From an optimization exercise on the open Yosys and OpenROAD flow, aimed at small area, a short achievable clock period and few clock cycles; shortcuts taken in it are not production practice. Where RTL was checked, it was by simulation tests only, not by an equivalence proof against the original. Some runs may be left out. An edit can pass the tests and still lose a function that they never use. Function not checked in runs 1 and 2: the RTL went through the layout flow alone.

Figure 1. The whole layout, all layers (run 1).
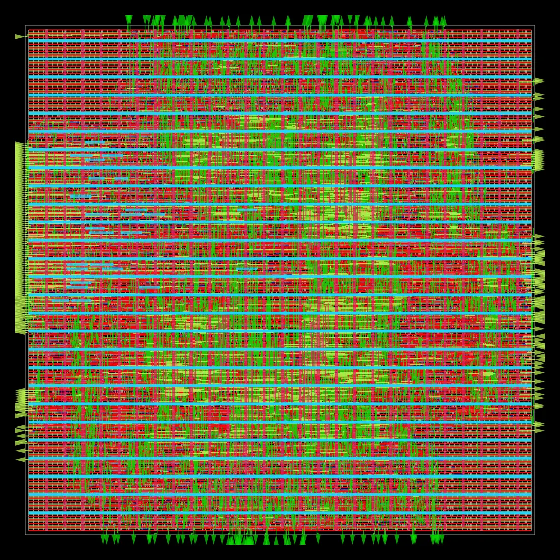
Figure 2. Port wiring (run 1).
The bar under the picture is 100 um long.
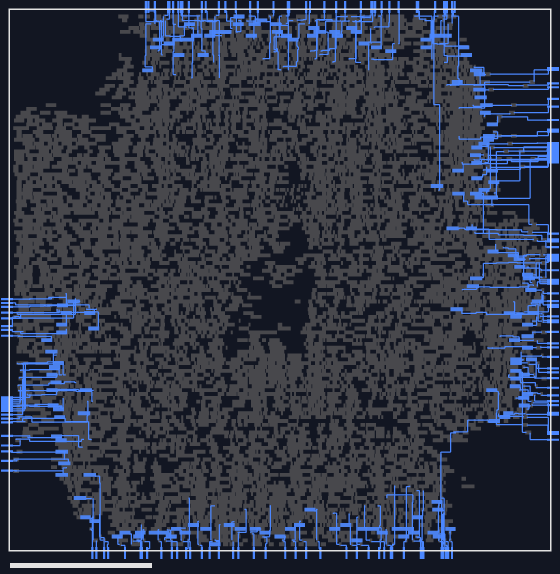
Figure 3. Routed metal, one colour a layer (run 1).
The bar under the picture is 100 um long. Only two layers are drawn.
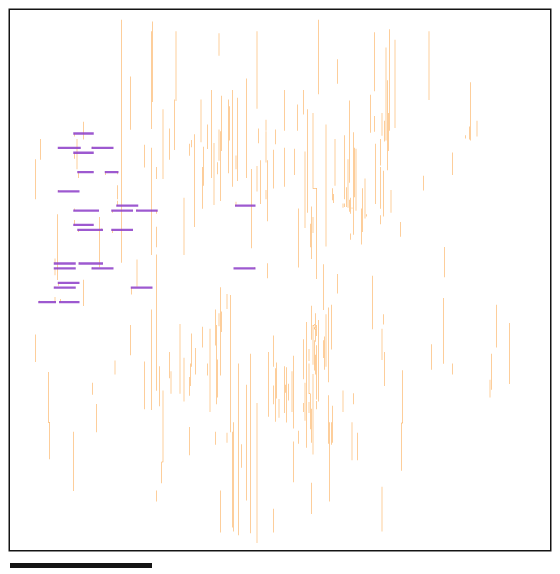
==> flow/design.v, too long to show whole: its modules and the start of the top module <==
// module systolic_array: 125 lines
// module mac_lane0: 493 lines
// module mac_lane1: 493 lines
// module mac_lane2: 493 lines
// module mac_lane3: 493 lines
// module mac_lane4: 493 lines
module systolic_array #(
    parameter DATAWIDTH = 16,
    parameter N_SIZE = 5
) (
    input  wire                     clk,
    input  wire                     rst_n,
    input  wire                     valid_in,
    input  wire signed [N_SIZE*DATAWIDTH-1:0] matrix_a_in,
    input  wire signed [N_SIZE*DATAWIDTH-1:0] matrix_b_in,
    output reg  valid_out,
    output wire signed [N_SIZE*2*DATAWIDTH-1:0] matrix_c_out
);
  // ...
==> flow/flow/run.sh <==
#!/bin/bash
set -euo pipefail
MARGIN=5.9
bash standard.sh synth > log_synth.txt 2>&1
bash standard.sh SETUP_SLACK_MARGIN=$MARGIN finish > log_layout.txt 2>&1
test -f out/final.def
==> flow/standard.sh <==
#!/bin/bash
# synth_recipe.tcl (not shown) runs the flow's synth.tcl, then flattens the netlist and writes it again
# the make line also repeats each setting of config.mk as NAME=value (left out here)
make -C /OpenROAD-flow-scripts/flow DESIGN_CONFIG=/design/flow/config.mk WORK_HOME=/design/flow/orfs CLKGATE_MAP_FILE= SYNTH_SCRIPT=/design/flow/synth_recipe.tcl "${@:-finish}"
==> flow/config.mk <==
export PLATFORM = sky130hd
export DESIGN_NAME = systolic_array
export DESIGN_NICKNAME = systolic_array
export VERILOG_FILES = /design/flow/design.v
export SDC_FILE = /design/flow/constraint.sdc
export NUM_CORES = 8
export LEC_CHECK = 0
export CAP_MARGIN = 40
export CORE_MARGIN = 2
export CORE_UTILIZATION = 45
export SLEW_MARGIN = 40
==> flow/constraint.sdc <==
create_clock -name core_clock -period 9.0 [get_ports {clk}]
set_input_delay 1.8000 -clock core_clock [delete_from_list [all_inputs] [get_ports {clk}]]
set_output_delay 1.8000 -clock core_clock [all_outputs]
set_load 0.01 [all_outputs]
==> reports/qor.yml, run 1 <==
final_layout:
  most-common-layout-cells: "sky130_fd_sc_hd__dfxtp_1 (1000), sky130_fd_sc_hd__inv_1 (923), sky130_fd_sc_hd__xnor2_1 (655)"
  share_of_the_final_layout_cell_area_in_multi_input_gates: 0.4497
  utilization: 0.5835
  num-nets-final: 7666
  clkbuf_count: 167
  top_area_cell_class: "multi-input gates"
  fillerInstances: 11560
worst_setup_path:
  cp_top_family: "compound AO/OA/AOI/OAI gates"
  critPathBufInv: 2
  worstSetupStartpointType: "register"
  worst_ep_required_time_ps: 9660
  cp-end-kind: "register"
  worst_r2r_path_depth: 14
  arr_time_crit_path_ps: 4090
  slowest_delay_ps: 490
timing:
  slew_headroom: 0.4499
  period_minus_slack_ps: 3428
  clock-skew-final_ps: 66.21
  setup_slack_ps: 5572
  achievable-frequency_ghz: 0.2917
  hold_violations: 0
  max_slew.worst_pin.slew_ps: 802.2
  report.final.setup_viol: 0
clock_network:
  insertion_delay_to_the_later_sink_of_the_worst_skew_pair_ps: 800
  ctsRootBufferMaster: "sky130_fd_sc_hd__clkbuf_16"
  ctsLongestPathBuffers: 3
  post_cts_buffers: 235
yosys:
  combinational_family_with_the_most_area_after_synthesis: "adder cells"
  synth-compound-area-share: 0.1153
  synth.top_cell.area_share: 0.3894
  synth_top_flop_cell: "sky130_fd_sc_hd__dfxtp_1"
  synth-xor-area-share: 0.1131
  synth.yosys.warnings: 18
  synth_largest_area_cell: "sky130_fd_sc_hd__dfxtp_1"
  average_footprint_of_a_synthesized_cell_um2: 10.50
  synth-edff-count: 0
  synth-seq-cells: 1251
placement:
  placed_area_um2: 69170
  pre_cts_slack_ps: 5001
  gp_congestion: 0.8720
  placed_cells_incl_taps: 8000
grt:
  pin_count_of_the_biggest_net_entering_global_routing: 52
  first_global_vias: 46960
detailed_routing:
  wl_met3_um: 18330
  drtPass1Iterations: 7
  detail_route.wl_per_cell_um: 21.88
floorplan:
  tap_cell_count: 1890
min_path:
  worst_hold_path_type: "register to register"
flow_run:
  number_of_max_cap_violations: 0
outcome:
  run_status: "timing/DRC/antenna clean"
Back to the opening pictures, Figure 1:
Die Y: 381.3 um
num ports: 324
row count: 138
overall die area: 145400 um2

Back to the opening pictures, Figure 2:
colour	port	direction	edge	end cells	wire
blue	`matrix_c_out`	output	55 right, 41 bottom, 40 top, 24 left	160	7380 um
number of input and output port buffers inserted: 323

Back to the opening pictures, Figure 3:
colour	layer	wire length
purple	met5	337 um
orange	met4	7070 um
global router's overall resource usage: 0.2513
Routed WL: 189400 um
via count: 46.00k

Figure 4. A small window of the routed layout (run 1).
Window x 181 to 201, y 181 to 201 um. Cells in grey, sequential cells in the stronger grey; small squares are vias.
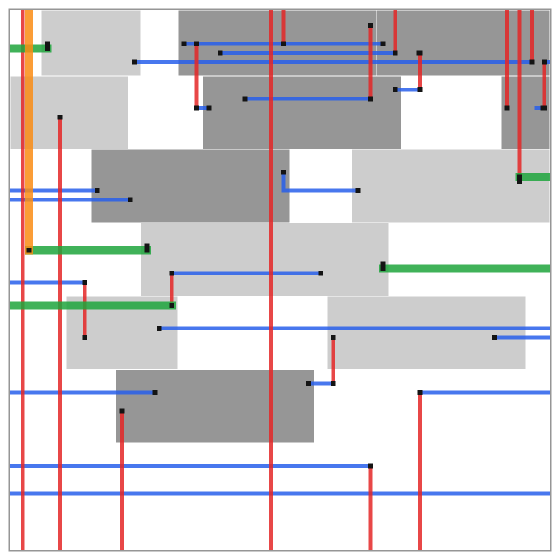

--- run 2: outline of the changes from run 1 ---
flow/design.v: 2590 -> 2594 lines; modules unchanged: 0
  systolic_array: edited, 125 -> 124 lines
  mac_lane0: edited, 493 -> 494 lines
  mac_lane1: edited, 493 -> 494 lines
  mac_lane2: edited, 493 -> 494 lines
  mac_lane3: edited, 493 -> 494 lines
  mac_lane4: edited, 493 -> 494 lines
==> module systolic_array as of run 2 <==
module systolic_array #(
    parameter DATAWIDTH = 16,
    parameter N_SIZE = 5
) (
    input  wire                     clk,
    input  wire                     rst_n,
    input  wire                     valid_in,
    input  wire signed [N_SIZE*DATAWIDTH-1:0] matrix_a_in,
    input  wire signed [N_SIZE*DATAWIDTH-1:0] matrix_b_in,
    output reg  valid_out,
    output wire signed [N_SIZE*2*DATAWIDTH-1:0] matrix_c_out
);
    localparam DW = DATAWIDTH;
    localparam N  = N_SIZE;
    localparam CW = 2*DATAWIDTH;
    reg [4:0] cnt;
    reg       load;      
    reg       first_0;   
    reg       first_1;   
    reg       first_2;   
    reg       first_3;   
    reg       first_4;   
    wire      run = (cnt != 5'd0) | valid_in;
    wire [4:0] cnt_nx = (cnt == 5'd31) ? cnt : cnt + 5'd1;
    always @(posedge clk or negedge rst_n) begin
        if (!rst_n)
            cnt <= 5'd0;
        else if (run)
            cnt <= cnt_nx;
    end
    always @(posedge clk) begin
        load      <= ~run | (cnt_nx <= 5'd4);
        valid_out <= run & ((cnt_nx == 5'd7) | (cnt_nx == 5'd12) | (cnt_nx == 5'd17) | (cnt_nx == 5'd22) | (cnt_nx == 5'd27));
        first_0 <= run & ((cnt_nx == 5'd2) | (cnt_nx == 5'd7) | (cnt_nx == 5'd12) | (cnt_nx == 5'd17) | (cnt_nx == 5'd22));
        first_1 <= ~(run & ((cnt_nx == 5'd2) | (cnt_nx == 5'd7) | (cnt_nx == 5'd12) | (cnt_nx == 5'd17) | (cnt_nx == 5'd22)));
        first_2 <= run & ((cnt_nx == 5'd1) | (cnt_nx == 5'd2) | (cnt_nx == 5'd7) | (cnt_nx == 5'd12) | (cnt_nx == 5'd17) | (cnt_nx == 5'd22));
        first_3 <= ~(run & ((cnt_nx == 5'd1) | (cnt_nx == 5'd2) | (cnt_nx == 5'd7) | (cnt_nx == 5'd12) | (cnt_nx == 5'd17) | (cnt_nx == 5'd22)));
        first_4 <= run & ((cnt_nx == 5'd2) | (cnt_nx == 5'd7) | (cnt_nx == 5'd12) | (cnt_nx == 5'd17) | (cnt_nx == 5'd22) | (cnt_nx == 5'd27));
    end
    reg signed [DW-1:0] a_st [1:20];
    integer q;
    always @(posedge clk) begin
        for (q = 1; q < 20; q = q + 1) begin
            if (q % 5 == 0)
                a_st[q] <= load ? matrix_a_in[(q/5)*DW +: DW] : a_st[q+1];
            else
                a_st[q] <= a_st[q+1];
        end
        a_st[20] <= matrix_a_in[4*DW +: DW];
    end
    wire [DW-1:0] a0_nx = load ? matrix_a_in[0 +: DW] : a_st[1];
    wire [DW:0]   a0_ext = {a0_nx, 1'b0};
    reg  [7:0] e0_0, e1_0, e2_0;
    reg  [7:0] e0_1, e1_1, e2_1;
    reg  [7:0] e0_2, e1_2, e2_2;
    reg  [7:0] e0_3, e1_3, e2_3;
    reg  [7:0] e0_4, e1_4, e2_4;
    integer d;
    reg x2, x1, x0;
    always @(posedge clk) begin
        for (d = 0; d < 8; d = d + 1) begin
            x2 = a0_ext[2*d+2];
            x1 = a0_ext[2*d+1];
            x0 = a0_ext[2*d];
            e0_0[d] <= x2;
            e1_0[d] <= x1 ^ x0;
            e2_0[d] <= (x2 & ~x1 & ~x0) | (~x2 & x1 & x0);
            e0_1[d] <= ~x2;
            e1_1[d] <= ~(x1 ^ x0);
            e2_1[d] <= ~((x2 & ~x1 & ~x0) | (~x2 & x1 & x0));
            e0_2[d] <= x2 & ~(x1 & x0);
            e1_2[d] <= x1 ^ x0;
            e2_2[d] <= (x2 & ~x1 & ~x0) | (~x2 & x1 & x0);
            e0_3[d] <= x2 | (~x1 & ~x0);
            e1_3[d] <= x1 ^ x0;
            e2_3[d] <= (x2 & ~x1 & ~x0) | (~x2 & x1 & x0);
            e0_4[d] <= (x2 & ~(x1 & x0)) | (~x2 & ~x1 & ~x0);
            e1_4[d] <= x1 ^ x0;
            e2_4[d] <= (x2 & ~x1 & ~x0) | (~x2 & x1 & x0);
        end
    end
    genvar j;
    generate
        for (j = 0; j < N; j = j + 1) begin : col
            reg signed [DW-1:0] b_st [0:4];
            integer p;
            always @(posedge clk) begin
                b_st[0] <= load ? matrix_b_in[j*DW +: DW] : b_st[4];
                for (p = 1; p < 5; p = p + 1)
                    b_st[p] <= b_st[p-1];
            end
        end
    endgenerate
    wire [CW-1:0] acc_0;
    mac_lane0 lane0 (
        .clk(clk), .first(first_0), .e0(e0_0), .e1(e1_0), .e2(e2_0),
        .b(col[0].b_st[0]), .acc(acc_0)
    );
    assign matrix_c_out[0*CW +: CW] = acc_0;
    wire [CW-1:0] acc_1;
    mac_lane1 lane1 (
        .clk(clk), .first(first_1), .e0(e0_1), .e1(e1_1), .e2(e2_1),
        .b(col[1].b_st[0]), .acc(acc_1)
    );
    assign matrix_c_out[1*CW +: CW] = acc_1;
    wire [CW-1:0] acc_2;
    mac_lane2 lane2 (
        .clk(clk), .first(first_2), .e0(e0_2), .e1(e1_2), .e2(e2_2),
        .b(col[2].b_st[0]), .acc(acc_2)
    );
    assign matrix_c_out[2*CW +: CW] = acc_2;
    wire [CW-1:0] acc_3;
    mac_lane3 lane3 (
        .clk(clk), .first(first_3), .e0(e0_3), .e1(e1_3), .e2(e2_3),
        .b(col[3].b_st[0]), .acc(acc_3)
    );
    assign matrix_c_out[3*CW +: CW] = acc_3;
    wire [CW-1:0] acc_4;
    mac_lane4 lane4 (
        .clk(clk), .first(first_4), .e0(e0_4), .e1(e1_4), .e2(e2_4),
        .b(col[4].b_st[0]), .acc(acc_4)
    );
    assign matrix_c_out[4*CW +: CW] = acc_4;
endmodule
==> flow/flow/run.sh (replaced) <==
#!/bin/bash
set -euo pipefail
MARGIN=5.9
R=orfs/results/sky130hd/systolic_array/base
bash standard.sh synth > log_synth.txt 2>&1
python3 flow/polarity.py $R/1_2_yosys.v > log_polarity.txt 2>&1
bash standard.sh SETUP_SLACK_MARGIN=$MARGIN \
  "BUFFER_PORTS_ARGS=-buffer_cell sky130_fd_sc_hd__buf_4" finish > log_layout.txt 2>&1
test -f out/final.def
==> flow/flow/polarity.py (new file) <==
#!/usr/bin/env python3
"""Remove inverters around full adders in a Yosys sky130hd netlist.

A full adder is self-dual: complementing its three inputs complements both
outputs.  XOR/XNOR gates take either input polarity (swapping XOR for XNOR).
This pass gives every full adder and XOR gate a phase (output stored true or
complemented) so that as few inverters as possible are needed, removes the
netlist's inverters and re-inserts one where a pin still needs the other
polarity of a net.  Registers and every other cell are left as they are.

usage: polarity.py NETLIST.v  (rewritten in place)
"""
import re
import sys
from collections import defaultdict

path = sys.argv[1]
text = open(path).read()

m = re.search(r"^module\s+(\S+)\s*\(", text, re.M)
body_start = text.index(";", m.end()) + 1
end = text.rindex("endmodule")
header, body, tail = text[:body_start], text[body_start:end], text[end:]

# split body into statements
stmts = [s.strip() for s in body.split(";") if s.strip()]
decls, cells, others = [], [], []
cell_re = re.compile(r"^(\S+)\s+(\S+)\s*\((.*)\)$", re.S)
pin_re = re.compile(r"\.(\w+)\(\s*(.*?)\s*\)\s*(?:,|$)", re.S)
for s in stmts:
    if s.startswith(("wire", "input", "output", "reg")):
        decls.append(s)
        continue
    if s.startswith("assign"):
        others.append(s)
        continue
    mm = cell_re.match(s)
    if not mm or not mm.group(1).startswith("sky130_fd_sc_hd__"):
        others.append(s)
        continue
    typ, name, conns = mm.groups()
    pins = {}
    for p, n in pin_re.findall(conns):
        pins[p] = n.strip()
    cells.append({"type": typ, "name": name, "pins": pins})

OUTP = {"X", "Y", "Q", "Q_N", "SUM", "COUT", "HI", "LO"}
def base(t):
    return re.sub(r"^sky130_fd_sc_hd__", "", t)

def kind(c):
    b = base(c["type"])
    if re.match(r"inv_\d+$", b):
        return "inv"
    if re.match(r"fa_\d+$", b):
        return "fa"
    if re.match(r"xn?or2_\d+$", b):
        return "xor"
    return "other"

driver = {}
loads = defaultdict(list)
for i, c in enumerate(cells):
    for p, n in c["pins"].items():
        if p in OUTP:
            driver[n] = (i, p)
        else:
            loads[n].append((i, p))
ports_out = set()
for d in decls:
    if d.startswith("output"):
        mm = re.match(r"output\s+(?:\[(\d+):(\d+)\]\s+)?(\S+)", d)
        hi, lo, nm = mm.groups()
        if hi is None:
            ports_out.add(nm)
        else:
            for k in range(int(lo), int(hi) + 1):
                ports_out.add(f"{nm}[{k}]")

def root(n):
    """Follow inverters back: (root net, parity)."""
    k = 0
    seen = 0
    while n in driver and kind(cells[driver[n][0]]) == "inv" and seen < 64:
        n = cells[driver[n][0]]["pins"]["A"]
        k ^= 1
        seen += 1
    return n, k

# sinks: every non-inverter cell input pin, and every output port
sinks = []  # (cell index or None, pin, port name, root net, parity)
for i, c in enumerate(cells):
    if kind(c) == "inv":
        continue
    for p, n in c["pins"].items():
        if p in OUTP:
            continue
        r, k = root(n)
        sinks.append((i, p, None, r, k))
# output ports driven through inverters
port_sinks = []
for n in ports_out:
    if n in driver and kind(cells[driver[n][0]]) == "inv":
        r, k = root(n)
        port_sinks.append((n, r, k))

phase = [0] * len(cells)   # for fa and xor cells
def src_phase(r):
    if r in driver:
        i = driver[r][0]
        if kind(cells[i]) in ("fa", "xor"):
            return phase[i]
    return 0

def need(s):
    i, p, _, r, k = s
    kd = kind(cells[i])
    if kd == "xor":
        return 0
    want = k ^ (phase[i] if kd == "fa" else 0)
    return want ^ src_phase(r)

sinks_by_root = defaultdict(list)
sinks_by_cell = defaultdict(list)
for s in sinks:
    sinks_by_root[s[3]].append(s)
    sinks_by_cell[s[0]].append(s)
port_by_root = defaultdict(list)
for ps in port_sinks:
    port_by_root[ps[1]].append(ps)

def root_cost(r):
    nd = any(need(s) for s in sinks_by_root[r])
    nd = nd or any(k ^ src_phase(r) for _, _, k in port_by_root[r])
    return 1 if nd else 0

def cell_cost(i):
    roots = set(s[3] for s in sinks_by_cell[i])
    c = cells[i]
    for p, n in c["pins"].items():
        if p in OUTP:
            roots.add(n)
    return sum(root_cost(r) for r in roots)

flippable = [i for i, c in enumerate(cells) if kind(c) in ("fa", "xor")]
total0 = sum(root_cost(r) for r in set(list(sinks_by_root) + list(port_by_root)))
for it in range(20):
    changed = 0
    for i in flippable:
        before = cell_cost(i)
        phase[i] ^= 1
        after = cell_cost(i)
        if after < before:
            changed += 1
        else:
            phase[i] ^= 1
    if not changed:
        break
total1 = sum(root_cost(r) for r in set(list(sinks_by_root) + list(port_by_root)))
ninv = sum(1 for c in cells if kind(c) == "inv")

# rewrite
new_cells = []
comp = {}
newwires = []
inv_type = "sky130_fd_sc_hd__inv_1"
def complement(r):
    if r not in comp:
        w = f"_pol{len(comp)}_"
        comp[r] = w
        newwires.append(w)
        new_cells.append({"type": inv_type, "name": f"_polinv{len(comp)}_",
                          "pins": {"A": r, "Y": w}})
    return comp[r]

def physical(r, want_comp):
    return complement(r) if want_comp else r

for s in sinks:
    i, p, _, r, k = s
    c = cells[i]
    kd = kind(c)
    if kd == "xor":
        # take the root net as it is, fold the polarity into the gate type
        pol = k ^ src_phase(r)
        c["pins"][p] = r
        c.setdefault("tog", 0)
        c["tog"] ^= pol
    else:
        c["pins"][p] = physical(r, need(s) == 1)
# xor cells: output polarity = original type ^ input toggles ^ phase
for i, c in enumerate(cells):
    if kind(c) != "xor":
        continue
    b = base(c["type"])
    is_xnor = b.startswith("xnor")
    drive = b.split("_")[1]
    outp = "Y" if is_xnor else "X"
    out = c["pins"].pop(outp)
    inv_now = is_xnor ^ c.get("tog", 0) ^ phase[i]
    if inv_now:
        c["type"] = f"sky130_fd_sc_hd__xnor2_{drive}"
        c["pins"]["Y"] = out
    else:
        c["type"] = f"sky130_fd_sc_hd__xor2_{drive}"
        c["pins"]["X"] = out
# output ports fed by inverters: drive the port from an inverter of the root
# (or a buffer-free connection is not possible: keep an inverter cell)
port_cells = []
for n, r, k in port_sinks:
    want = k ^ src_phase(r)
    if want:
        port_cells.append({"type": inv_type, "name": f"_polport{len(port_cells)}_",
                           "pins": {"A": r, "Y": n}})
    else:
        port_cells.append({"type": "sky130_fd_sc_hd__buf_1", "name": f"_polport{len(port_cells)}_",
                           "pins": {"A": r, "X": n}})

kept = [c for c in cells if kind(c) != "inv"]
out_cells = kept + new_cells + port_cells

def esc(n):
    return n + " " if n.startswith("\\") else n

def fmt(c):
    pins = ",\n".join(f"    .{p}({esc(n)})" for p, n in c["pins"].items())
    return f"  {c['type']} {c['name']} (\n{pins}\n  );"

# wires: keep declarations of nets still used, add new ones
used = set()
for c in out_cells:
    used.update(c["pins"].values())
lines = [header]
for d in decls:
    mm = re.match(r"wire\s+(?:\[\d+:\d+\]\s+)?(\S+)$", d)
    if mm and not d.startswith(("input", "output")):
        nm = mm.group(1)
        if nm not in used and not any(u.startswith(nm + "[") or u == nm for u in used) and not re.search(r"\[", d):
            continue
    lines.append(f"  {d} ;")
for w in newwires:
    lines.append(f"  wire {w};")
for o in others:
    lines.append(f"  {o} ;")
for c in out_cells:
    lines.append(fmt(c))
open(path, "w").write("\n".join(lines) + "\n" + tail)
print(f"polarity: {ninv} inverters before, {len(newwires)} after "
      f"(+{sum(1 for c in port_cells if 'inv' in c['type'])} at ports); "
      f"root cost {total0} -> {total1}")
--- a/flow/config.mk
+++ b/flow/config.mk
@@ -9,3 +9,6 @@
 export CORE_MARGIN = 2
 export CORE_UTILIZATION = 45
+export CTS_CLUSTER_DIAMETER = 150
+export CTS_CLUSTER_SIZE = 28
 export SLEW_MARGIN = 40
+export TNS_END_PERCENT = 10
Figure 5. A small window of the routed layout (run 2).
Window x 178 to 198, y 178 to 198 um. Cells in grey, sequential cells in the stronger grey; small squares are vias.
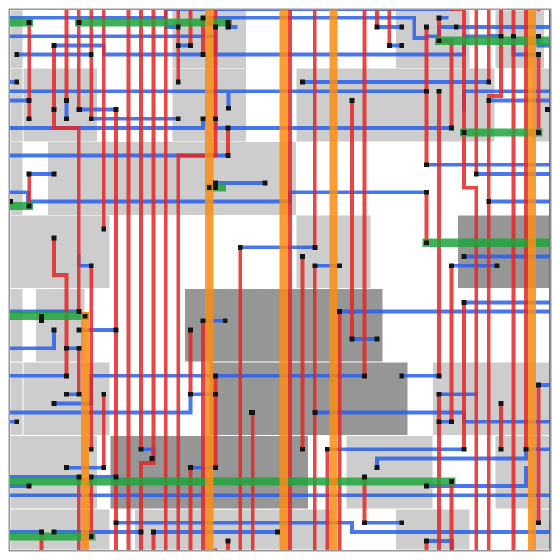
colour	layer
blue	met1
green	met3
red	met2
orange	met4
cells with their middle in the window	20
sequential cells in the window	3
most frequent	a22oi_1 (5), fa_1 (5), dfxtp_1 (3)

Figure 6. Routed metal, one colour a layer (run 2).
The bar under the picture is 100 um long. Only two layers are drawn.
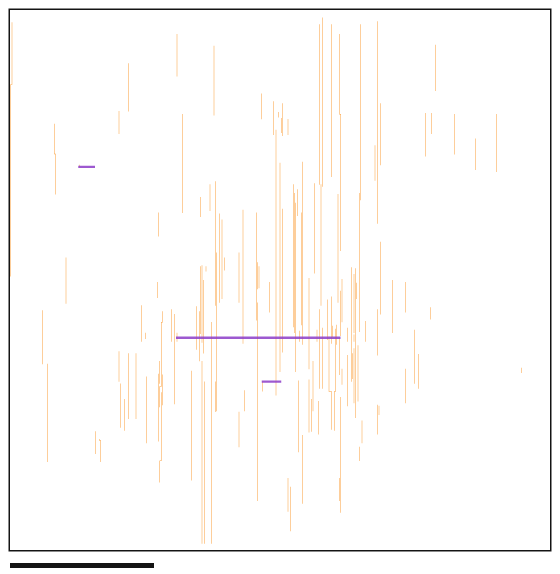
colour	layer	wire length
orange	met4	6570 um
purple	met5	135 um
Routed WL: 173800 um
global router's overall resource usage: 0.2318
WL per Instance: 23.08 um

==> run 2 against run 1 <==
Still clean on timing, DRC and antenna. Synthesized cell count is 9.3% lower. Non-clock buffer count is 227 lower. Fmax is 0.95% higher. Register-to-register slack better by 30 ps. Clock skew is 17 ps lower. Critical endpoint is now lane1.acc[29]. Largest cell class unchanged.
==> reports/qor.yml, run 2 <==
min_path:
  worst_hold_path_type: "register to register"
placement:
  placed_area_um2: 66250  # -4.2%
  pre_cts_slack_ps: 5005  # +3.980 ps
  gp_congestion: 0.8690  # -0.34%
  placed_cells_incl_taps: 7291  # -8.9%
  port_buffers: 323  # unchanged
  post-dp-hpwl_um: 109700
worst_setup_path:
  worst_r2r_path_depth: 13  # -1
  worstSetupStartpointType: "register"
  worstSetupPathType: "register to register"
  critical_path.most_common_cell: "sky130_fd_sc_hd__nand2_1"
  cp_slowest_cell: "sky130_fd_sc_hd__a2111o_1"
  worst_ep_required_time_ps: 9620  # -40 ps
  cp.depth: 13
  critPathBufInv: 2  # unchanged
  cp_top_family: "compound AO/OA/AOI/OAI gates"
  cp-end-kind: "register"
  slowest_delay_ps: 570  # +80 ps
  worst-r2r-setup-slack_ps: 5600
  arr_time_crit_path_ps: 4020  # -70 ps
  maximum_net_fanout_on_the_critical_path: 6
grt:
  first_global_vias: 42350  # -9.8%
  grtUsageMet3: 0.04057
  antenna_violations_before_repair: 7
  grtUsageMet2: 0.3781
  pin_count_of_the_biggest_net_entering_global_routing: 69  # +33%
  globalRoute.busiestLayer: "met2"
  grt_pass1_wl_um: 255000
  grt_remaining_overflow: 0
clock_network:
  ctsLongestPathBuffers: 3  # unchanged
  h-tree-depth: 2
  tritoncts.num_buffers: 51
  ctsRootBufferMaster: "sky130_fd_sc_hd__clkbuf_16"
  insertion_delay_to_the_later_sink_of_the_worst_skew_pair_ps: 720  # -80 ps
  cts_resized: 230
  clock-sinks: 1260
  cts_tree: "built"
  post_cts_buffers: 64  # -73%
  cts_hold_buf: 0
final_layout:
  finalNonFillerCells: 7527
  multiInputGateArea_um2: 35940
  clkCellAreaFrac: 0.01946
  max_reg_flops: 400
  fillerInstances: 12140  # +5.0%
  post_route_cells_drive_above_1_share: 0.1968
  antenna-diode-count: 0
  seq-cell-share: 0.3541
  area_growth_pct: 15.26
  regArea_um2: 25450
  share_of_the_final_layout_cell_area_in_multi_input_gates: 0.5000  # +0.05034
  top_area_cell_class: "multi-input gates"
  clkbuf_count: 52  # -69%
  final_design_area_no_fill_um2: 71870
  num-nets-final: 6749  # -12%
  layout.non_clock_inverters: 369
  utilization: 0.5227  # -0.06078
  numSequentialCells: 1260
  most-common-layout-cells: "sky130_fd_sc_hd__dfxtp_1 (1161), sky130_fd_sc_hd__fa_1 (548), sky130_fd_sc_hd__xnor2_1 (533)"
  multi_input_comb_cells: 3481
timing:
  slew_headroom: 0.4144  # -0.03554
  setup_slack_ps: 5604  # +32.33 ps
  max_slew.worst_pin.slew_ps: 877.3  # +75.06 ps
  report.final.setup_viol: 0  # unchanged
  clock-skew-final_ps: 49.21  # -17.00 ps
  achievable-frequency_ghz: 0.2945  # +0.95%
  tns_ps: 0
  period_minus_slack_ps: 3396  # -32.33 ps
  holdWs_ps: 311.5
  period_share: 0.3773
  setup_repair_after_global_routing_missed_its_margin: "true"
  hold_violations: 0  # unchanged
floorplan:
  floorplan.die.height_um: 376.3  # -1.3%
  initial_utilization: 0.4535
  floorplan.die.width_um: 376.3
  die_area_um2: 141600  # -2.6%
  core.rowCount: 136  # -1.4%
  floorplan.core_area_um2: 137500
  tap_cell_count: 1794  # -5.1%
  io_pins: 324  # unchanged
detailed_routing:
  wl_met3_um: 13130  # -28%
  drt_first_iter_violations: 3410
  drtPass1Iterations: 6  # -1
  drt-met1-wl_um: 73750
  top_layer_used: "met5"
  vias: 41430  # -9.9%
yosys:
  mappedNetlistNets: 6553
  syn-instance-count: 5533
  syn_area_um2: 62360
  synth.yosys.warnings: 18  # unchanged
  average_footprint_of_a_synthesized_cell_um2: 11.27  # +7.4%
flow_run:
  number_of_max_cap_violations: 0  # unchanged
outcome:
  run_status: "timing/DRC/antenna clean"
Figure 7. Port wiring (run 2).
The bar under the picture is 100 um long.
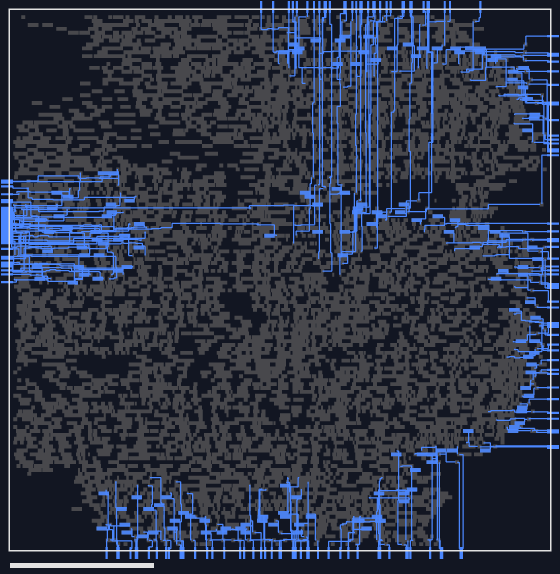
colour	port	direction	edge	end cells	wire
blue	`matrix_c_out`	output	47 bottom, 46 right, 34 left, 33 top	160	11300 um

Figure 8. The whole layout, all layers (run 2).
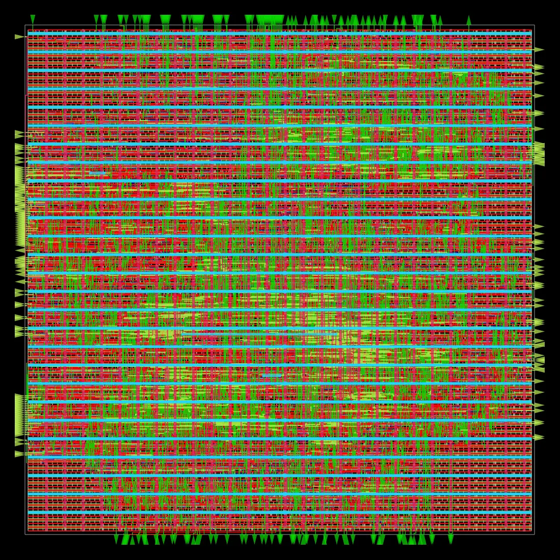

==> inputs of run 3 (changes only) <==
--- a/flow/design.v
+++ b/flow/design.v
@@ -17,7 +17,7 @@
     reg       load;      
-    reg       first_0;   
-    reg       first_1;   
-    reg       first_2;   
-    reg       first_3;   
-    reg       first_4;   
+    reg [3:0] first_0;   
+    reg [3:0] first_1;   
+    reg [3:0] first_2;   
+    reg [3:0] first_3;   
+    reg [3:0] first_4;   
     wire      run = (cnt != 5'd0) | valid_in;
@@ -33,7 +33,22 @@
         valid_out <= run & ((cnt_nx == 5'd7) | (cnt_nx == 5'd12) | (cnt_nx == 5'd17) | (cnt_nx == 5'd22) | (cnt_nx == 5'd27));
-        first_0 <= run & ((cnt_nx == 5'd2) | (cnt_nx == 5'd7) | (cnt_nx == 5'd12) | (cnt_nx == 5'd17) | (cnt_nx == 5'd22));
-        first_1 <= ~(run & ((cnt_nx == 5'd2) | (cnt_nx == 5'd7) | (cnt_nx == 5'd12) | (cnt_nx == 5'd17) | (cnt_nx == 5'd22)));
-        first_2 <= run & ((cnt_nx == 5'd1) | (cnt_nx == 5'd2) | (cnt_nx == 5'd7) | (cnt_nx == 5'd12) | (cnt_nx == 5'd17) | (cnt_nx == 5'd22));
-        first_3 <= ~(run & ((cnt_nx == 5'd1) | (cnt_nx == 5'd2) | (cnt_nx == 5'd7) | (cnt_nx == 5'd12) | (cnt_nx == 5'd17) | (cnt_nx == 5'd22)));
-        first_4 <= run & ((cnt_nx == 5'd2) | (cnt_nx == 5'd7) | (cnt_nx == 5'd12) | (cnt_nx == 5'd17) | (cnt_nx == 5'd22) | (cnt_nx == 5'd27));
+        first_0[0] <= run & ((cnt_nx == 5'd2) | (cnt_nx == 5'd7) | (cnt_nx == 5'd12) | (cnt_nx == 5'd17) | (cnt_nx == 5'd22));
+        first_0[1] <= ~(run & ((cnt_nx == 5'd2) | (cnt_nx == 5'd7) | (cnt_nx == 5'd12) | (cnt_nx == 5'd17) | (cnt_nx == 5'd22)));
+        first_0[2] <= run & ((cnt_nx == 5'd1) | (cnt_nx == 5'd2) | (cnt_nx == 5'd7) | (cnt_nx == 5'd12) | (cnt_nx == 5'd17) | (cnt_nx == 5'd22));
+        first_0[3] <= ~(run & ((cnt_nx == 5'd1) | (cnt_nx == 5'd2) | (cnt_nx == 5'd7) | (cnt_nx == 5'd12) | (cnt_nx == 5'd17) | (cnt_nx == 5'd22)));
+        first_1[0] <= run & ((cnt_nx == 5'd2) | (cnt_nx == 5'd7) | (cnt_nx == 5'd12) | (cnt_nx == 5'd17) | (cnt_nx == 5'd22) | (cnt_nx == 5'd27));
+        first_1[1] <= ~(run & ((cnt_nx == 5'd2) | (cnt_nx == 5'd7) | (cnt_nx == 5'd12) | (cnt_nx == 5'd17) | (cnt_nx == 5'd22) | (cnt_nx == 5'd27)));
+        first_1[2] <= run & ((cnt_nx == 5'd1) | (cnt_nx == 5'd2) | (cnt_nx == 5'd7) | (cnt_nx == 5'd12) | (cnt_nx == 5'd17) | (cnt_nx == 5'd22) | (cnt_nx == 5'd27));
+        first_1[3] <= ~(run & ((cnt_nx == 5'd1) | (cnt_nx == 5'd2) | (cnt_nx == 5'd7) | (cnt_nx == 5'd12) | (cnt_nx == 5'd17) | (cnt_nx == 5'd22) | (cnt_nx == 5'd27)));
+        first_2[0] <= run & ((cnt_nx == 5'd2) | (cnt_nx == 5'd7) | (cnt_nx == 5'd12) | (cnt_nx == 5'd17) | (cnt_nx == 5'd22) | (cnt_nx == 5'd28));
+        first_2[1] <= ~(run & ((cnt_nx == 5'd2) | (cnt_nx == 5'd7) | (cnt_nx == 5'd12) | (cnt_nx == 5'd17) | (cnt_nx == 5'd22) | (cnt_nx == 5'd28)));
+        first_2[2] <= run & ((cnt_nx == 5'd1) | (cnt_nx == 5'd2) | (cnt_nx == 5'd7) | (cnt_nx == 5'd12) | (cnt_nx == 5'd17) | (cnt_nx == 5'd22) | (cnt_nx == 5'd28));
+        first_2[3] <= ~(run & ((cnt_nx == 5'd1) | (cnt_nx == 5'd2) | (cnt_nx == 5'd7) | (cnt_nx == 5'd12) | (cnt_nx == 5'd17) | (cnt_nx == 5'd22) | (cnt_nx == 5'd28)));
+        first_3[0] <= run & ((cnt_nx == 5'd2) | (cnt_nx == 5'd7) | (cnt_nx == 5'd12) | (cnt_nx == 5'd17) | (cnt_nx == 5'd22) | (cnt_nx == 5'd27) | (cnt_nx == 5'd28));
+        first_3[1] <= ~(run & ((cnt_nx == 5'd2) | (cnt_nx == 5'd7) | (cnt_nx == 5'd12) | (cnt_nx == 5'd17) | (cnt_nx == 5'd22) | (cnt_nx == 5'd27) | (cnt_nx == 5'd28)));
+        first_3[2] <= run & ((cnt_nx == 5'd1) | (cnt_nx == 5'd2) | (cnt_nx == 5'd7) | (cnt_nx == 5'd12) | (cnt_nx == 5'd17) | (cnt_nx == 5'd22) | (cnt_nx == 5'd27) | (cnt_nx == 5'd28));
+        first_3[3] <= ~(run & ((cnt_nx == 5'd1) | (cnt_nx == 5'd2) | (cnt_nx == 5'd7) | (cnt_nx == 5'd12) | (cnt_nx == 5'd17) | (cnt_nx == 5'd22) | (cnt_nx == 5'd27) | (cnt_nx == 5'd28)));
+        first_4[0] <= run & ((cnt_nx == 5'd2) | (cnt_nx == 5'd7) | (cnt_nx == 5'd12) | (cnt_nx == 5'd17) | (cnt_nx == 5'd22) | (cnt_nx == 5'd29));
+        first_4[1] <= ~(run & ((cnt_nx == 5'd2) | (cnt_nx == 5'd7) | (cnt_nx == 5'd12) | (cnt_nx == 5'd17) | (cnt_nx == 5'd22) | (cnt_nx == 5'd29)));
+        first_4[2] <= run & ((cnt_nx == 5'd1) | (cnt_nx == 5'd2) | (cnt_nx == 5'd7) | (cnt_nx == 5'd12) | (cnt_nx == 5'd17) | (cnt_nx == 5'd22) | (cnt_nx == 5'd29));
+        first_4[3] <= ~(run & ((cnt_nx == 5'd1) | (cnt_nx == 5'd2) | (cnt_nx == 5'd7) | (cnt_nx == 5'd12) | (cnt_nx == 5'd17) | (cnt_nx == 5'd22) | (cnt_nx == 5'd29)));
     end
@@ -126,3 +141,3 @@
     input  wire        clk,
-    input  wire        first,
+    input  wire [3:0]  first,
     input  wire [7:0]  e0,
@@ -550,3 +565,3 @@
     end
-    wire [31:0] acc_in = first ? 32'h55570000 : acc;
+    wire [31:0] acc_in = {(!first[3] ? 8'h55 : acc[31:24]), (first[2] ? 8'h57 : acc[23:16]), (!first[1] ? 8'h0 : acc[15:8]), (first[0] ? 8'h0 : acc[7:0])};
     wire u1 = s1[0] ^ s1[1];
@@ -620,3 +635,3 @@
     input  wire        clk,
-    input  wire        first,
+    input  wire [3:0]  first,
     input  wire [7:0]  e0,
@@ -1044,3 +1059,3 @@
     end
-    wire [31:0] acc_in = !first ? 32'h55570000 : acc;
+    wire [31:0] acc_in = {(!first[3] ? 8'h55 : acc[31:24]), (first[2] ? 8'h57 : acc[23:16]), (!first[1] ? 8'h0 : acc[15:8]), (first[0] ? 8'h0 : acc[7:0])};
     wire u1 = s1[0] ^ s1[1];
@@ -1114,3 +1129,3 @@
     input  wire        clk,
-    input  wire        first,
+    input  wire [3:0]  first,
     input  wire [7:0]  e0,
@@ -1538,3 +1553,3 @@
     end
-    wire [31:0] acc_in = first ? 32'h55570000 : acc;
+    wire [31:0] acc_in = {(!first[3] ? 8'h55 : acc[31:24]), (first[2] ? 8'h57 : acc[23:16]), (!first[1] ? 8'h0 : acc[15:8]), (first[0] ? 8'h0 : acc[7:0])};
     wire u1 = s1[0] ^ s1[1];
@@ -1608,3 +1623,3 @@
     input  wire        clk,
-    input  wire        first,
+    input  wire [3:0]  first,
     input  wire [7:0]  e0,
@@ -2032,3 +2047,3 @@
     end
-    wire [31:0] acc_in = !first ? 32'h55570000 : acc;
+    wire [31:0] acc_in = {(!first[3] ? 8'h55 : acc[31:24]), (first[2] ? 8'h57 : acc[23:16]), (!first[1] ? 8'h0 : acc[15:8]), (first[0] ? 8'h0 : acc[7:0])};
     wire u1 = s1[0] ^ s1[1];
@@ -2102,3 +2117,3 @@
     input  wire        clk,
-    input  wire        first,
+    input  wire [3:0]  first,
     input  wire [7:0]  e0,
@@ -2526,3 +2541,3 @@
     end
-    wire [31:0] acc_in = first ? 32'h55570000 : acc;
+    wire [31:0] acc_in = {(!first[3] ? 8'h55 : acc[31:24]), (first[2] ? 8'h57 : acc[23:16]), (!first[1] ? 8'h0 : acc[15:8]), (first[0] ? 8'h0 : acc[7:0])};
     wire u1 = s1[0] ^ s1[1];
--- a/flow/flow/polarity.py
+++ b/flow/flow/polarity.py
@@ -10,2 +10,5 @@
 
+It also gives the high-fanout operand registers (B operands, Booth digit
+registers) a stronger drive: same cell type, larger size.
+
 usage: polarity.py NETLIST.v  (rewritten in place)
@@ -18,2 +21,3 @@
 text = open(path).read()
+text = re.sub(r"\(\*.*?\*\)", "", text, flags=re.S)
 
@@ -219,2 +223,13 @@
 kept = [c for c in cells if kind(c) != "inv"]
+UPSIZE = [(re.compile(r"^\\col\[\d\]\.b_st\[0\]\[\d+\]\$_DFF_P_$"), "sky130_fd_sc_hd__dfxtp_4"),
+          (re.compile(r"^\\e[012]_\d\[\d\]\$_DFF_P_$"), "sky130_fd_sc_hd__dfxtp_2")]
+nup = 0
+for c in kept:
+    if c["type"] != "sky130_fd_sc_hd__dfxtp_1":
+        continue
+    for rx, cell in UPSIZE:
+        if rx.match(c["name"]):
+            c["type"] = cell
+            nup += 1
+            break
 out_cells = kept + new_cells + port_cells
@@ -249,2 +264,2 @@
       f"(+{sum(1 for c in port_cells if 'inv' in c['type'])} at ports); "
-      f"root cost {total0} -> {total1}")
+      f"root cost {total0} -> {total1}; {nup} registers upsized")
--- a/flow/config.mk
+++ b/flow/config.mk
@@ -10,4 +10,3 @@
 export CORE_UTILIZATION = 45
-export CTS_CLUSTER_DIAMETER = 150
-export CTS_CLUSTER_SIZE = 28
+export CTS_CLUSTER_SIZE = 16
 export SLEW_MARGIN = 40
Figure 9. The whole layout, all layers (run 3).
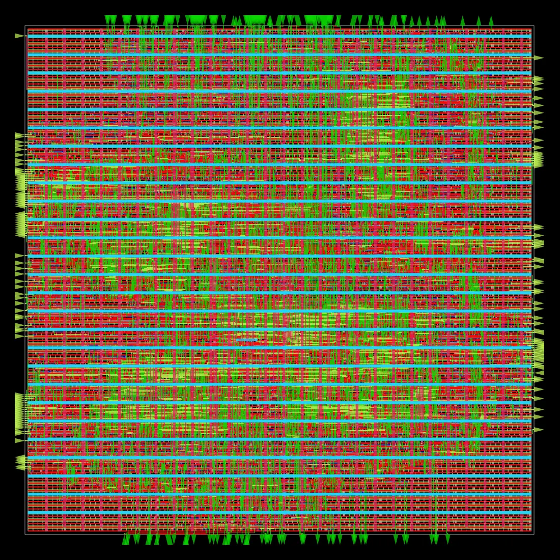
overall die area: 142900 um2
final standard cell count with taps included and fillers excluded: 7811
Routed WL: 171500 um

Figure 10. Port wiring (run 3).
The bar under the picture is 100 um long.
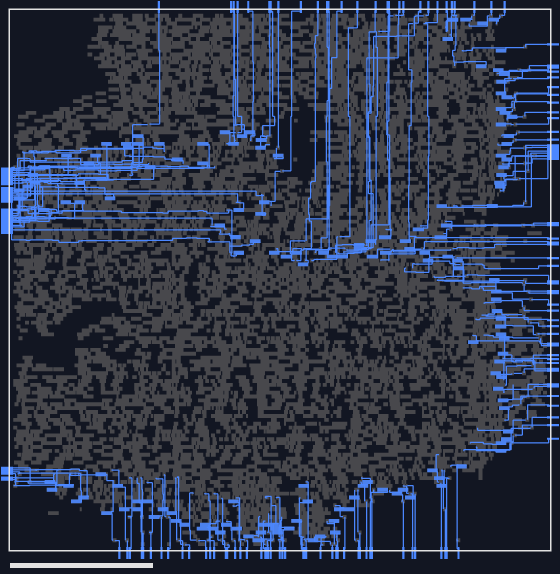
colour	port	direction	edge	end cells	wire
blue	`matrix_c_out`	output	50 right, 46 bottom, 36 left, 28 top	160	12800 um

==> run 3 against run 2 <==
Wire length fell by 1.3%. Sequential share of layout area fell by 0.79 points. Final cell count rose by 3.8%. Core utilization rose by 1.8 points. Critical path depth rose by 2. Synthesized cell count did not move. Critical path type unchanged.
==> reports/qor.yml, run 3 <==
placement:
  placed_area_um2: 66450  # +0.30%
  gp_congestion: 0.8597  # -1.1%
  placed_cells_incl_taps: 7358  # +0.92%
grt:
  globalRoute.busiestLayer: "met2"
  antenna_violations_before_repair: 1  # -6
  pin_count_of_the_biggest_net_entering_global_routing: 65  # -5.8%
  grt_pass1_wl_um: 258900  # +1.5%
  first_global_vias: 43060  # +1.7%
floorplan:
  floorplan.die.width_um: 378.0  # +0.46%
  tap_cell_count: 1876  # +4.6%
  io_pins: 324  # unchanged
final_layout:
  multiInputGateArea_um2: 35780  # -0.43%
  fillerInstances: 12060  # -0.62%
  seq-cell-share: 0.3462  # -0.007892
  area_growth_pct: 19.67
  max_reg_flops: 400  # unchanged
  share_of_the_final_layout_cell_area_in_multi_input_gates: 0.4751  # -0.02494
  post_route_cells_drive_above_1_share: 0.2248  # +0.02809
timing:
  clock-skew-final_ps: 69.30  # +20.09 ps
  period_minus_slack_ps: 3326  # -70.11 ps
  max_slew.worst_pin.slew_ps: 899.8  # +22.53 ps
  achievable-frequency_ghz: 0.3007  # +2.1%
  hold_violations: 0  # unchanged
  report.final.setup_viol: 0  # unchanged
worst_setup_path:
  worstSetupStartpointType: "register"
  slowest_delay_ps: 550  # -20 ps
  critPathBufInv: 3  # +1
clock_network:
  tritoncts.num_buffers: 137  # +170%
  ctsLongestPathBuffers: 3  # unchanged
  h-tree-depth: 4  # +2
  cts_hold_buf: 0  # unchanged
  insertion_delay_to_the_later_sink_of_the_worst_skew_pair_ps: 800  # +80 ps
detailed_routing:
  top_layer_used: "met5"
  drtPass1Iterations: 7  # +1
flow_run:
  number_of_max_cap_violations: 0  # unchanged
yosys:
  mappedNetlistNets: 6553  # unchanged
  synth.yosys.warnings: 18  # unchanged
outcome:
  run_status: "timing/DRC/antenna clean"
Testbench counts for the RTL of run 3, summed over its fixed seeds: cycles 67,200.
Figure 11. Routed metal, one colour a layer (run 3).
The bar under the picture is 100 um long. Only two layers are drawn.
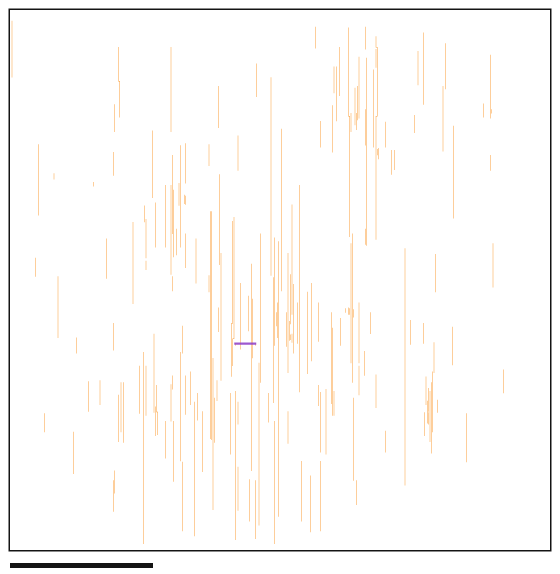
colour	layer	wire length
purple	met5	13.8 um
orange	met4	7560 um
via count: 42.10k
WL per Instance: 21.96 um

Figure 12. Signal metal coverage by tile (run 3).
The die is cut into 38 by 38 equal tiles; dark blue is low, red is high, scaled to the fullest tile. Values are wire area over tile area, all layers added.
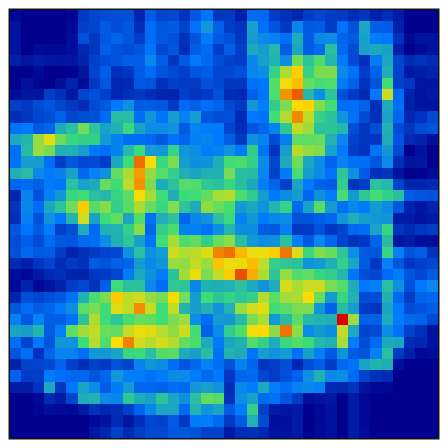

==> inputs of run 4 (changes only) <==
--- a/flow/config.mk
+++ b/flow/config.mk
@@ -10,3 +10,4 @@
 export CORE_UTILIZATION = 45
-export CTS_CLUSTER_SIZE = 16
+export CTS_CLUSTER_DIAMETER = 100
+export CTS_CLUSTER_SIZE = 22
 export SLEW_MARGIN = 40
Figure 13. Signal metal coverage by tile (run 4).
The die is cut into 38 by 38 equal tiles; dark blue is low, red is high, scaled to the fullest tile. Values are wire area over tile area, all layers added.
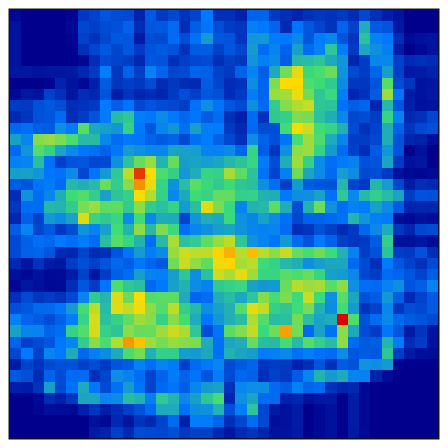
tiles over half the peak	12%
densest ninth of the die	centre
fullest tile	0.76
WL per Instance: 22.08 um
global router's overall resource usage: 0.2326

Figure 14. Port wiring (run 4).
The bar under the picture is 100 um long.
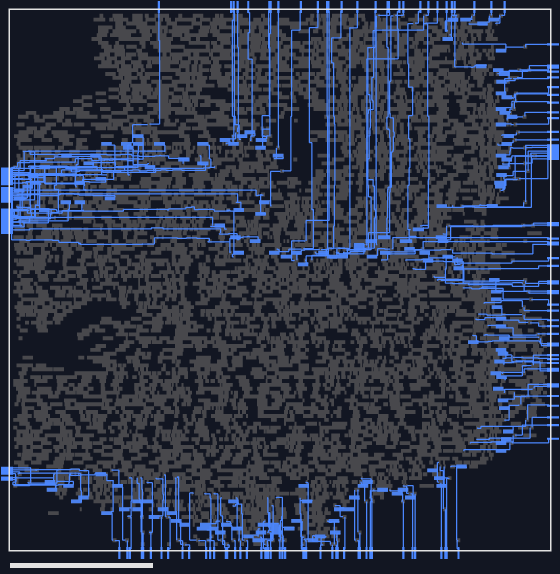

==> run 4 against run 3 <==
Core utilization is 2.4 points lower. Hold slack improved by 34 ps. Clock-buffer cell count shrank 93. Register-to-register slack worse by 30 ps.
==> reports/qor.yml, run 4 <==
outcome:
  run_status: "timing/DRC/antenna clean"
final_layout:
  most-common-layout-cells: "sky130_fd_sc_hd__dfxtp_1 (1095), sky130_fd_sc_hd__fa_1 (554), sky130_fd_sc_hd__xnor2_1 (531)"
  non_clock_buffer_area_share: 0.05987
  fillerInstances: 12420  # +2.9%
  final_design_area_no_fill_um2: 71940
  numSequentialCells: 1275
  multiInputGateArea_um2: 35580  # -0.57%
  finalNonFillerCells: 7623  # -2.4%
  share_of_the_final_layout_cell_area_in_multi_input_gates: 0.4946  # +0.01950
  post_route_cells_drive_above_1_share: 0.1939  # -0.03097
  max_reg_flops: 400  # unchanged
  area_growth_pct: 14.30
  seq-cell-share: 0.3623  # +0.01617
  regArea_um2: 26070
detailed_routing:
  vias: 41310  # -1.9%
  met2_wirelength_um: 76780
  drtPass1Iterations: 7  # unchanged
  top_layer_used: "met5"
  wirelength_um: 168300  # -1.8%
  via_per_inst: 5.420
  detail-route-antenna-nets: 0
grt:
  pin_count_of_the_biggest_net_entering_global_routing: 65  # unchanged
  antenna_violations_before_repair: 3  # +2
  globalRoute.busiestLayer: "met2"
  first_global_vias: 42060  # -2.3%
  grt_remaining_overflow: 0
  grt_pass1_wl_um: 255000  # -1.5%
clock_network:
  clock-sinks: 1275
  ctsRootBufferMaster: "sky130_fd_sc_hd__clkbuf_16"
  tritoncts.num_buffers: 71  # -48%
  cts_resized: 208
  ctsLongestPathBuffers: 3  # unchanged
  cts_hold_buf: 0  # unchanged
  insertion_delay_to_the_later_sink_of_the_worst_skew_pair_ps: 710  # -90 ps
  h-tree-depth: 3  # -1
floorplan:
  tap_cell_count: 1876  # unchanged
  core.rowCount: 137
  die_area_um2: 142900  # unchanged
  floorplan.die.width_um: 378.0  # unchanged
  io_pins: 324  # unchanged
  floorplan.core_area_um2: 139200
yosys:
  mappedNetlistNets: 6553  # unchanged
  syn-instance-count: 5533
  synth.yosys.warnings: 18  # unchanged
timing:
  hold_violations: 0  # unchanged
  achievable-frequency_ghz: 0.2976  # -1.0%
  period_minus_slack_ps: 3360  # +34.15 ps
  clock-skew-final_ps: 44.79  # -24.51 ps
  report.final.setup_viol: 0  # unchanged
  max_slew.worst_pin.slew_ps: 838.1  # -61.68 ps
  setup_slack_ps: 5640
worst_setup_path:
  maximum_net_fanout_on_the_critical_path: 8
  slowest_delay_ps: 520  # -30 ps
  worstSetupStartpointType: "register"
  worstSetupPathType: "register to register"
  critPathBufInv: 2  # -1
  arr_time_crit_path_ps: 3940
  worst_r2r_path_depth: 14
placement:
  placed_cells_incl_taps: 7358  # unchanged
  placed_area_um2: 66450  # unchanged
  gp_congestion: 0.8597  # unchanged
  post-dp-hpwl_um: 112900
  pre_cts_slack_ps: 5035
min_path:
  min_delay_path_depth: 0
flow_run:
  number_of_max_cap_violations: 0  # unchanged
Figure 15. A small window of the routed layout (run 4).
Window x 179 to 199, y 179 to 199 um. Cells in grey, sequential cells in the stronger grey; small squares are vias.
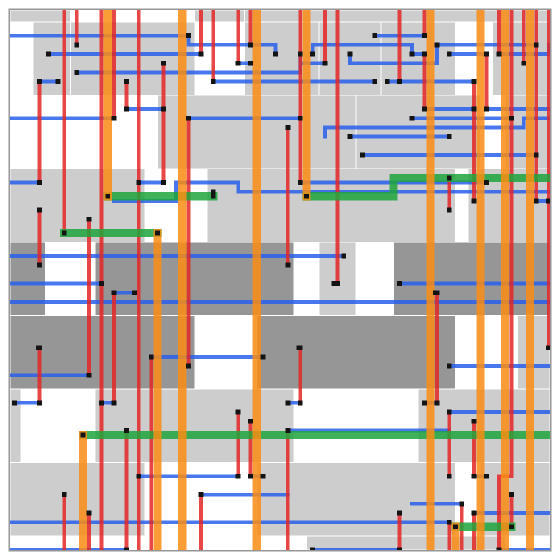
colour	layer
green	met3
orange	met4
blue	met1
red	met2
sequential cells in the window	4
most frequent	fa_1 (6), dfxtp_1 (4)
cells with their middle in the window	20

Figure 16. Routed metal, one colour a layer (run 4).
The bar under the picture is 100 um long. Only two layers are drawn.
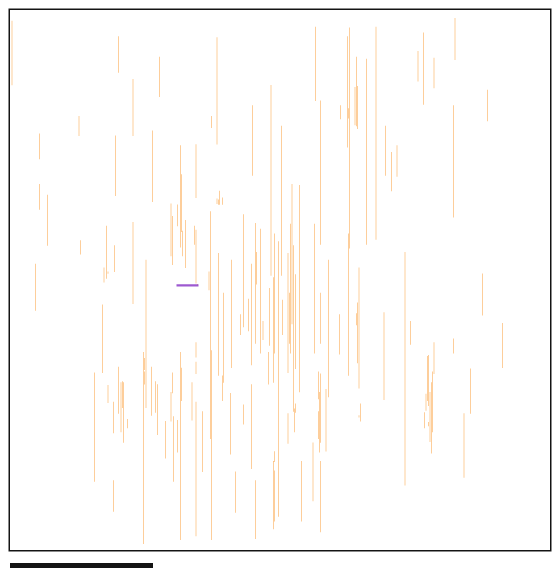

==> inputs of run 5 (changes only) <==
--- a/flow/flow/run.sh
+++ b/flow/flow/run.sh
@@ -2,3 +2,3 @@
 set -euo pipefail
-MARGIN=5.9
+MARGIN=6.1
 R=orfs/results/sky130hd/systolic_array/base
--- a/flow/config.mk
+++ b/flow/config.mk
@@ -13,2 +13,2 @@
 export SLEW_MARGIN = 40
-export TNS_END_PERCENT = 10
+export TNS_END_PERCENT = 30
Figure 17. Routed metal, one colour a layer (run 5).
The bar under the picture is 100 um long. Only two layers are drawn.
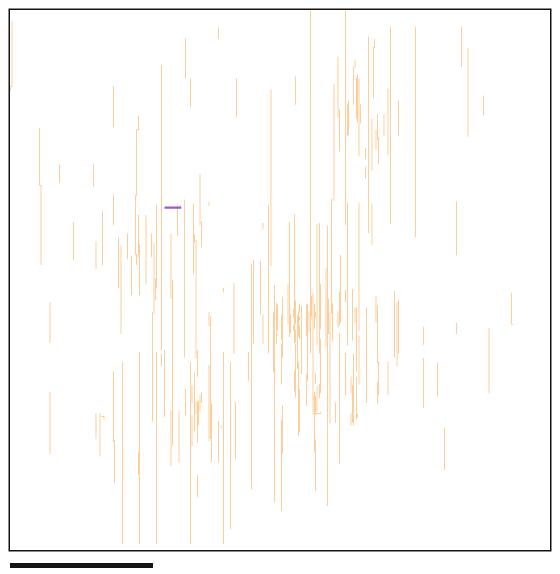
colour	layer	wire length
purple	met5	10.1 um
orange	met4	8530 um
Routed WL: 183300 um
global router's overall resource usage: 0.2492
via count: 42.67k

Figure 18. A small window of the routed layout (run 5).
Window x 179 to 199, y 179 to 199 um. Cells in grey, sequential cells in the stronger grey; small squares are vias.
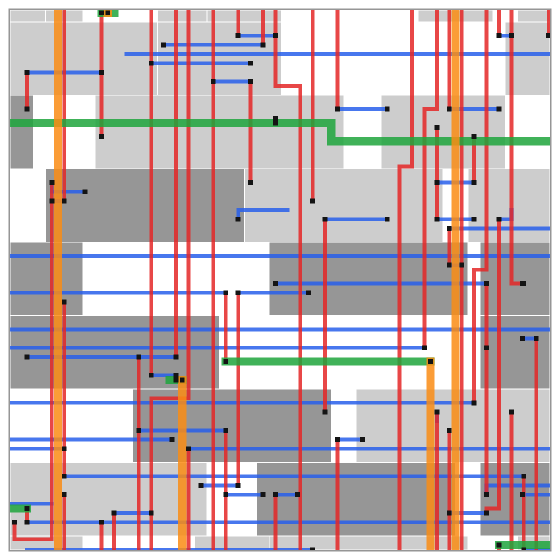
colour	layer
orange	met4
red	met2
blue	met1
green	met3
cells with their middle in the window	12
sequential cells in the window	5
most frequent	dfxtp_1 (4), fa_1 (3), ha_1 (2)

==> run 5 against run 4 <==
First-iteration DRC count increased by 1.6%. Still clean. Wire length rose by 8.9%. Register-to-register slack barely moved. Synthesized cell count stayed put. Global-route usage increased by 1.7 points.
==> reports/qor.yml, run 5 <==
placement:
  pre_cts_slack_ps: 5074  # +38.92 ps
  placed_cells_incl_taps: 7360  # +0.027%
  gp_congestion: 0.8726  # +1.5%
  post-dp-hpwl_um: 113900  # +0.95%
  placed_area_um2: 67030  # +0.87%
  port_buffers: 323
timing:
  hold_violations: 0  # unchanged
  report.final.setup_viol: 0  # unchanged
  setup_slack_ps: 5637  # -3.720 ps
  max_slew.worst_pin.slew_ps: 830.2  # -7.926 ps
  setup_repair_after_global_routing_missed_its_margin: "true"
  period_minus_slack_ps: 3363  # +3.720 ps
  clock-skew-final_ps: 38.63  # -6.156 ps
  slew_headroom: 0.4423
  achievable-frequency_ghz: 0.2973  # -0.11%
final_layout:
  non_clock_buffer_count: 649
  regArea_um2: 26210  # +0.55%
  final_design_area_no_fill_um2: 75990  # +5.6%
  utilization: 0.5460
  non_clock_buffer_area_share: 0.08769  # +0.02782
  post_route_cells_drive_above_1_share: 0.2808  # +0.08693
  seq-cell-share: 0.3449  # -0.01745
  max_reg_flops: 400  # unchanged
  multiInputGateArea_um2: 37170  # +4.5%
  fillerInstances: 11980  # -3.6%
  multi_input_comb_cells: 3483
  area_growth_pct: 20.74
  numSequentialCells: 1275  # unchanged
  finalNonFillerCells: 7782  # +2.1%
  share_of_the_final_layout_cell_area_in_multi_input_gates: 0.4891  # -0.005465
  most-common-layout-cells: "sky130_fd_sc_hd__dfxtp_1 (1069), sky130_fd_sc_hd__xnor2_1 (500), sky130_fd_sc_hd__buf_4 (490)"
detailed_routing:
  top_layer_used: "met5"
  met2_wirelength_um: 84150  # +9.6%
  via_per_inst: 5.483  # +1.2%
  detail-route-antenna-nets: 0  # unchanged
  detail_route.wl_per_cell_um: 23.56  # +6.7%
  drtPass1Iterations: 6  # -1
floorplan:
  initial_utilization: 0.4522
  tap_cell_count: 1876  # unchanged
  die_area_um2: 142900  # unchanged
  floorplan.core_area_um2: 139200  # unchanged
  floorplan.die.width_um: 378.0  # unchanged
  io_pins: 324  # unchanged
  core.rowCount: 137  # unchanged
yosys:
  mappedNetlistNets: 6553  # unchanged
  average_footprint_of_a_synthesized_cell_um2: 11.37
  synth.yosys.warnings: 18  # unchanged
  syn-instance-count: 5533  # unchanged
grt:
  first_global_vias: 43220  # +2.8%
  antenna_violations_before_repair: 9  # +6
  grt_remaining_overflow: 0  # unchanged
  pin_count_of_the_biggest_net_entering_global_routing: 62  # -4.6%
  globalRoute.busiestLayer: "met2"
  grtUsageMet3: 0.05382
  grt_pass1_wl_um: 269100  # +5.5%
clock_network:
  ctsRootBufferMaster: "sky130_fd_sc_hd__clkbuf_16"
  clock-sinks: 1275  # unchanged
  cts_hold_buf: 0  # unchanged
  h-tree-depth: 3  # unchanged
  insertion_delay_to_the_later_sink_of_the_worst_skew_pair_ps: 720  # about the same
  tritoncts.num_buffers: 71  # unchanged
  cts_resized: 494  # +140%
  ctsLongestPathBuffers: 3  # unchanged
min_path:
  min_delay_path_depth: 0  # unchanged
  worst_hold_path_type: "register to register"
worst_setup_path:
  arr_time_crit_path_ps: 3970  # +30 ps
  maximum_net_fanout_on_the_critical_path: 7  # -1
  worstSetupStartpointType: "register"
  critical_path.most_common_cell: "sky130_fd_sc_hd__buf_6"
  critPathBufInv: 3  # +1
  slowest_delay_ps: 510  # about the same
  worst_r2r_path_depth: 14  # unchanged
  worstSetupPathType: "register to register"
flow_run:
  number_of_max_cap_violations: 0  # unchanged
outcome:
  run_status: "timing/DRC/antenna clean"
Figure 19. Port wiring (run 5).
The bar under the picture is 100 um long.
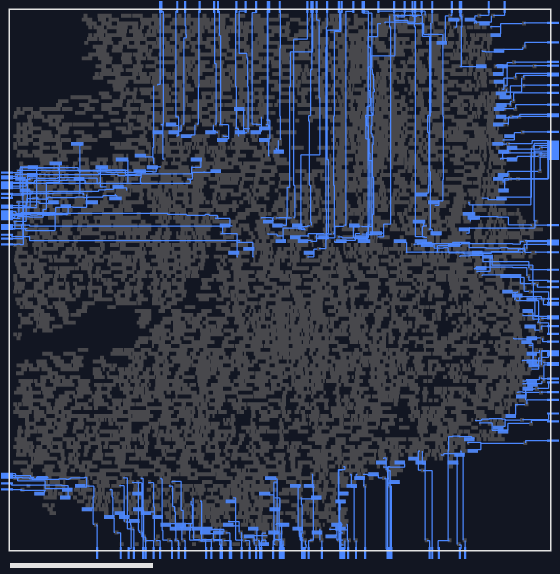

Figure 20. The whole layout, all layers (run 5).
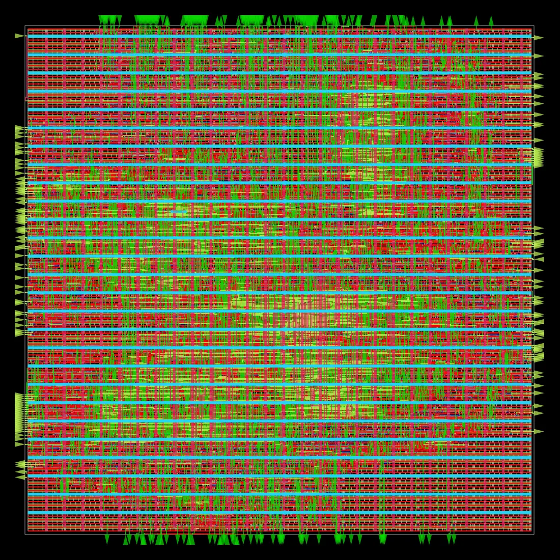

==> inputs of run 6 (changes only) <==
--- a/flow/flow/run.sh
+++ b/flow/flow/run.sh
@@ -2,3 +2,3 @@
 set -euo pipefail
-MARGIN=6.1
+MARGIN=5.9
 R=orfs/results/sky130hd/systolic_array/base
@@ -6,2 +6,3 @@
 python3 flow/polarity.py $R/1_2_yosys.v > log_polarity.txt 2>&1
+python3 flow/s2build.py $R/1_2_yosys.v flow/s2map.json > log_s2build.txt 2>&1
 bash standard.sh SETUP_SLACK_MARGIN=$MARGIN \
==> flow/flow/s2build.py (new file) <==
#!/usr/bin/env python3
"""Rebuild the accumulator stage of each multiply-accumulate lane with
hand-mapped sky130hd cells.

The accumulator stage of lane v is all the logic between its registers
lane<v>.s1[*], lane<v>.acc[*], first_<v>[*] and the D pins of lane<v>.acc[*]:
    acc <= gated(acc) + (sum of the s1 bits at their column weights)
where gated() replaces a segment of acc with the row-start constant while its
first_<v> register is active.  S2MAP.json (written by gen/gen2.py) gives the
column of every s1 bit, the segments and the constant.  The rebuilt logic is a
3:2 row split with the late accumulator input last, a Kogge-Stone adder with
alternating inverting prefix cells, and XOR outputs.  Registers are not
touched.  A lane whose registers are not all found is left as it is.

usage: s2build.py NETLIST.v S2MAP.json   (netlist rewritten in place)
"""
import json
import re
import sys
from collections import defaultdict

path, mpath = sys.argv[1], sys.argv[2]
M = json.load(open(mpath))
W = M["W"]
K5 = M["K5"]
text = open(path).read()
text = re.sub(r"\(\*.*?\*\)", "", text, flags=re.S)
m = re.search(r"^module\s+(\S+)\s*\(", text, re.M)
body_start = text.index(";", m.end()) + 1
end = text.rindex("endmodule")
header, body, tail = text[:body_start], text[body_start:end], text[end:]
stmts = [s.strip() for s in body.split(";") if s.strip()]
decls, cells, others = [], [], []
cell_re = re.compile(r"^(\S+)\s+(\S+)\s*\((.*)\)$", re.S)
pin_re = re.compile(r"\.(\w+)\(\s*(.*?)\s*\)\s*(?:,|$)", re.S)
for s in stmts:
    if s.startswith(("wire", "input", "output", "reg")):
        decls.append(s)
        continue
    mm = cell_re.match(s)
    if s.startswith("assign") or not mm or not mm.group(1).startswith("sky130_fd_sc_hd__"):
        others.append(s)
        continue
    typ, name, conns = mm.groups()
    cells.append({"type": typ, "name": name,
                  "pins": {p: n.strip() for p, n in pin_re.findall(conns)}})

OUTP = {"X", "Y", "Q", "Q_N", "SUM", "COUT", "HI", "LO"}
def is_ff(c):
    return re.match(r"sky130_fd_sc_hd__(df|sdf|edf|dl)", c["type"]) is not None

def index():
    drv, lds = {}, defaultdict(list)
    for i, c in enumerate(cells):
        if c is None:
            continue
        for p, n in c["pins"].items():
            if p in OUTP:
                drv[n] = i
            else:
                lds[n].append(i)
    return drv, lds

inst = {c["name"]: i for i, c in enumerate(cells)}
newwires = []
nnew = [0]
def wire():
    nnew[0] += 1
    w = f"_s2n{nnew[0]}_"
    newwires.append(w)
    return w
def add(typ, **pins):
    nnew[0] += 1
    cells.append({"type": "sky130_fd_sc_hd__" + typ, "name": f"_s2c{nnew[0]}_", "pins": pins})

# arrival-time model (ns after the clock edge)
T_Q, T_GATE = 0.35, 0.55
report = []

def build_lane(L):
    v = L["lane"]
    drv0, _ = index()
    def reg(nm):
        """the register by instance name, or the register driving the net of
        that name (synthesis may have merged equal registers)"""
        i = inst.get(nm)
        if i is not None and cells[i] is not None:
            return cells[i]
        net = nm[:-len("$_DFF_P_")]
        j = drv0.get(net)
        if j is not None and is_ff(cells[j]):
            return cells[j]
        return None
    s1 = {}
    missing = {}
    for k, col in L["s1"]:
        c = reg(f"\\lane{v}.s1[{k}]$_DFF_P_")
        if c is None:
            # merged with the same bit of another lane: found in the cone below
            missing[k] = col
            continue
        s1[k] = (c["pins"]["Q"], col)
    accq, accd = {}, {}
    for i in range(W):
        c = reg(f"\\lane{v}.acc[{i}]$_DFF_P_")
        if c is None:
            return f"lane {v}: acc[{i}] not found"
        accq[i], accd[i] = c["pins"]["Q"], c["pins"]["D"]
    firstq = {}
    for q, lo, hi, inv in L["first"]:
        c = reg(f"\\first_{v}[{q}]$_DFF_P_")
        if c is None:
            return f"lane {v}: first_{v}[{q}] not found"
        firstq[q] = c["pins"]["Q"]
    drv, lds = index()
    leaves = set(n for n, _ in s1.values()) | set(accq.values()) | set(firstq.values())
    cone, seen = set(), set()
    stack = list(accd.values())
    while stack:
        n = stack.pop()
        if n in seen or n in leaves or n in ("1'b0", "1'b1", "1'h0", "1'h1"):
            continue
        seen.add(n)
        i = drv.get(n)
        if i is None:
            return f"lane {v}: net {n} has no driver in the cone"
        c = cells[i]
        if is_ff(c):
            mm = re.match(r"^\\lane\d+\.s1\[(\d+)\]\$_DFF_P_$", c["name"])
            if mm and int(mm.group(1)) in missing:
                k = int(mm.group(1))
                s1[k] = (n, missing.pop(k))
                leaves.add(n)
                continue
            return f"lane {v}: cone reaches register {c['name']}"
        cone.add(i)
        for p, nn in c["pins"].items():
            if p not in OUTP:
                stack.append(nn)
    if missing:
        return f"lane {v}: s1 bits {sorted(missing)} not found"
    # remove the cone cells used only inside the cone
    dsts = set(accd.values())
    removable = set()
    changed = True
    cand = set(cone)
    while changed:
        changed = False
        for i in list(cand):
            outs = [n for p, n in cells[i]["pins"].items() if p in OUTP]
            ok = all(all(j in removable or (j in cand and j != i) for j in lds[n]) or n in dsts
                     and all(j in cand or is_ff(cells[j]) and cells[j]["pins"].get("D") == n for j in lds[n])
                     for n in outs)
            if ok and i not in removable:
                removable.add(i)
                changed = True
    # (a conservative pass: only cells whose every load is a removable cell or an acc D pin)
    removable = set()
    order = list(cone)
    changed = True
    while changed:
        changed = False
        for i in order:
            if i in removable:
                continue
            outs = [n for p, n in cells[i]["pins"].items() if p in OUTP]
            good = True
            for n in outs:
                for j in lds[n]:
                    if j in removable:
                        continue
                    if is_ff(cells[j]) and n in dsts:
                        continue
                    good = False
            if good:
                removable.add(i)
                changed = True
    kept = len(cone) - len(removable)
    for i in removable:
        cells[i] = None

    # gating
    acc_in = {}
    for q, lo, hi, inv in L["first"]:
        f = firstq[q]
        for i in range(lo, hi + 1):
            kb = (K5 >> i) & 1
            o = wire()
            if kb == 0 and not inv:
                add("nor2b_1", A=f, B_N=accq[i], Y=o)        # acc & ~f
            elif kb == 0 and inv:
                add("and2_1", A=accq[i], B=f, X=o)            # acc & f'
            elif kb == 1 and not inv:
                add("or2_1", A=accq[i], B=f, X=o)             # acc | f
            else:
                add("nand2b_1", A_N=accq[i], B=f, Y=o)       # acc | ~f'
            acc_in[i] = o
    # 3:2 reduction to two rows
    cols = [[] for _ in range(W)]
    for k, (n, col) in s1.items():
        cols[col].append((n, T_Q))
    for i in range(W):
        cols[i].append((acc_in[i], T_GATE))
    rows = [[] for _ in range(W)]
    carry = []
    for c in range(W):
        pool = sorted(cols[c] + carry, key=lambda x: x[1])
        carry = []
        while len(pool) > 2:
            a, b, d = pool[0], pool[1], pool[2]
            pool = pool[3:]
            x = wire()
            if d[1] - max(a[1], b[1]) > 0.08:
                # split 3:2: the late input d goes through one gate
                h, g = wire(), wire()
                add("xor2_1", A=a[0], B=b[0], X=h)
                add("xor2_1", A=h, B=d[0], X=x)
                te = max(a[1], b[1]) + 0.22
                pool.append((x, max(te, d[1]) + 0.2))
                if c + 1 < W:
                    add("and2_1", A=a[0], B=b[0], X=g)
                    y = wire()
                    add("a21o_1", A1=h, A2=d[0], B1=g, X=y)
                    carry.append((y, max(te, d[1]) + 0.25))
            else:
                if c + 1 < W:
                    y = wire()
                    add("fa_1", A=a[0], B=b[0], CIN=d[0], SUM=x, COUT=y)
                    carry.append((y, max(a[1], b[1], d[1]) + 0.42))
                else:
                    add("xor3_1", A=a[0], B=b[0], C=d[0], X=x)
                pool.append((x, max(a[1], b[1], d[1]) + 0.5))
            pool.sort(key=lambda x: x[1])
        rows[c] = pool
    # generate / propagate; signals are (net, inverted) or ("0"/"1", None)
    G, P, p0 = [], [], []
    for c in range(W):
        r = rows[c]
        if len(r) == 2:
            p, g = wire(), wire()
            add("ha_1", A=r[0][0], B=r[1][0], SUM=p, COUT=g)
            G.append((g, 0)); P.append((p, 0)); p0.append((p, 0))
        elif len(r) == 1:
            G.append(("0", None)); P.append((r[0][0], 0)); p0.append((r[0][0], 0))
        else:
            G.append(("0", None)); P.append(("0", None)); p0.append(("0", None))
    def const(s):
        return s[1] is None
    def inv(s):
        if const(s):
            return ("1" if s[0] == "0" else "0", None)
        o = wire()
        add("inv_1", A=s[0], Y=o)
        return (o, 1 - s[1])
    def same_pol(sigs, pol):
        return [s if const(s) or s[1] == pol else inv(s) for s in sigs]
    def val(s, pol):
        """net carrying the signal with polarity pol (constants by tie cells)"""
        if const(s):
            bit = s[0] if pol == 0 else ("1" if s[0] == "0" else "0")
            o = wire()
            add("conb_1", HI=o if bit == "1" else wire(), LO=o if bit == "0" else wire())
            return o
        return s[0] if s[1] == pol else inv(s)[0]
    def gop(gi, pi, gj):
        """gi | pi & gj"""
        if const(gj) and gj[0] == "0" or const(pi) and pi[0] == "0":
            return gi
        if const(gi) and gi[0] == "0":
            return aop(pi, gj)
        if const(gi) and gi[0] == "1":
            return gi
        # choose polarity from the majority of the inputs
        pols = [s[1] for s in (gi, pi, gj) if not const(s)]
        pol = 1 if sum(pols) * 2 > len(pols) else 0
        gi, pi, gj = [s if not const(s) else s for s in (gi, pi, gj)]
        o = wire()
        if pol == 0:
            add("a21oi_1", A1=val(pi, 0), A2=val(gj, 0), B1=val(gi, 0), Y=o)
            return (o, 1)
        add("o21ai_0", A1=val(pi, 1), A2=val(gj, 1), B1=val(gi, 1), Y=o)
        return (o, 0)
    def aop(a, b):
        """a & b"""
        if const(a):
            return b if a[0] == "1" else ("0", None)
        if const(b):
            return a if b[0] == "1" else ("0", None)
        pol = 1 if a[1] + b[1] >= 1 else 0
        o = wire()
        if pol == 0:
            add("nand2_1", A=val(a, 0), B=val(b, 0), Y=o)
            return (o, 1)
        add("nor2_1", A=val(a, 1), B=val(b, 1), Y=o)
        return (o, 0)
    d = 1
    while d < W:
        nG, nP = list(G), list(P)
        for i in range(d, W):
            nG[i] = gop(G[i], P[i], G[i - d])
            if i >= 2 * d:
                nP[i] = aop(P[i], P[i - d])
            else:
                nP[i] = None
        G = nG
        P = [p if p is not None else ("0", None) for p in nP]
        d *= 2
    # sums
    for i in range(W):
        out = accd[i]
        p = p0[i]
        if i == 0:
            cin = ("0", None)
        else:
            cin = G[i - 1]
        if const(cin) and cin[0] == "0":
            if const(p):
                add("conb_1", HI=wire(), LO=out) if p[0] == "0" else add("conb_1", HI=out, LO=wire())
            elif p[1] == 0:
                add("buf_1", A=p[0], X=out)
            else:
                add("inv_1", A=p[0], Y=out)
            continue
        a = val(p, 0)
        if cin[1] == 0:
            add("xor2_1", A=a, B=cin[0], X=out)
        else:
            add("xnor2_1", A=a, B=cin[0], Y=out)
    return f"lane {v}: rebuilt; {len(removable)} cells removed, {kept} kept (shared)"

for L in M["lanes"]:
    report.append(build_lane(L))

# drop cells left without loads (combinational only), repeatedly
while True:
    drv, lds = index()
    ports = set()
    for dcl in decls:
        if dcl.startswith("output"):
            mm = re.match(r"output\s+(?:\[(\d+):(\d+)\]\s+)?(\S+)", dcl)
            hi, lo, nm = mm.groups()
            ports |= {nm} if hi is None else {f"{nm}[{k}]" for k in range(int(lo), int(hi) + 1)}
    dead = 0
    for i, c in enumerate(cells):
        if c is None or is_ff(c) or "conb" in c["type"] and False:
            continue
        outs = [n for p, n in c["pins"].items() if p in OUTP]
        if outs and all(not lds.get(n) and n not in ports for n in outs):
            cells[i] = None
            dead += 1
    if not dead:
        break

def esc(n):
    return n + " " if n.startswith("\\") else n
used = set()
for c in cells:
    if c is not None:
        used.update(c["pins"].values())
lines = [header]
for dcl in decls:
    mm = re.match(r"wire\s+(?:\[\d+:\d+\]\s+)?(\S+)$", dcl)
    if mm and "[" not in dcl and mm.group(1) not in used:
        continue
    lines.append(f"  {dcl} ;")
for w in newwires:
    if w in used:
        lines.append(f"  wire {w};")
for o in others:
    lines.append(f"  {o} ;")
for c in cells:
    if c is None:
        continue
    pins = ",\n".join(f"    .{p}({esc(n)})" for p, n in c["pins"].items())
    lines.append(f"  {c['type']} {c['name']} (\n{pins}\n  );")
open(path, "w").write("\n".join(lines) + "\n" + tail)
print("s2build: " + "; ".join(report))
==> flow/flow/s2map.json (new file) <==
{"W": 32, "K5": 1431764992, "acc": "bin", "stages": 2, "lanes": [{"lane": 0, "s1": [[0, 0], [1, 0], [2, 1], [3, 2], [4, 2], [5, 3], [6, 3], [7, 4], [8, 4], [9, 5], [10, 5], [11, 6], [12, 6], [13, 7], [14, 7], [15, 8], [16, 8], [17, 9], [18, 9], [19, 10], [20, 10], [21, 11], [22, 11], [23, 12], [24, 12], [25, 13], [26, 13], [27, 14], [28, 14], [29, 15], [30, 15], [31, 16], [32, 16], [33, 17], [34, 17], [35, 18], [36, 18], [37, 19], [38, 19], [39, 20], [40, 20], [41, 21], [42, 21], [43, 22], [44, 22], [45, 23], [46, 23], [47, 24], [48, 24], [49, 25], [50, 25], [51, 26], [52, 26], [53, 27], [54, 27], [55, 28], [56, 28], [57, 29], [58, 29], [59, 30]], "first": [[0, 0, 7, 0], [1, 8, 15, 1], [2, 16, 23, 0], [3, 24, 31, 1]]}, {"lane": 1, "s1": [[0, 0], [1, 0], [2, 1], [3, 2], [4, 2], [5, 3], [6, 3], [7, 4], [8, 4], [9, 5], [10, 5], [11, 6], [12, 6], [13, 7], [14, 7], [15, 8], [16, 8], [17, 9], [18, 9], [19, 10], [20, 10], [21, 11], [22, 11], [23, 12], [24, 12], [25, 13], [26, 13], [27, 14], [28, 14], [29, 15], [30, 15], [31, 16], [32, 16], [33, 17], [34, 17], [35, 18], [36, 18], [37, 19], [38, 19], [39, 20], [40, 20], [41, 21], [42, 21], [43, 22], [44, 22], [45, 23], [46, 23], [47, 24], [48, 24], [49, 25], [50, 25], [51, 26], [52, 26], [53, 27], [54, 27], [55, 28], [56, 28], [57, 29], [58, 29], [59, 30]], "first": [[0, 0, 7, 0], [1, 8, 15, 1], [2, 16, 23, 0], [3, 24, 31, 1]]}, {"lane": 2, "s1": [[0, 0], [1, 0], [2, 1], [3, 2], [4, 2], [5, 3], [6, 3], [7, 4], [8, 4], [9, 5], [10, 5], [11, 6], [12, 6], [13, 7], [14, 7], [15, 8], [16, 8], [17, 9], [18, 9], [19, 10], [20, 10], [21, 11], [22, 11], [23, 12], [24, 12], [25, 13], [26, 13], [27, 14], [28, 14], [29, 15], [30, 15], [31, 16], [32, 16], [33, 17], [34, 17], [35, 18], [36, 18], [37, 19], [38, 19], [39, 20], [40, 20], [41, 21], [42, 21], [43, 22], [44, 22], [45, 23], [46, 23], [47, 24], [48, 24], [49, 25], [50, 25], [51, 26], [52, 26], [53, 27], [54, 27], [55, 28], [56, 28], [57, 29], [58, 29], [59, 30]], "first": [[0, 0, 7, 0], [1, 8, 15, 1], [2, 16, 23, 0], [3, 24, 31, 1]]}, {"lane": 3, "s1": [[0, 0], [1, 0], [2, 1], [3, 2], [4, 2], [5, 3], [6, 3], [7, 4], [8, 4], [9, 5], [10, 5], [11, 6], [12, 6], [13, 7], [14, 7], [15, 8], [16, 8], [17, 9], [18, 9], [19, 10], [20, 10], [21, 11], [22, 11], [23, 12], [24, 12], [25, 13], [26, 13], [27, 14], [28, 14], [29, 15], [30, 15], [31, 16], [32, 16], [33, 17], [34, 17], [35, 18], [36, 18], [37, 19], [38, 19], [39, 20], [40, 20], [41, 21], [42, 21], [43, 22], [44, 22], [45, 23], [46, 23], [47, 24], [48, 24], [49, 25], [50, 25], [51, 26], [52, 26], [53, 27], [54, 27], [55, 28], [56, 28], [57, 29], [58, 29], [59, 30]], "first": [[0, 0, 7, 0], [1, 8, 15, 1], [2, 16, 23, 0], [3, 24, 31, 1]]}, {"lane": 4, "s1": [[0, 0], [1, 0], [2, 1], [3, 2], [4, 2], [5, 3], [6, 3], [7, 4], [8, 4], [9, 5], [10, 5], [11, 6], [12, 6], [13, 7], [14, 7], [15, 8], [16, 8], [17, 9], [18, 9], [19, 10], [20, 10], [21, 11], [22, 11], [23, 12], [24, 12], [25, 13], [26, 13], [27, 14], [28, 14], [29, 15], [30, 15], [31, 16], [32, 16], [33, 17], [34, 17], [35, 18], [36, 18], [37, 19], [38, 19], [39, 20], [40, 20], [41, 21], [42, 21], [43, 22], [44, 22], [45, 23], [46, 23], [47, 24], [48, 24], [49, 25], [50, 25], [51, 26], [52, 26], [53, 27], [54, 27], [55, 28], [56, 28], [57, 29], [58, 29], [59, 30]], "first": [[0, 0, 7, 0], [1, 8, 15, 1], [2, 16, 23, 0], [3, 24, 31, 1]]}]}
--- a/flow/config.mk
+++ b/flow/config.mk
@@ -13,2 +13,2 @@
 export SLEW_MARGIN = 40
-export TNS_END_PERCENT = 30
+export TNS_END_PERCENT = 10
Figure 21. The whole layout, all layers (run 6).
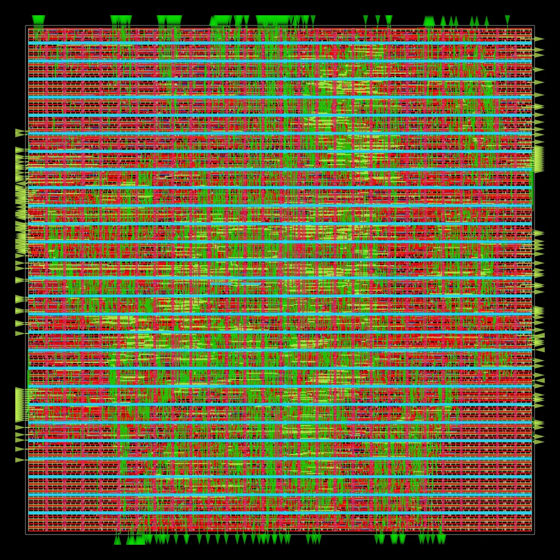
DIE WIDTH: 383.1 um
final standard cell count with taps included and fillers excluded: 8235
overall die area: 146800 um2
Die Y: 383.1 um
Routed WL: 183000 um

Figure 22. Port wiring (run 6).
The bar under the picture is 100 um long.
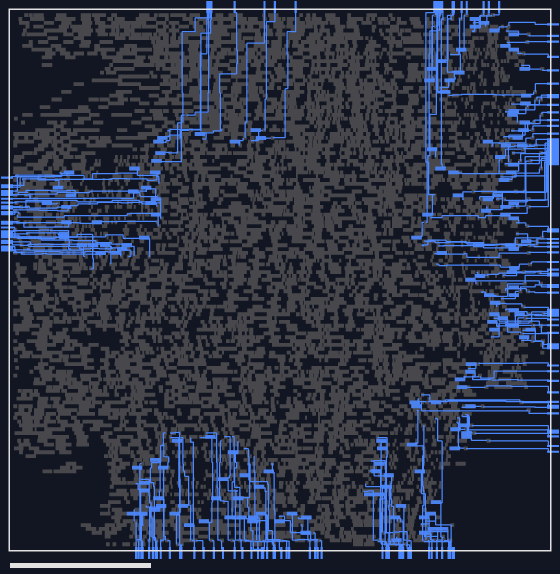
colour	port	direction	edge	end cells	wire
blue	`matrix_c_out`	output	63 right, 51 bottom, 24 left, 22 top	160	11000 um

==> run 6 against run 5 <==
Critical path depth down 13. Sequential share of layout area up 1.7 points. Non-clock buffer count down 224. Flip-flop and latch count unchanged. Critical path type is now register to primary output.
==> reports/qor.yml, run 6 <==
outcome:
  run_status: "timing/DRC/antenna clean"
clock_network:
  ctsLongestPathBuffers: 3  # unchanged
  ctsRootBufferMaster: "sky130_fd_sc_hd__clkbuf_16"
  cts_hold_buf: 0  # unchanged
worst_setup_path:
  worstSetupStartpointType: "register"
  critPathBufInv: 1  # -2
  maximum_net_fanout_on_the_critical_path: 2  # -5
  worst_r2r_path_depth: 8  # -6
  worstSetupPathType: "register to primary output"
grt:
  grtUsageMet3: 0.04091  # -0.01291
  globalRoute.busiestLayer: "met2"
  antenna_violations_before_repair: 4  # -5
  pin_count_of_the_biggest_net_entering_global_routing: 109  # +76%
  grt_pass1_wl_um: 276500  # +2.7%
  first_global_vias: 45170  # +4.5%
placement:
  post-dp-hpwl_um: 127100  # +12%
  pre_cts_slack_ps: 5165  # +90.60 ps
  placed_cells_incl_taps: 8028  # +9.1%
final_layout:
  most-common-layout-cells: "sky130_fd_sc_hd__dfxtp_1 (1117), sky130_fd_sc_hd__xor2_1 (601), sky130_fd_sc_hd__xnor2_1 (535)"
  fillerInstances: 13050  # +8.9%
  utilization: 0.5018  # -0.04413
  share_of_the_final_layout_cell_area_in_multi_input_gates: 0.5060  # +0.01692
  seq-cell-share: 0.3617  # +0.01683
  area_growth_pct: 11.06
  multiInputGateArea_um2: 36350  # -2.2%
  final_design_area_no_fill_um2: 71830  # -5.5%
  max_reg_flops: 400  # unchanged
  post_route_cells_drive_above_1_share: 0.1340  # -0.1467
  non_clock_buffer_count: 425  # -35%
floorplan:
  floorplan.core_area_um2: 143100  # +2.8%
  io_pins: 324  # unchanged
  initial_utilization: 0.4519  # about the same
  core.rowCount: 139  # +1.5%
  tap_cell_count: 1903  # +1.4%
detailed_routing:
  detail-route-antenna-nets: 0  # unchanged
  top_layer_used: "met5"
  met2_wirelength_um: 82860  # -1.5%
  via_per_inst: 5.431  # -0.94%
timing:
  achievable-frequency_ghz: 0.3137  # +5.5%
  clock-skew-final_ps: 42.73  # +4.098 ps
  hold_violations: 0  # unchanged
  max_slew.worst_pin.slew_ps: 826.9  # -3.246 ps
  setup_repair_after_global_routing_missed_its_margin: "true"
  period_minus_slack_ps: 3188  # -175.7 ps
  slew_headroom: 0.4487  # +0.006422
flow_run:
  number_of_max_cap_violations: 0  # unchanged
min_path:
  worst_hold_path_type: "register to register"
  min_delay_path_depth: 0  # unchanged
yosys:
  syn-instance-count: 6175  # +12%
Figure 23. Routed metal, one colour a layer (run 6).
The bar under the picture is 100 um long. Only two layers are drawn.
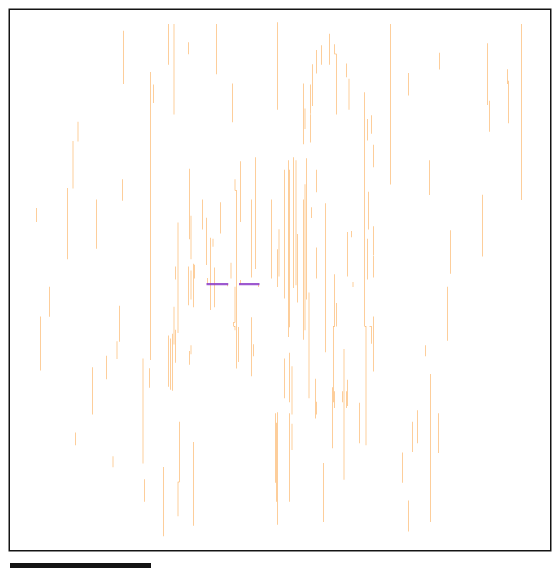
colour	layer	wire length
orange	met4	5540 um
purple	met5	26.7 um
via count: 44.73k
global router's overall resource usage: 0.2440
WL per Instance: 22.22 um

Figure 24. Signal metal coverage by tile (run 6).
The die is cut into 38 by 38 equal tiles; dark blue is low, red is high, scaled to the fullest tile. Values are wire area over tile area, all layers added.
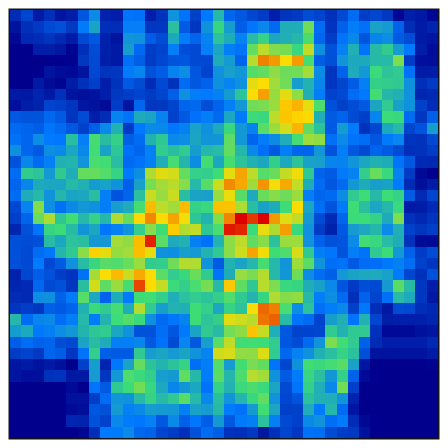

==> run 7: too many edits to list; what changed since run 6 <==
flow/design.v: 2609 -> 2724 lines; modules unchanged: 1
  mac_lane0: edited, 494 -> 517 lines
  mac_lane1: edited, 494 -> 517 lines
  mac_lane2: edited, 494 -> 517 lines
  mac_lane3: edited, 494 -> 517 lines
  mac_lane4: edited, 494 -> 517 lines
==> flow/flow/s2map.json (replaced) <==
{"W": 32, "K5": 1431764992, "acc": "bin", "stages": 2, "lanes": [{"lane": 0, "s1": [[0, 0], [1, 0], [2, 1], [3, 2], [4, 3], [5, 3], [6, 3], [7, 4], [8, 4], [9, 4], [10, 5], [11, 5], [12, 5], [13, 6], [14, 6], [15, 6], [16, 7], [17, 7], [18, 7], [19, 8], [20, 8], [21, 8], [22, 9], [23, 9], [24, 9], [25, 10], [26, 10], [27, 10], [28, 11], [29, 11], [30, 11], [31, 12], [32, 12], [33, 12], [34, 13], [35, 13], [36, 13], [37, 14], [38, 14], [39, 14], [40, 15], [41, 15], [42, 15], [43, 16], [44, 16], [45, 16], [46, 17], [47, 17], [48, 17], [49, 18], [50, 18], [51, 18], [52, 19], [53, 19], [54, 19], [55, 20], [56, 20], [57, 20], [58, 21], [59, 21], [60, 21], [61, 22], [62, 22], [63, 22], [64, 23], [65, 23], [66, 23], [67, 24], [68, 24], [69, 24], [70, 25], [71, 25], [72, 25], [73, 26], [74, 26], [75, 26], [76, 27], [77, 27], [78, 27], [79, 28], [80, 28], [81, 29], [82, 30]], "first": [[0, 0, 7, 0], [1, 8, 15, 1], [2, 16, 23, 0], [3, 24, 31, 1]]}, {"lane": 1, "s1": [[0, 0], [1, 0], [2, 1], [3, 2], [4, 3], [5, 3], [6, 3], [7, 4], [8, 4], [9, 4], [10, 5], [11, 5], [12, 5], [13, 6], [14, 6], [15, 6], [16, 7], [17, 7], [18, 7], [19, 8], [20, 8], [21, 8], [22, 9], [23, 9], [24, 9], [25, 10], [26, 10], [27, 10], [28, 11], [29, 11], [30, 11], [31, 12], [32, 12], [33, 12], [34, 13], [35, 13], [36, 13], [37, 14], [38, 14], [39, 14], [40, 15], [41, 15], [42, 15], [43, 16], [44, 16], [45, 16], [46, 17], [47, 17], [48, 17], [49, 18], [50, 18], [51, 18], [52, 19], [53, 19], [54, 19], [55, 20], [56, 20], [57, 20], [58, 21], [59, 21], [60, 21], [61, 22], [62, 22], [63, 22], [64, 23], [65, 23], [66, 23], [67, 24], [68, 24], [69, 24], [70, 25], [71, 25], [72, 25], [73, 26], [74, 26], [75, 26], [76, 27], [77, 27], [78, 27], [79, 28], [80, 28], [81, 29], [82, 30]], "first": [[0, 0, 7, 0], [1, 8, 15, 1], [2, 16, 23, 0], [3, 24, 31, 1]]}, {"lane": 2, "s1": [[0, 0], [1, 0], [2, 1], [3, 2], [4, 3], [5, 3], [6, 3], [7, 4], [8, 4], [9, 4], [10, 5], [11, 5], [12, 5], [13, 6], [14, 6], [15, 6], [16, 7], [17, 7], [18, 7], [19, 8], [20, 8], [21, 8], [22, 9], [23, 9], [24, 9], [25, 10], [26, 10], [27, 10], [28, 11], [29, 11], [30, 11], [31, 12], [32, 12], [33, 12], [34, 13], [35, 13], [36, 13], [37, 14], [38, 14], [39, 14], [40, 15], [41, 15], [42, 15], [43, 16], [44, 16], [45, 16], [46, 17], [47, 17], [48, 17], [49, 18], [50, 18], [51, 18], [52, 19], [53, 19], [54, 19], [55, 20], [56, 20], [57, 20], [58, 21], [59, 21], [60, 21], [61, 22], [62, 22], [63, 22], [64, 23], [65, 23], [66, 23], [67, 24], [68, 24], [69, 24], [70, 25], [71, 25], [72, 25], [73, 26], [74, 26], [75, 26], [76, 27], [77, 27], [78, 27], [79, 28], [80, 28], [81, 29], [82, 30]], "first": [[0, 0, 7, 0], [1, 8, 15, 1], [2, 16, 23, 0], [3, 24, 31, 1]]}, {"lane": 3, "s1": [[0, 0], [1, 0], [2, 1], [3, 2], [4, 3], [5, 3], [6, 3], [7, 4], [8, 4], [9, 4], [10, 5], [11, 5], [12, 5], [13, 6], [14, 6], [15, 6], [16, 7], [17, 7], [18, 7], [19, 8], [20, 8], [21, 8], [22, 9], [23, 9], [24, 9], [25, 10], [26, 10], [27, 10], [28, 11], [29, 11], [30, 11], [31, 12], [32, 12], [33, 12], [34, 13], [35, 13], [36, 13], [37, 14], [38, 14], [39, 14], [40, 15], [41, 15], [42, 15], [43, 16], [44, 16], [45, 16], [46, 17], [47, 17], [48, 17], [49, 18], [50, 18], [51, 18], [52, 19], [53, 19], [54, 19], [55, 20], [56, 20], [57, 20], [58, 21], [59, 21], [60, 21], [61, 22], [62, 22], [63, 22], [64, 23], [65, 23], [66, 23], [67, 24], [68, 24], [69, 24], [70, 25], [71, 25], [72, 25], [73, 26], [74, 26], [75, 26], [76, 27], [77, 27], [78, 27], [79, 28], [80, 28], [81, 29], [82, 30]], "first": [[0, 0, 7, 0], [1, 8, 15, 1], [2, 16, 23, 0], [3, 24, 31, 1]]}, {"lane": 4, "s1": [[0, 0], [1, 0], [2, 1], [3, 2], [4, 3], [5, 3], [6, 3], [7, 4], [8, 4], [9, 4], [10, 5], [11, 5], [12, 5], [13, 6], [14, 6], [15, 6], [16, 7], [17, 7], [18, 7], [19, 8], [20, 8], [21, 8], [22, 9], [23, 9], [24, 9], [25, 10], [26, 10], [27, 10], [28, 11], [29, 11], [30, 11], [31, 12], [32, 12], [33, 12], [34, 13], [35, 13], [36, 13], [37, 14], [38, 14], [39, 14], [40, 15], [41, 15], [42, 15], [43, 16], [44, 16], [45, 16], [46, 17], [47, 17], [48, 17], [49, 18], [50, 18], [51, 18], [52, 19], [53, 19], [54, 19], [55, 20], [56, 20], [57, 20], [58, 21], [59, 21], [60, 21], [61, 22], [62, 22], [63, 22], [64, 23], [65, 23], [66, 23], [67, 24], [68, 24], [69, 24], [70, 25], [71, 25], [72, 25], [73, 26], [74, 26], [75, 26], [76, 27], [77, 27], [78, 27], [79, 28], [80, 28], [81, 29], [82, 30]], "first": [[0, 0, 7, 0], [1, 8, 15, 1], [2, 16, 23, 0], [3, 24, 31, 1]]}]}
Figure 25. Signal metal coverage by tile (run 7).
The die is cut into 38 by 38 equal tiles; dark blue is low, red is high, scaled to the fullest tile. Values are wire area over tile area, all layers added.
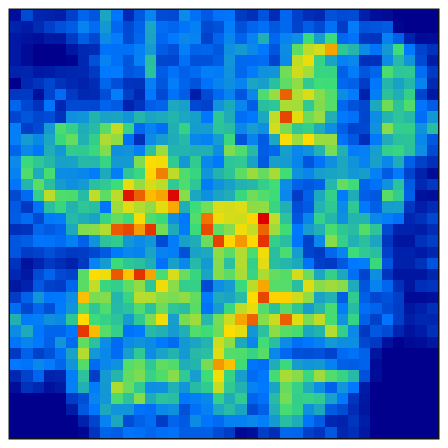
tiles over half the peak	19%
fullest tile	0.60
mean over tiles	0.19
nearly empty tiles	6.0%
densest ninth of the die	centre
global router's overall resource usage: 0.2371
WL per Instance: 22.77 um

Figure 26. Port wiring (run 7).
The bar under the picture is 100 um long.
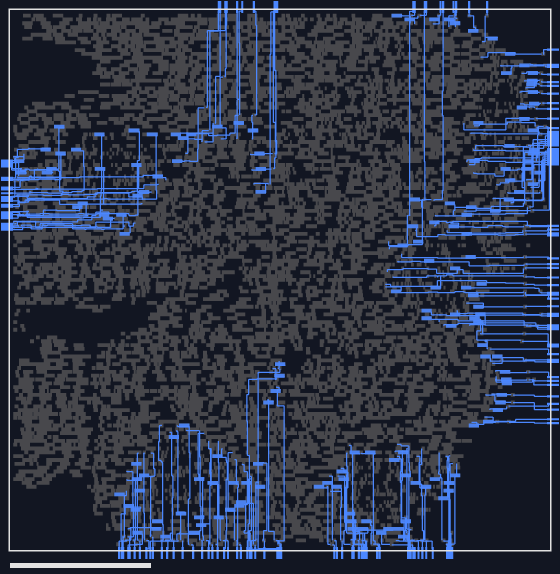

==> run 7 against run 6 <==
Clock-buffer cell count rose by 8. Sequential share of layout area rose by 3.8 points. First-iteration DRC count fell by 9.7%. Non-clock buffer count fell by 79. Final cell count fell by 6.4%. Final area fell by 1.5%. Register-to-register slack improved by 100 ps. Clock skew rose by 25 ps. Critical path type unchanged.
==> reports/qor.yml, run 7 <==
final_layout:
  num-nets-final: 6703
  fillerInstances: 13030  # -0.15%
  clkCellAreaFrac: 0.03265
  area_growth_pct: 9.202
  clkbuf_count: 105
  most-common-layout-cells: "sky130_fd_sc_hd__dfxtp_1 (1227), sky130_fd_sc_hd__xnor2_1 (646), sky130_fd_sc_hd__fa_1 (545)"
  utilization: 0.4936  # -0.008249
  max_reg_flops: 400  # unchanged
  seq-cell-share: 0.3996  # +0.03786
  share_of_the_final_layout_cell_area_in_multi_input_gates: 0.4863  # -0.01969
  antenna-diode-count: 1
  final_common_cell: "sky130_fd_sc_hd__dfxtp_1"
  layout.non_clock_inverters: 176
  non_clock_buffer_area_share: 0.03840
  multi_input_comb_cells: 3768
  post_route_cells_drive_above_1_share: 0.1310  # -0.003061
  multiInputGateArea_um2: 34400  # -5.4%
  non_clock_buffer_count: 346  # -19%
placement:
  pre_cts_slack_ps: 5476  # +310.7 ps
  placed_cells_incl_taps: 7581  # -5.6%
  post-dp-hpwl_um: 124300  # -2.2%
  gp_congestion: 0.9019
  placed_area_um2: 68240
timing:
  setup_repair_after_global_routing_missed_its_margin: "true"
  achievable-frequency_ghz: 0.3141  # +0.13%
  holdWs_ps: 287.2
  report.final.setup_viol: 0
  max_slew.worst_pin.slew_ps: 876.1  # +49.15 ps
  hold_violations: 0  # unchanged
  clock-skew-final_ps: 67.72  # +24.99 ps
  period_share: 0.3537
  period_minus_slack_ps: 3184  # -4.180 ps
  slew_headroom: 0.4159  # -0.03277
floorplan:
  io_pins: 324  # unchanged
  floorplan.die.width_um: 383.4  # about the same
  tap_cell_count: 1903  # unchanged
  floorplan.core_area_um2: 143300  # +0.12%
  initial_utilization: 0.4520  # about the same
  core.rowCount: 139  # unchanged
detailed_routing:
  vias: 41420  # -7.4%
  met2_wirelength_um: 78570  # -5.2%
  top_layer_used: "met4"
  detail-route-antenna-nets: 0  # unchanged
  drtPass1Iterations: 8
  wl_met3_um: 12000
  via_per_inst: 5.376  # -1.0%
worst_setup_path:
  cp_slowest_cell: "sky130_fd_sc_hd__dfxtp_1"
  worst_ep_required_time_ps: 7200
  maximum_net_fanout_on_the_critical_path: 2  # unchanged
  worst_r2r_path_depth: 7  # -1
  cp_top_family: "flip-flops"
  worst-r2r-setup-slack_ps: 5930
  cp-end-kind: "primary output"
  critPathBufInv: 1  # unchanged
  worstSetupStartpointType: "register"
  cp.depth: 1
  worstSetupPathType: "register to primary output"
  arr_time_crit_path_ps: 1380
grt:
  grt_pass1_wl_um: 268000  # -3.1%
  grtUsageMet2: 0.3656
  grt_remaining_overflow: 0
  grtUsageMet3: 0.03954  # -0.001368
  pin_count_of_the_biggest_net_entering_global_routing: 69  # -37%
  antenna_violations_before_repair: 7  # +3
  first_global_vias: 43050  # -4.7%
  globalRouteMet1Util: 0.3411
  globalRoute.busiestLayer: "met2"
clock_network:
  ctsLongestPathBuffers: 3  # unchanged
  post_cts_buffers: 0
  cts_hold_buf: 0  # unchanged
  insertion_delay_to_the_later_sink_of_the_worst_skew_pair_ps: 740
  ctsRootBufferMaster: "sky130_fd_sc_hd__clkbuf_16"
  h-tree-depth: 3
  clk_transition_reported_paths_ps: 90
  cts_resized: 20
  cts_tree: "built"
yosys:
  syn-instance-count: 5751  # -6.9%
  syn_area_um2: 64780
  synth.yosys.warnings: 18
  mappedNetlistNets: 6696
flow_run:
  number_of_max_cap_violations: 0  # unchanged
outcome:
  run_status: "timing/DRC/antenna clean"
min_path:
  worst_hold_path_type: "register to register"
  min_delay_path_depth: 0  # unchanged
Testbench counts for the RTL of run 7, summed over its fixed seeds: cycles 67,200.
Figure 27. The whole layout, all layers (run 7).
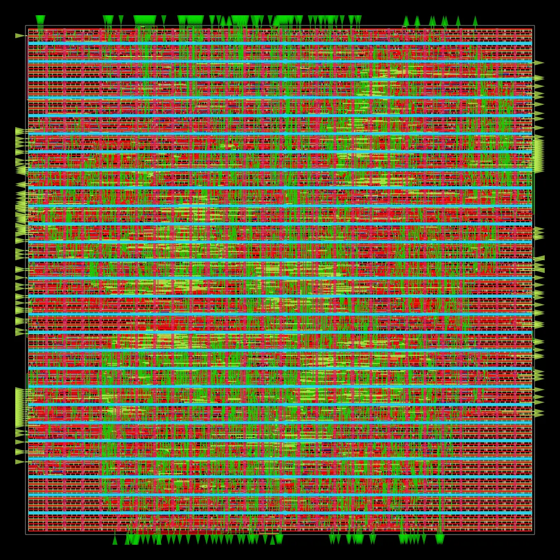
Routed WL: 175400 um
Die Y: 383.4 um
final standard cell area without fillers: 70740 um2
overall die area: 147000 um2
final standard cell count with taps included and fillers excluded: 7706

Figure 28. A small window of the routed layout (run 7).
Window x 182 to 202, y 182 to 202 um. Cells in grey, sequential cells in the stronger grey; small squares are vias.
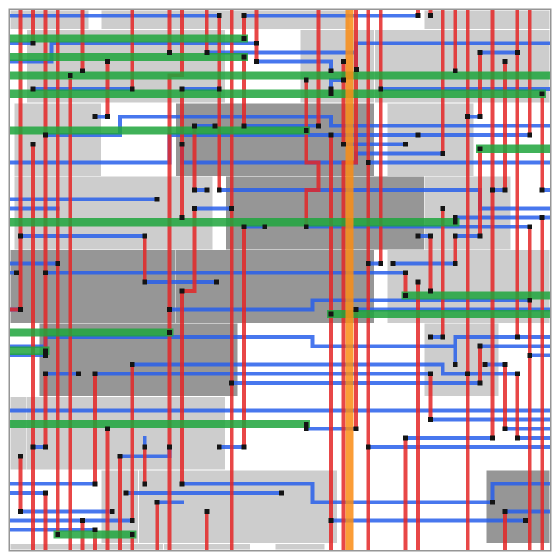

==> inputs of run 8 (changes only) <==
--- a/flow/flow/run.sh
+++ b/flow/flow/run.sh
@@ -2,3 +2,3 @@
 set -euo pipefail
-MARGIN=5.9
+MARGIN=6.1
 R=orfs/results/sky130hd/systolic_array/base
--- a/flow/flow/polarity.py
+++ b/flow/flow/polarity.py
@@ -224,3 +224,4 @@
 UPSIZE = [(re.compile(r"^\\col\[\d\]\.b_st\[0\]\[\d+\]\$_DFF_P_$"), "sky130_fd_sc_hd__dfxtp_4"),
-          (re.compile(r"^\\e[012]_\d\[\d\]\$_DFF_P_$"), "sky130_fd_sc_hd__dfxtp_2")]
+          (re.compile(r"^\\e[012]_\d\[\d\]\$_DFF_P_$"), "sky130_fd_sc_hd__dfxtp_2"),
+          (re.compile(r"^\\lane\d\.acc\[\d+\]\$_DFF_P_$"), "sky130_fd_sc_hd__dfxtp_2")]
 nup = 0
Figure 29. A small window of the routed layout (run 8).
Window x 182 to 202, y 182 to 202 um. Cells in grey, sequential cells in the stronger grey; small squares are vias.
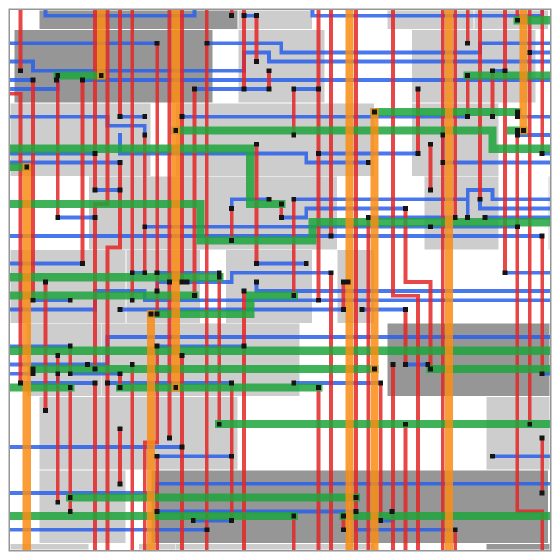

Figure 30. Port wiring (run 8).
The bar under the picture is 100 um long.
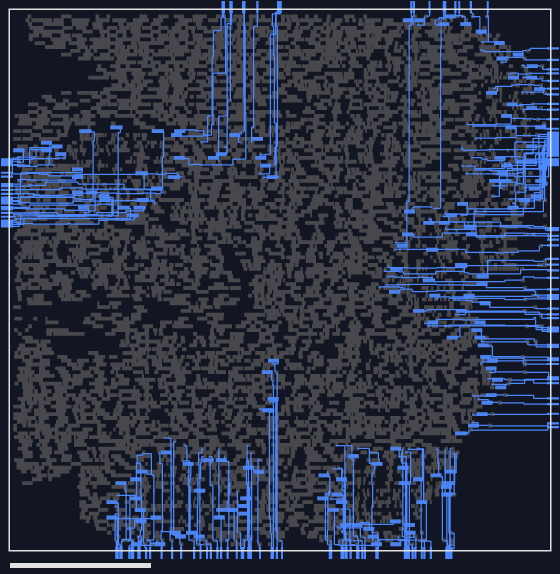

==> run 8 against run 7 <==
Synthesized cell count stayed put. Non-clock buffer count is 9 higher. Final area is 1.5% higher. Area after synthesis is 0.31% higher. Largest cell class unchanged. Die area is 0.31% higher. Final cell count hardly changed. Register-to-register slack better by 90 ps. Critical path depth stayed put. Critical endpoint is now matrix_c_out[120]. Wire length hardly changed.
==> reports/qor.yml, run 8 <==
outcome:
  run_status: "timing/DRC/antenna clean"
timing:
  slew_headroom: 0.4152  # -0.0007600
  period_share: 0.3410  # -0.01270
  clock-skew-final_ps: 64.75  # -2.965 ps
  max_slew.worst_pin.slew_ps: 877.2  # +1.139 ps
  setup_repair_after_global_routing_missed_its_margin: "true"
  report.final.setup_viol: 0  # unchanged
clock_network:
  ctsRootBufferMaster: "sky130_fd_sc_hd__clkbuf_16"
  cts_hold_buf: 0  # unchanged
  post_cts_buffers: 9  # +9
worst_setup_path:
  maximum_net_fanout_on_the_critical_path: 2  # unchanged
  worstSetupPathType: "register to primary output"
  worstSetupStartpointType: "register"
  cp_slowest_cell: "sky130_fd_sc_hd__dfxtp_2"
  worst_r2r_path_depth: 8  # +1
  cp.depth: 1  # unchanged
  critPathBufInv: 1  # unchanged
  cp-end-kind: "primary output"
  worst-r2r-setup-slack_ps: 6020  # +90 ps
  worst_ep_required_time_ps: 7200  # about the same
grt:
  globalRouteMet1Util: 0.3409  # about the same
  grtUsageMet3: 0.04126  # +0.001715
  globalRoute.busiestLayer: "met2"
  antenna_violations_before_repair: 12  # +5
  grtUsageMet2: 0.3609  # -0.004646
yosys:
  syn-instance-count: 5751  # unchanged
  mappedNetlistNets: 6696  # unchanged
  synth.yosys.warnings: 18  # unchanged
floorplan:
  die_area_um2: 147400  # +0.31%
  tap_cell_count: 1903  # unchanged
  initial_utilization: 0.4529  # +0.0008474
  io_pins: 324  # unchanged
final_layout:
  finalNonFillerCells: 7711  # +0.065%
  final_design_area_no_fill_um2: 71830  # +1.5%
  area_growth_pct: 10.55
  fillerInstances: 12950  # -0.58%
  layout.non_clock_inverters: 176  # unchanged
  utilization: 0.5006  # +0.007041
  most-common-layout-cells: "sky130_fd_sc_hd__dfxtp_1 (1065), sky130_fd_sc_hd__xnor2_1 (646), sky130_fd_sc_hd__fa_1 (544)"
detailed_routing:
  via_per_inst: 5.401  # +0.47%
  drtPass1Iterations: 6  # -2
  vias: 41640  # +0.53%
  wirelength_um: 175600  # about the same
placement:
  gp_congestion: 0.9138  # +1.3%
  placed_cells_incl_taps: 7581  # unchanged
Figure 31. The whole layout, all layers (run 8).
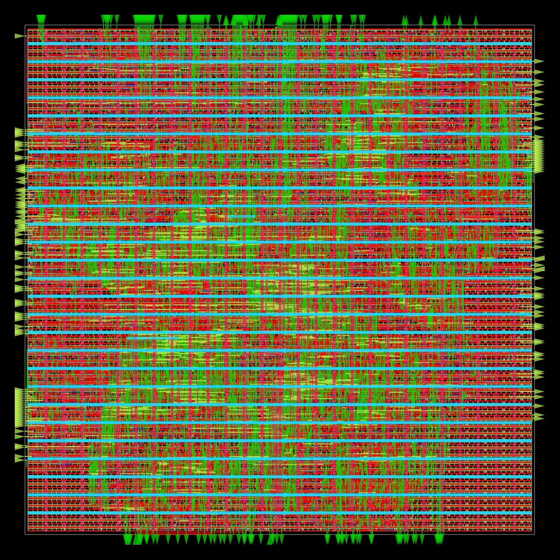
row count: 139
DIE WIDTH: 384.0 um

Figure 32. Signal metal coverage by tile (run 8).
The die is cut into 38 by 38 equal tiles; dark blue is low, red is high, scaled to the fullest tile. Values are wire area over tile area, all layers added.
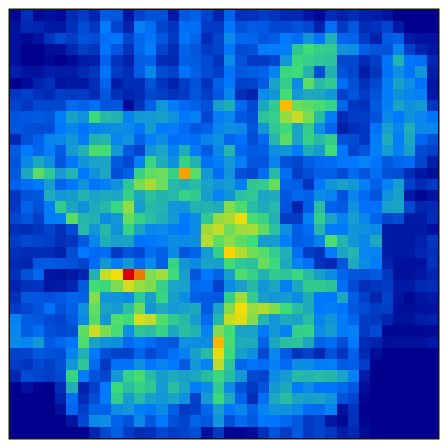

==> inputs of run 9 (changes only) <==
--- a/flow/flow/run.sh
+++ b/flow/flow/run.sh
@@ -8,3 +8,3 @@
 bash standard.sh SETUP_SLACK_MARGIN=$MARGIN \
-  "BUFFER_PORTS_ARGS=-buffer_cell sky130_fd_sc_hd__buf_4" finish > log_layout.txt 2>&1
+  "BUFFER_PORTS_ARGS=-buffer_cell sky130_fd_sc_hd__buf_2" finish > log_layout.txt 2>&1
 test -f out/final.def
Figure 33. Signal metal coverage by tile (run 9).
The die is cut into 38 by 38 equal tiles; dark blue is low, red is high, scaled to the fullest tile. Values are wire area over tile area, all layers added.
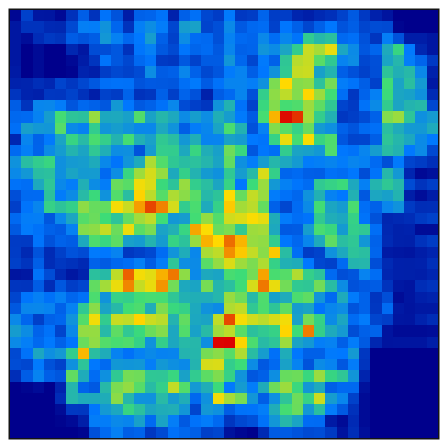
mean over tiles	0.19
tiles over half the peak	18%
fullest tile	0.63
nearly empty tiles	6.6%
emptiest ninth of the die	lower right
WL per Instance: 22.84 um
Routed WL: 176200 um

Figure 34. The whole layout, all layers (run 9).
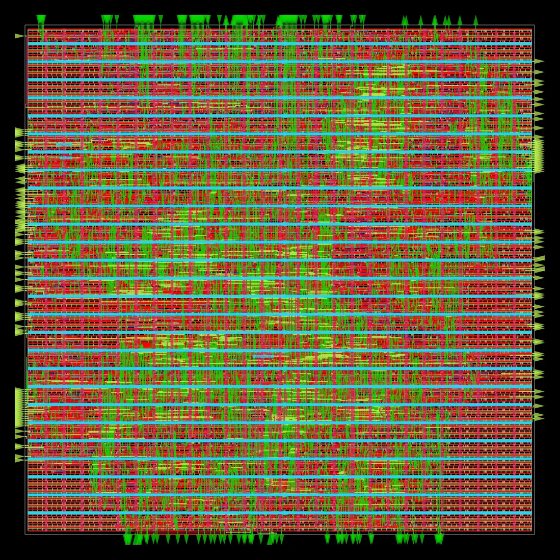
overall die area: 147400 um2
utilization of the core after routing: 0.4950
final standard cell area without fillers: 71030 um2
final standard cell count with taps included and fillers excluded: 7717
Die Y: 384.0 um

==> run 9 against run 8 <==
Via count up 1.0%. First-iteration DRC count hardly changed. Register-to-register slack worse by 30 ps. Flip-flop and latch count unchanged. Global-route usage barely moved. Wire length rose by 0.36%. Largest cell class unchanged. Highest routed layer unchanged.
==> reports/qor.yml, run 9 <==
floorplan:
  tap_cell_count: 1903  # unchanged
  initial_utilization: 0.4529  # unchanged
  io_pins: 324  # unchanged
  floorplan.core_area_um2: 143500
  core.rowCount: 139  # unchanged
  floorplan.die.width_um: 384.0  # unchanged
timing:
  tns_ps: 0
  slew_headroom: 0.4382  # +0.02303
  report.final.setup_viol: 0  # unchanged
  max_slew.worst_pin.slew_ps: 842.7  # -34.55 ps
  setup_repair_after_global_routing_missed_its_margin: "true"
  slew_viol_final: 0
  holdWs_ps: 296.8
  period_share: 0.3396  # -0.001433
  clock-skew-final_ps: 68.17  # +3.419 ps
  hold_violations: 0
worst_setup_path:
  worst_r2r_path_depth: 6  # -2
  worstSetupStartpointType: "register"
  cp.depth: 1  # unchanged
  cp_slowest_cell: "sky130_fd_sc_hd__dfxtp_2"
  worst-r2r-setup-slack_ps: 5990  # -30 ps
  maximum_net_fanout_on_the_critical_path: 2  # unchanged
  cp-end-kind: "primary output"
  arr_time_crit_path_ps: 1260
  worst_ep_required_time_ps: 7200  # about the same
  worstSetupPathType: "register to primary output"
  slowest_delay_ps: 400
  critPathBufInv: 1  # unchanged
  critical_path.cell_chain: "buf_2"
grt:
  antenna_violations_before_repair: 15  # +3
  globalRouteMet1Util: 0.3422  # +0.001264
  globalRoute.busiestLayer: "met2"
  groute.usage.overall: 0.2354
  grtUsageMet3: 0.03717  # -0.004091
  grtUsageMet2: 0.3592  # -0.001699
final_layout:
  area_growth_pct: 9.316
  multi_input_comb_cells: 3768
  post_route_cells_drive_above_1_share: 0.1884
  multiInputGateArea_um2: 35050
  numSequentialCells: 1390
  regArea_um2: 28500
  final_common_cell: "sky130_fd_sc_hd__dfxtp_1"
  layout.non_clock_inverters: 176  # unchanged
  clkbuf_count: 102
  most-common-layout-cells: "sky130_fd_sc_hd__dfxtp_1 (1065), sky130_fd_sc_hd__xnor2_1 (646), sky130_fd_sc_hd__fa_1 (544)"
  non_clock_buffer_count: 358
  fillerInstances: 13010  # +0.41%
  antenna-diode-count: 2
clock_network:
  cts_hold_buf: 0  # unchanged
  tritoncts.num_buffers: 75
  ctsRootBufferMaster: "sky130_fd_sc_hd__clkbuf_16"
  post_cts_buffers: 3  # -6
placement:
  pre_cts_slack_ps: 5306
  gp_congestion: 0.9146  # about the same
  placed_cells_incl_taps: 7582  # +0.013%
yosys:
  syn-instance-count: 5751  # unchanged
  synth.yosys.warnings: 18  # unchanged
  mappedNetlistNets: 6696  # unchanged
detailed_routing:
  via_per_inst: 5.451  # +0.94%
  drtPass1Iterations: 6  # unchanged
  vias: 42070  # +1.0%
  detail-route-antenna-nets: 0
outcome:
  run_status: "timing/DRC/antenna clean"
min_path:
  min_delay_path_depth: 0
  worst_hold_path_type: "register to register"
Figure 35. Port wiring (run 9).
The bar under the picture is 100 um long.
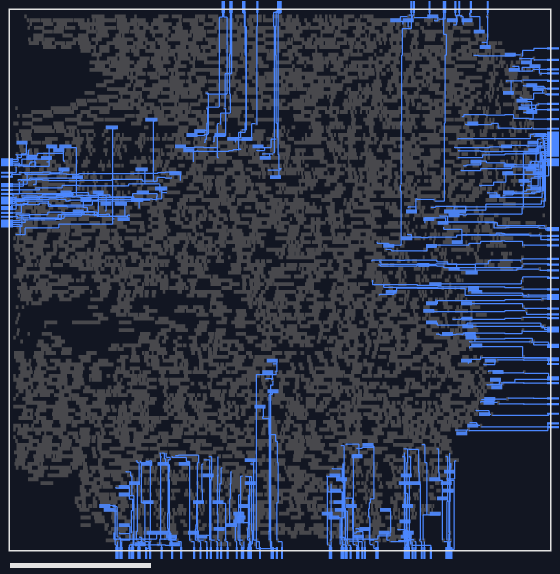
colour	port	direction	edge	end cells	wire
blue	`matrix_c_out`	output	60 right, 59 bottom, 22 left, 19 top	160	11900 um


==> screenshots <==
Signal metal coverage by tile.
The die is cut into 38 by 38 equal tiles; dark blue is low, red is high, scaled to the fullest tile. Values are wire area over tile area, all layers added.
Plate I
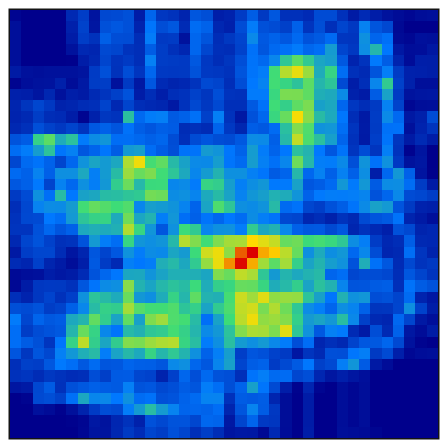
Plate II
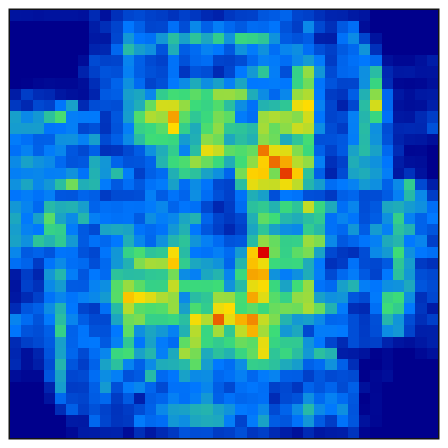
Plate III
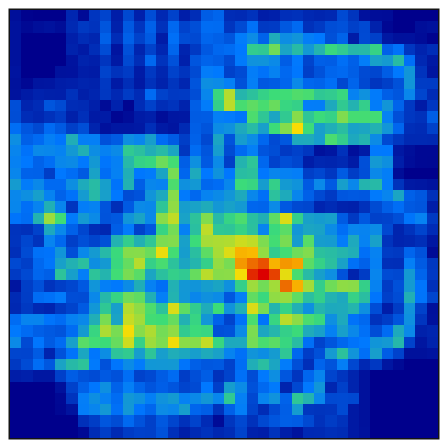
For run 1, see Plate II.
For run 5, see Plate I.
For run 2, see Plate III.

==> static timing again, ports no longer ideal <==
Ports are ideal in the flow. The routed layouts listed here were re-timed in OpenROAD. Step 1: set_driving_cell puts a clkbuf_16 on clk and a buf_2 on each other input, an assumption about the parent block. Step 2, shift: input delay + t, output delay - t, t = (earliest + latest rising clock arrival at the registers) / 2. This alone moves slack from input paths to output paths. a / b / c = no drivers / after step 1 / after step 2; a / b = the first two.
| run | t, ns | setup slack, ns | hold WS [ns] | worst setup path at the end | latest minus earliest clock arrival (ns) |
|---|---|---|---|---|---|
| run 1 | 0.842 | 5.572 / 5.572 / 5.459 | 0.293 / 0.293 / 0.293 | input to register | 0.067 / 0.067 |
| run 2 | 0.778 | 5.604 / 5.604 / 5.232 | 0.312 / 0.312 / 0.312 | input to register | 0.058 / 0.058 |
| run 3 | 0.838 | 5.674 / 5.674 / 5.473 | 0.283 / 0.283 / 0.283 | input to register | 0.070 / 0.070 |
| run 4 | 0.755 | 5.640 / 5.640 / 5.470 | 0.317 / 0.317 / 0.317 | input to register | 0.056 / 0.056 |
| run 5 | 0.774 | 5.637 / 5.637 / 5.327 | 0.313 / 0.313 / 0.313 | input to register | 0.040 / 0.041 |
| run 6 | 0.800 | 5.812 / 5.727 / 5.571 | 0.317 / 0.317 / 0.317 | input to register | 0.048 / 0.048 |
| run 7 | 0.786 | 5.816 / 5.741 / 5.594 | 0.287 / 0.287 / 0.287 | input to register | 0.074 / 0.074 |
| run 8 | 0.790 | 5.931 / 5.855 / 5.632 | 0.296 / 0.296 / 0.296 | input to register | 0.065 / 0.065 |
| run 9 | 0.781 | 5.944 / 5.869 / 5.724 | 0.297 / 0.297 / 0.297 | input to register | 0.069 / 0.069 |
After both steps setup and hold are still met in every run listed. For run 2, which loses most, drivers alone change the setup slack by 0.000 ns; drivers and shift together by -0.372 ns.
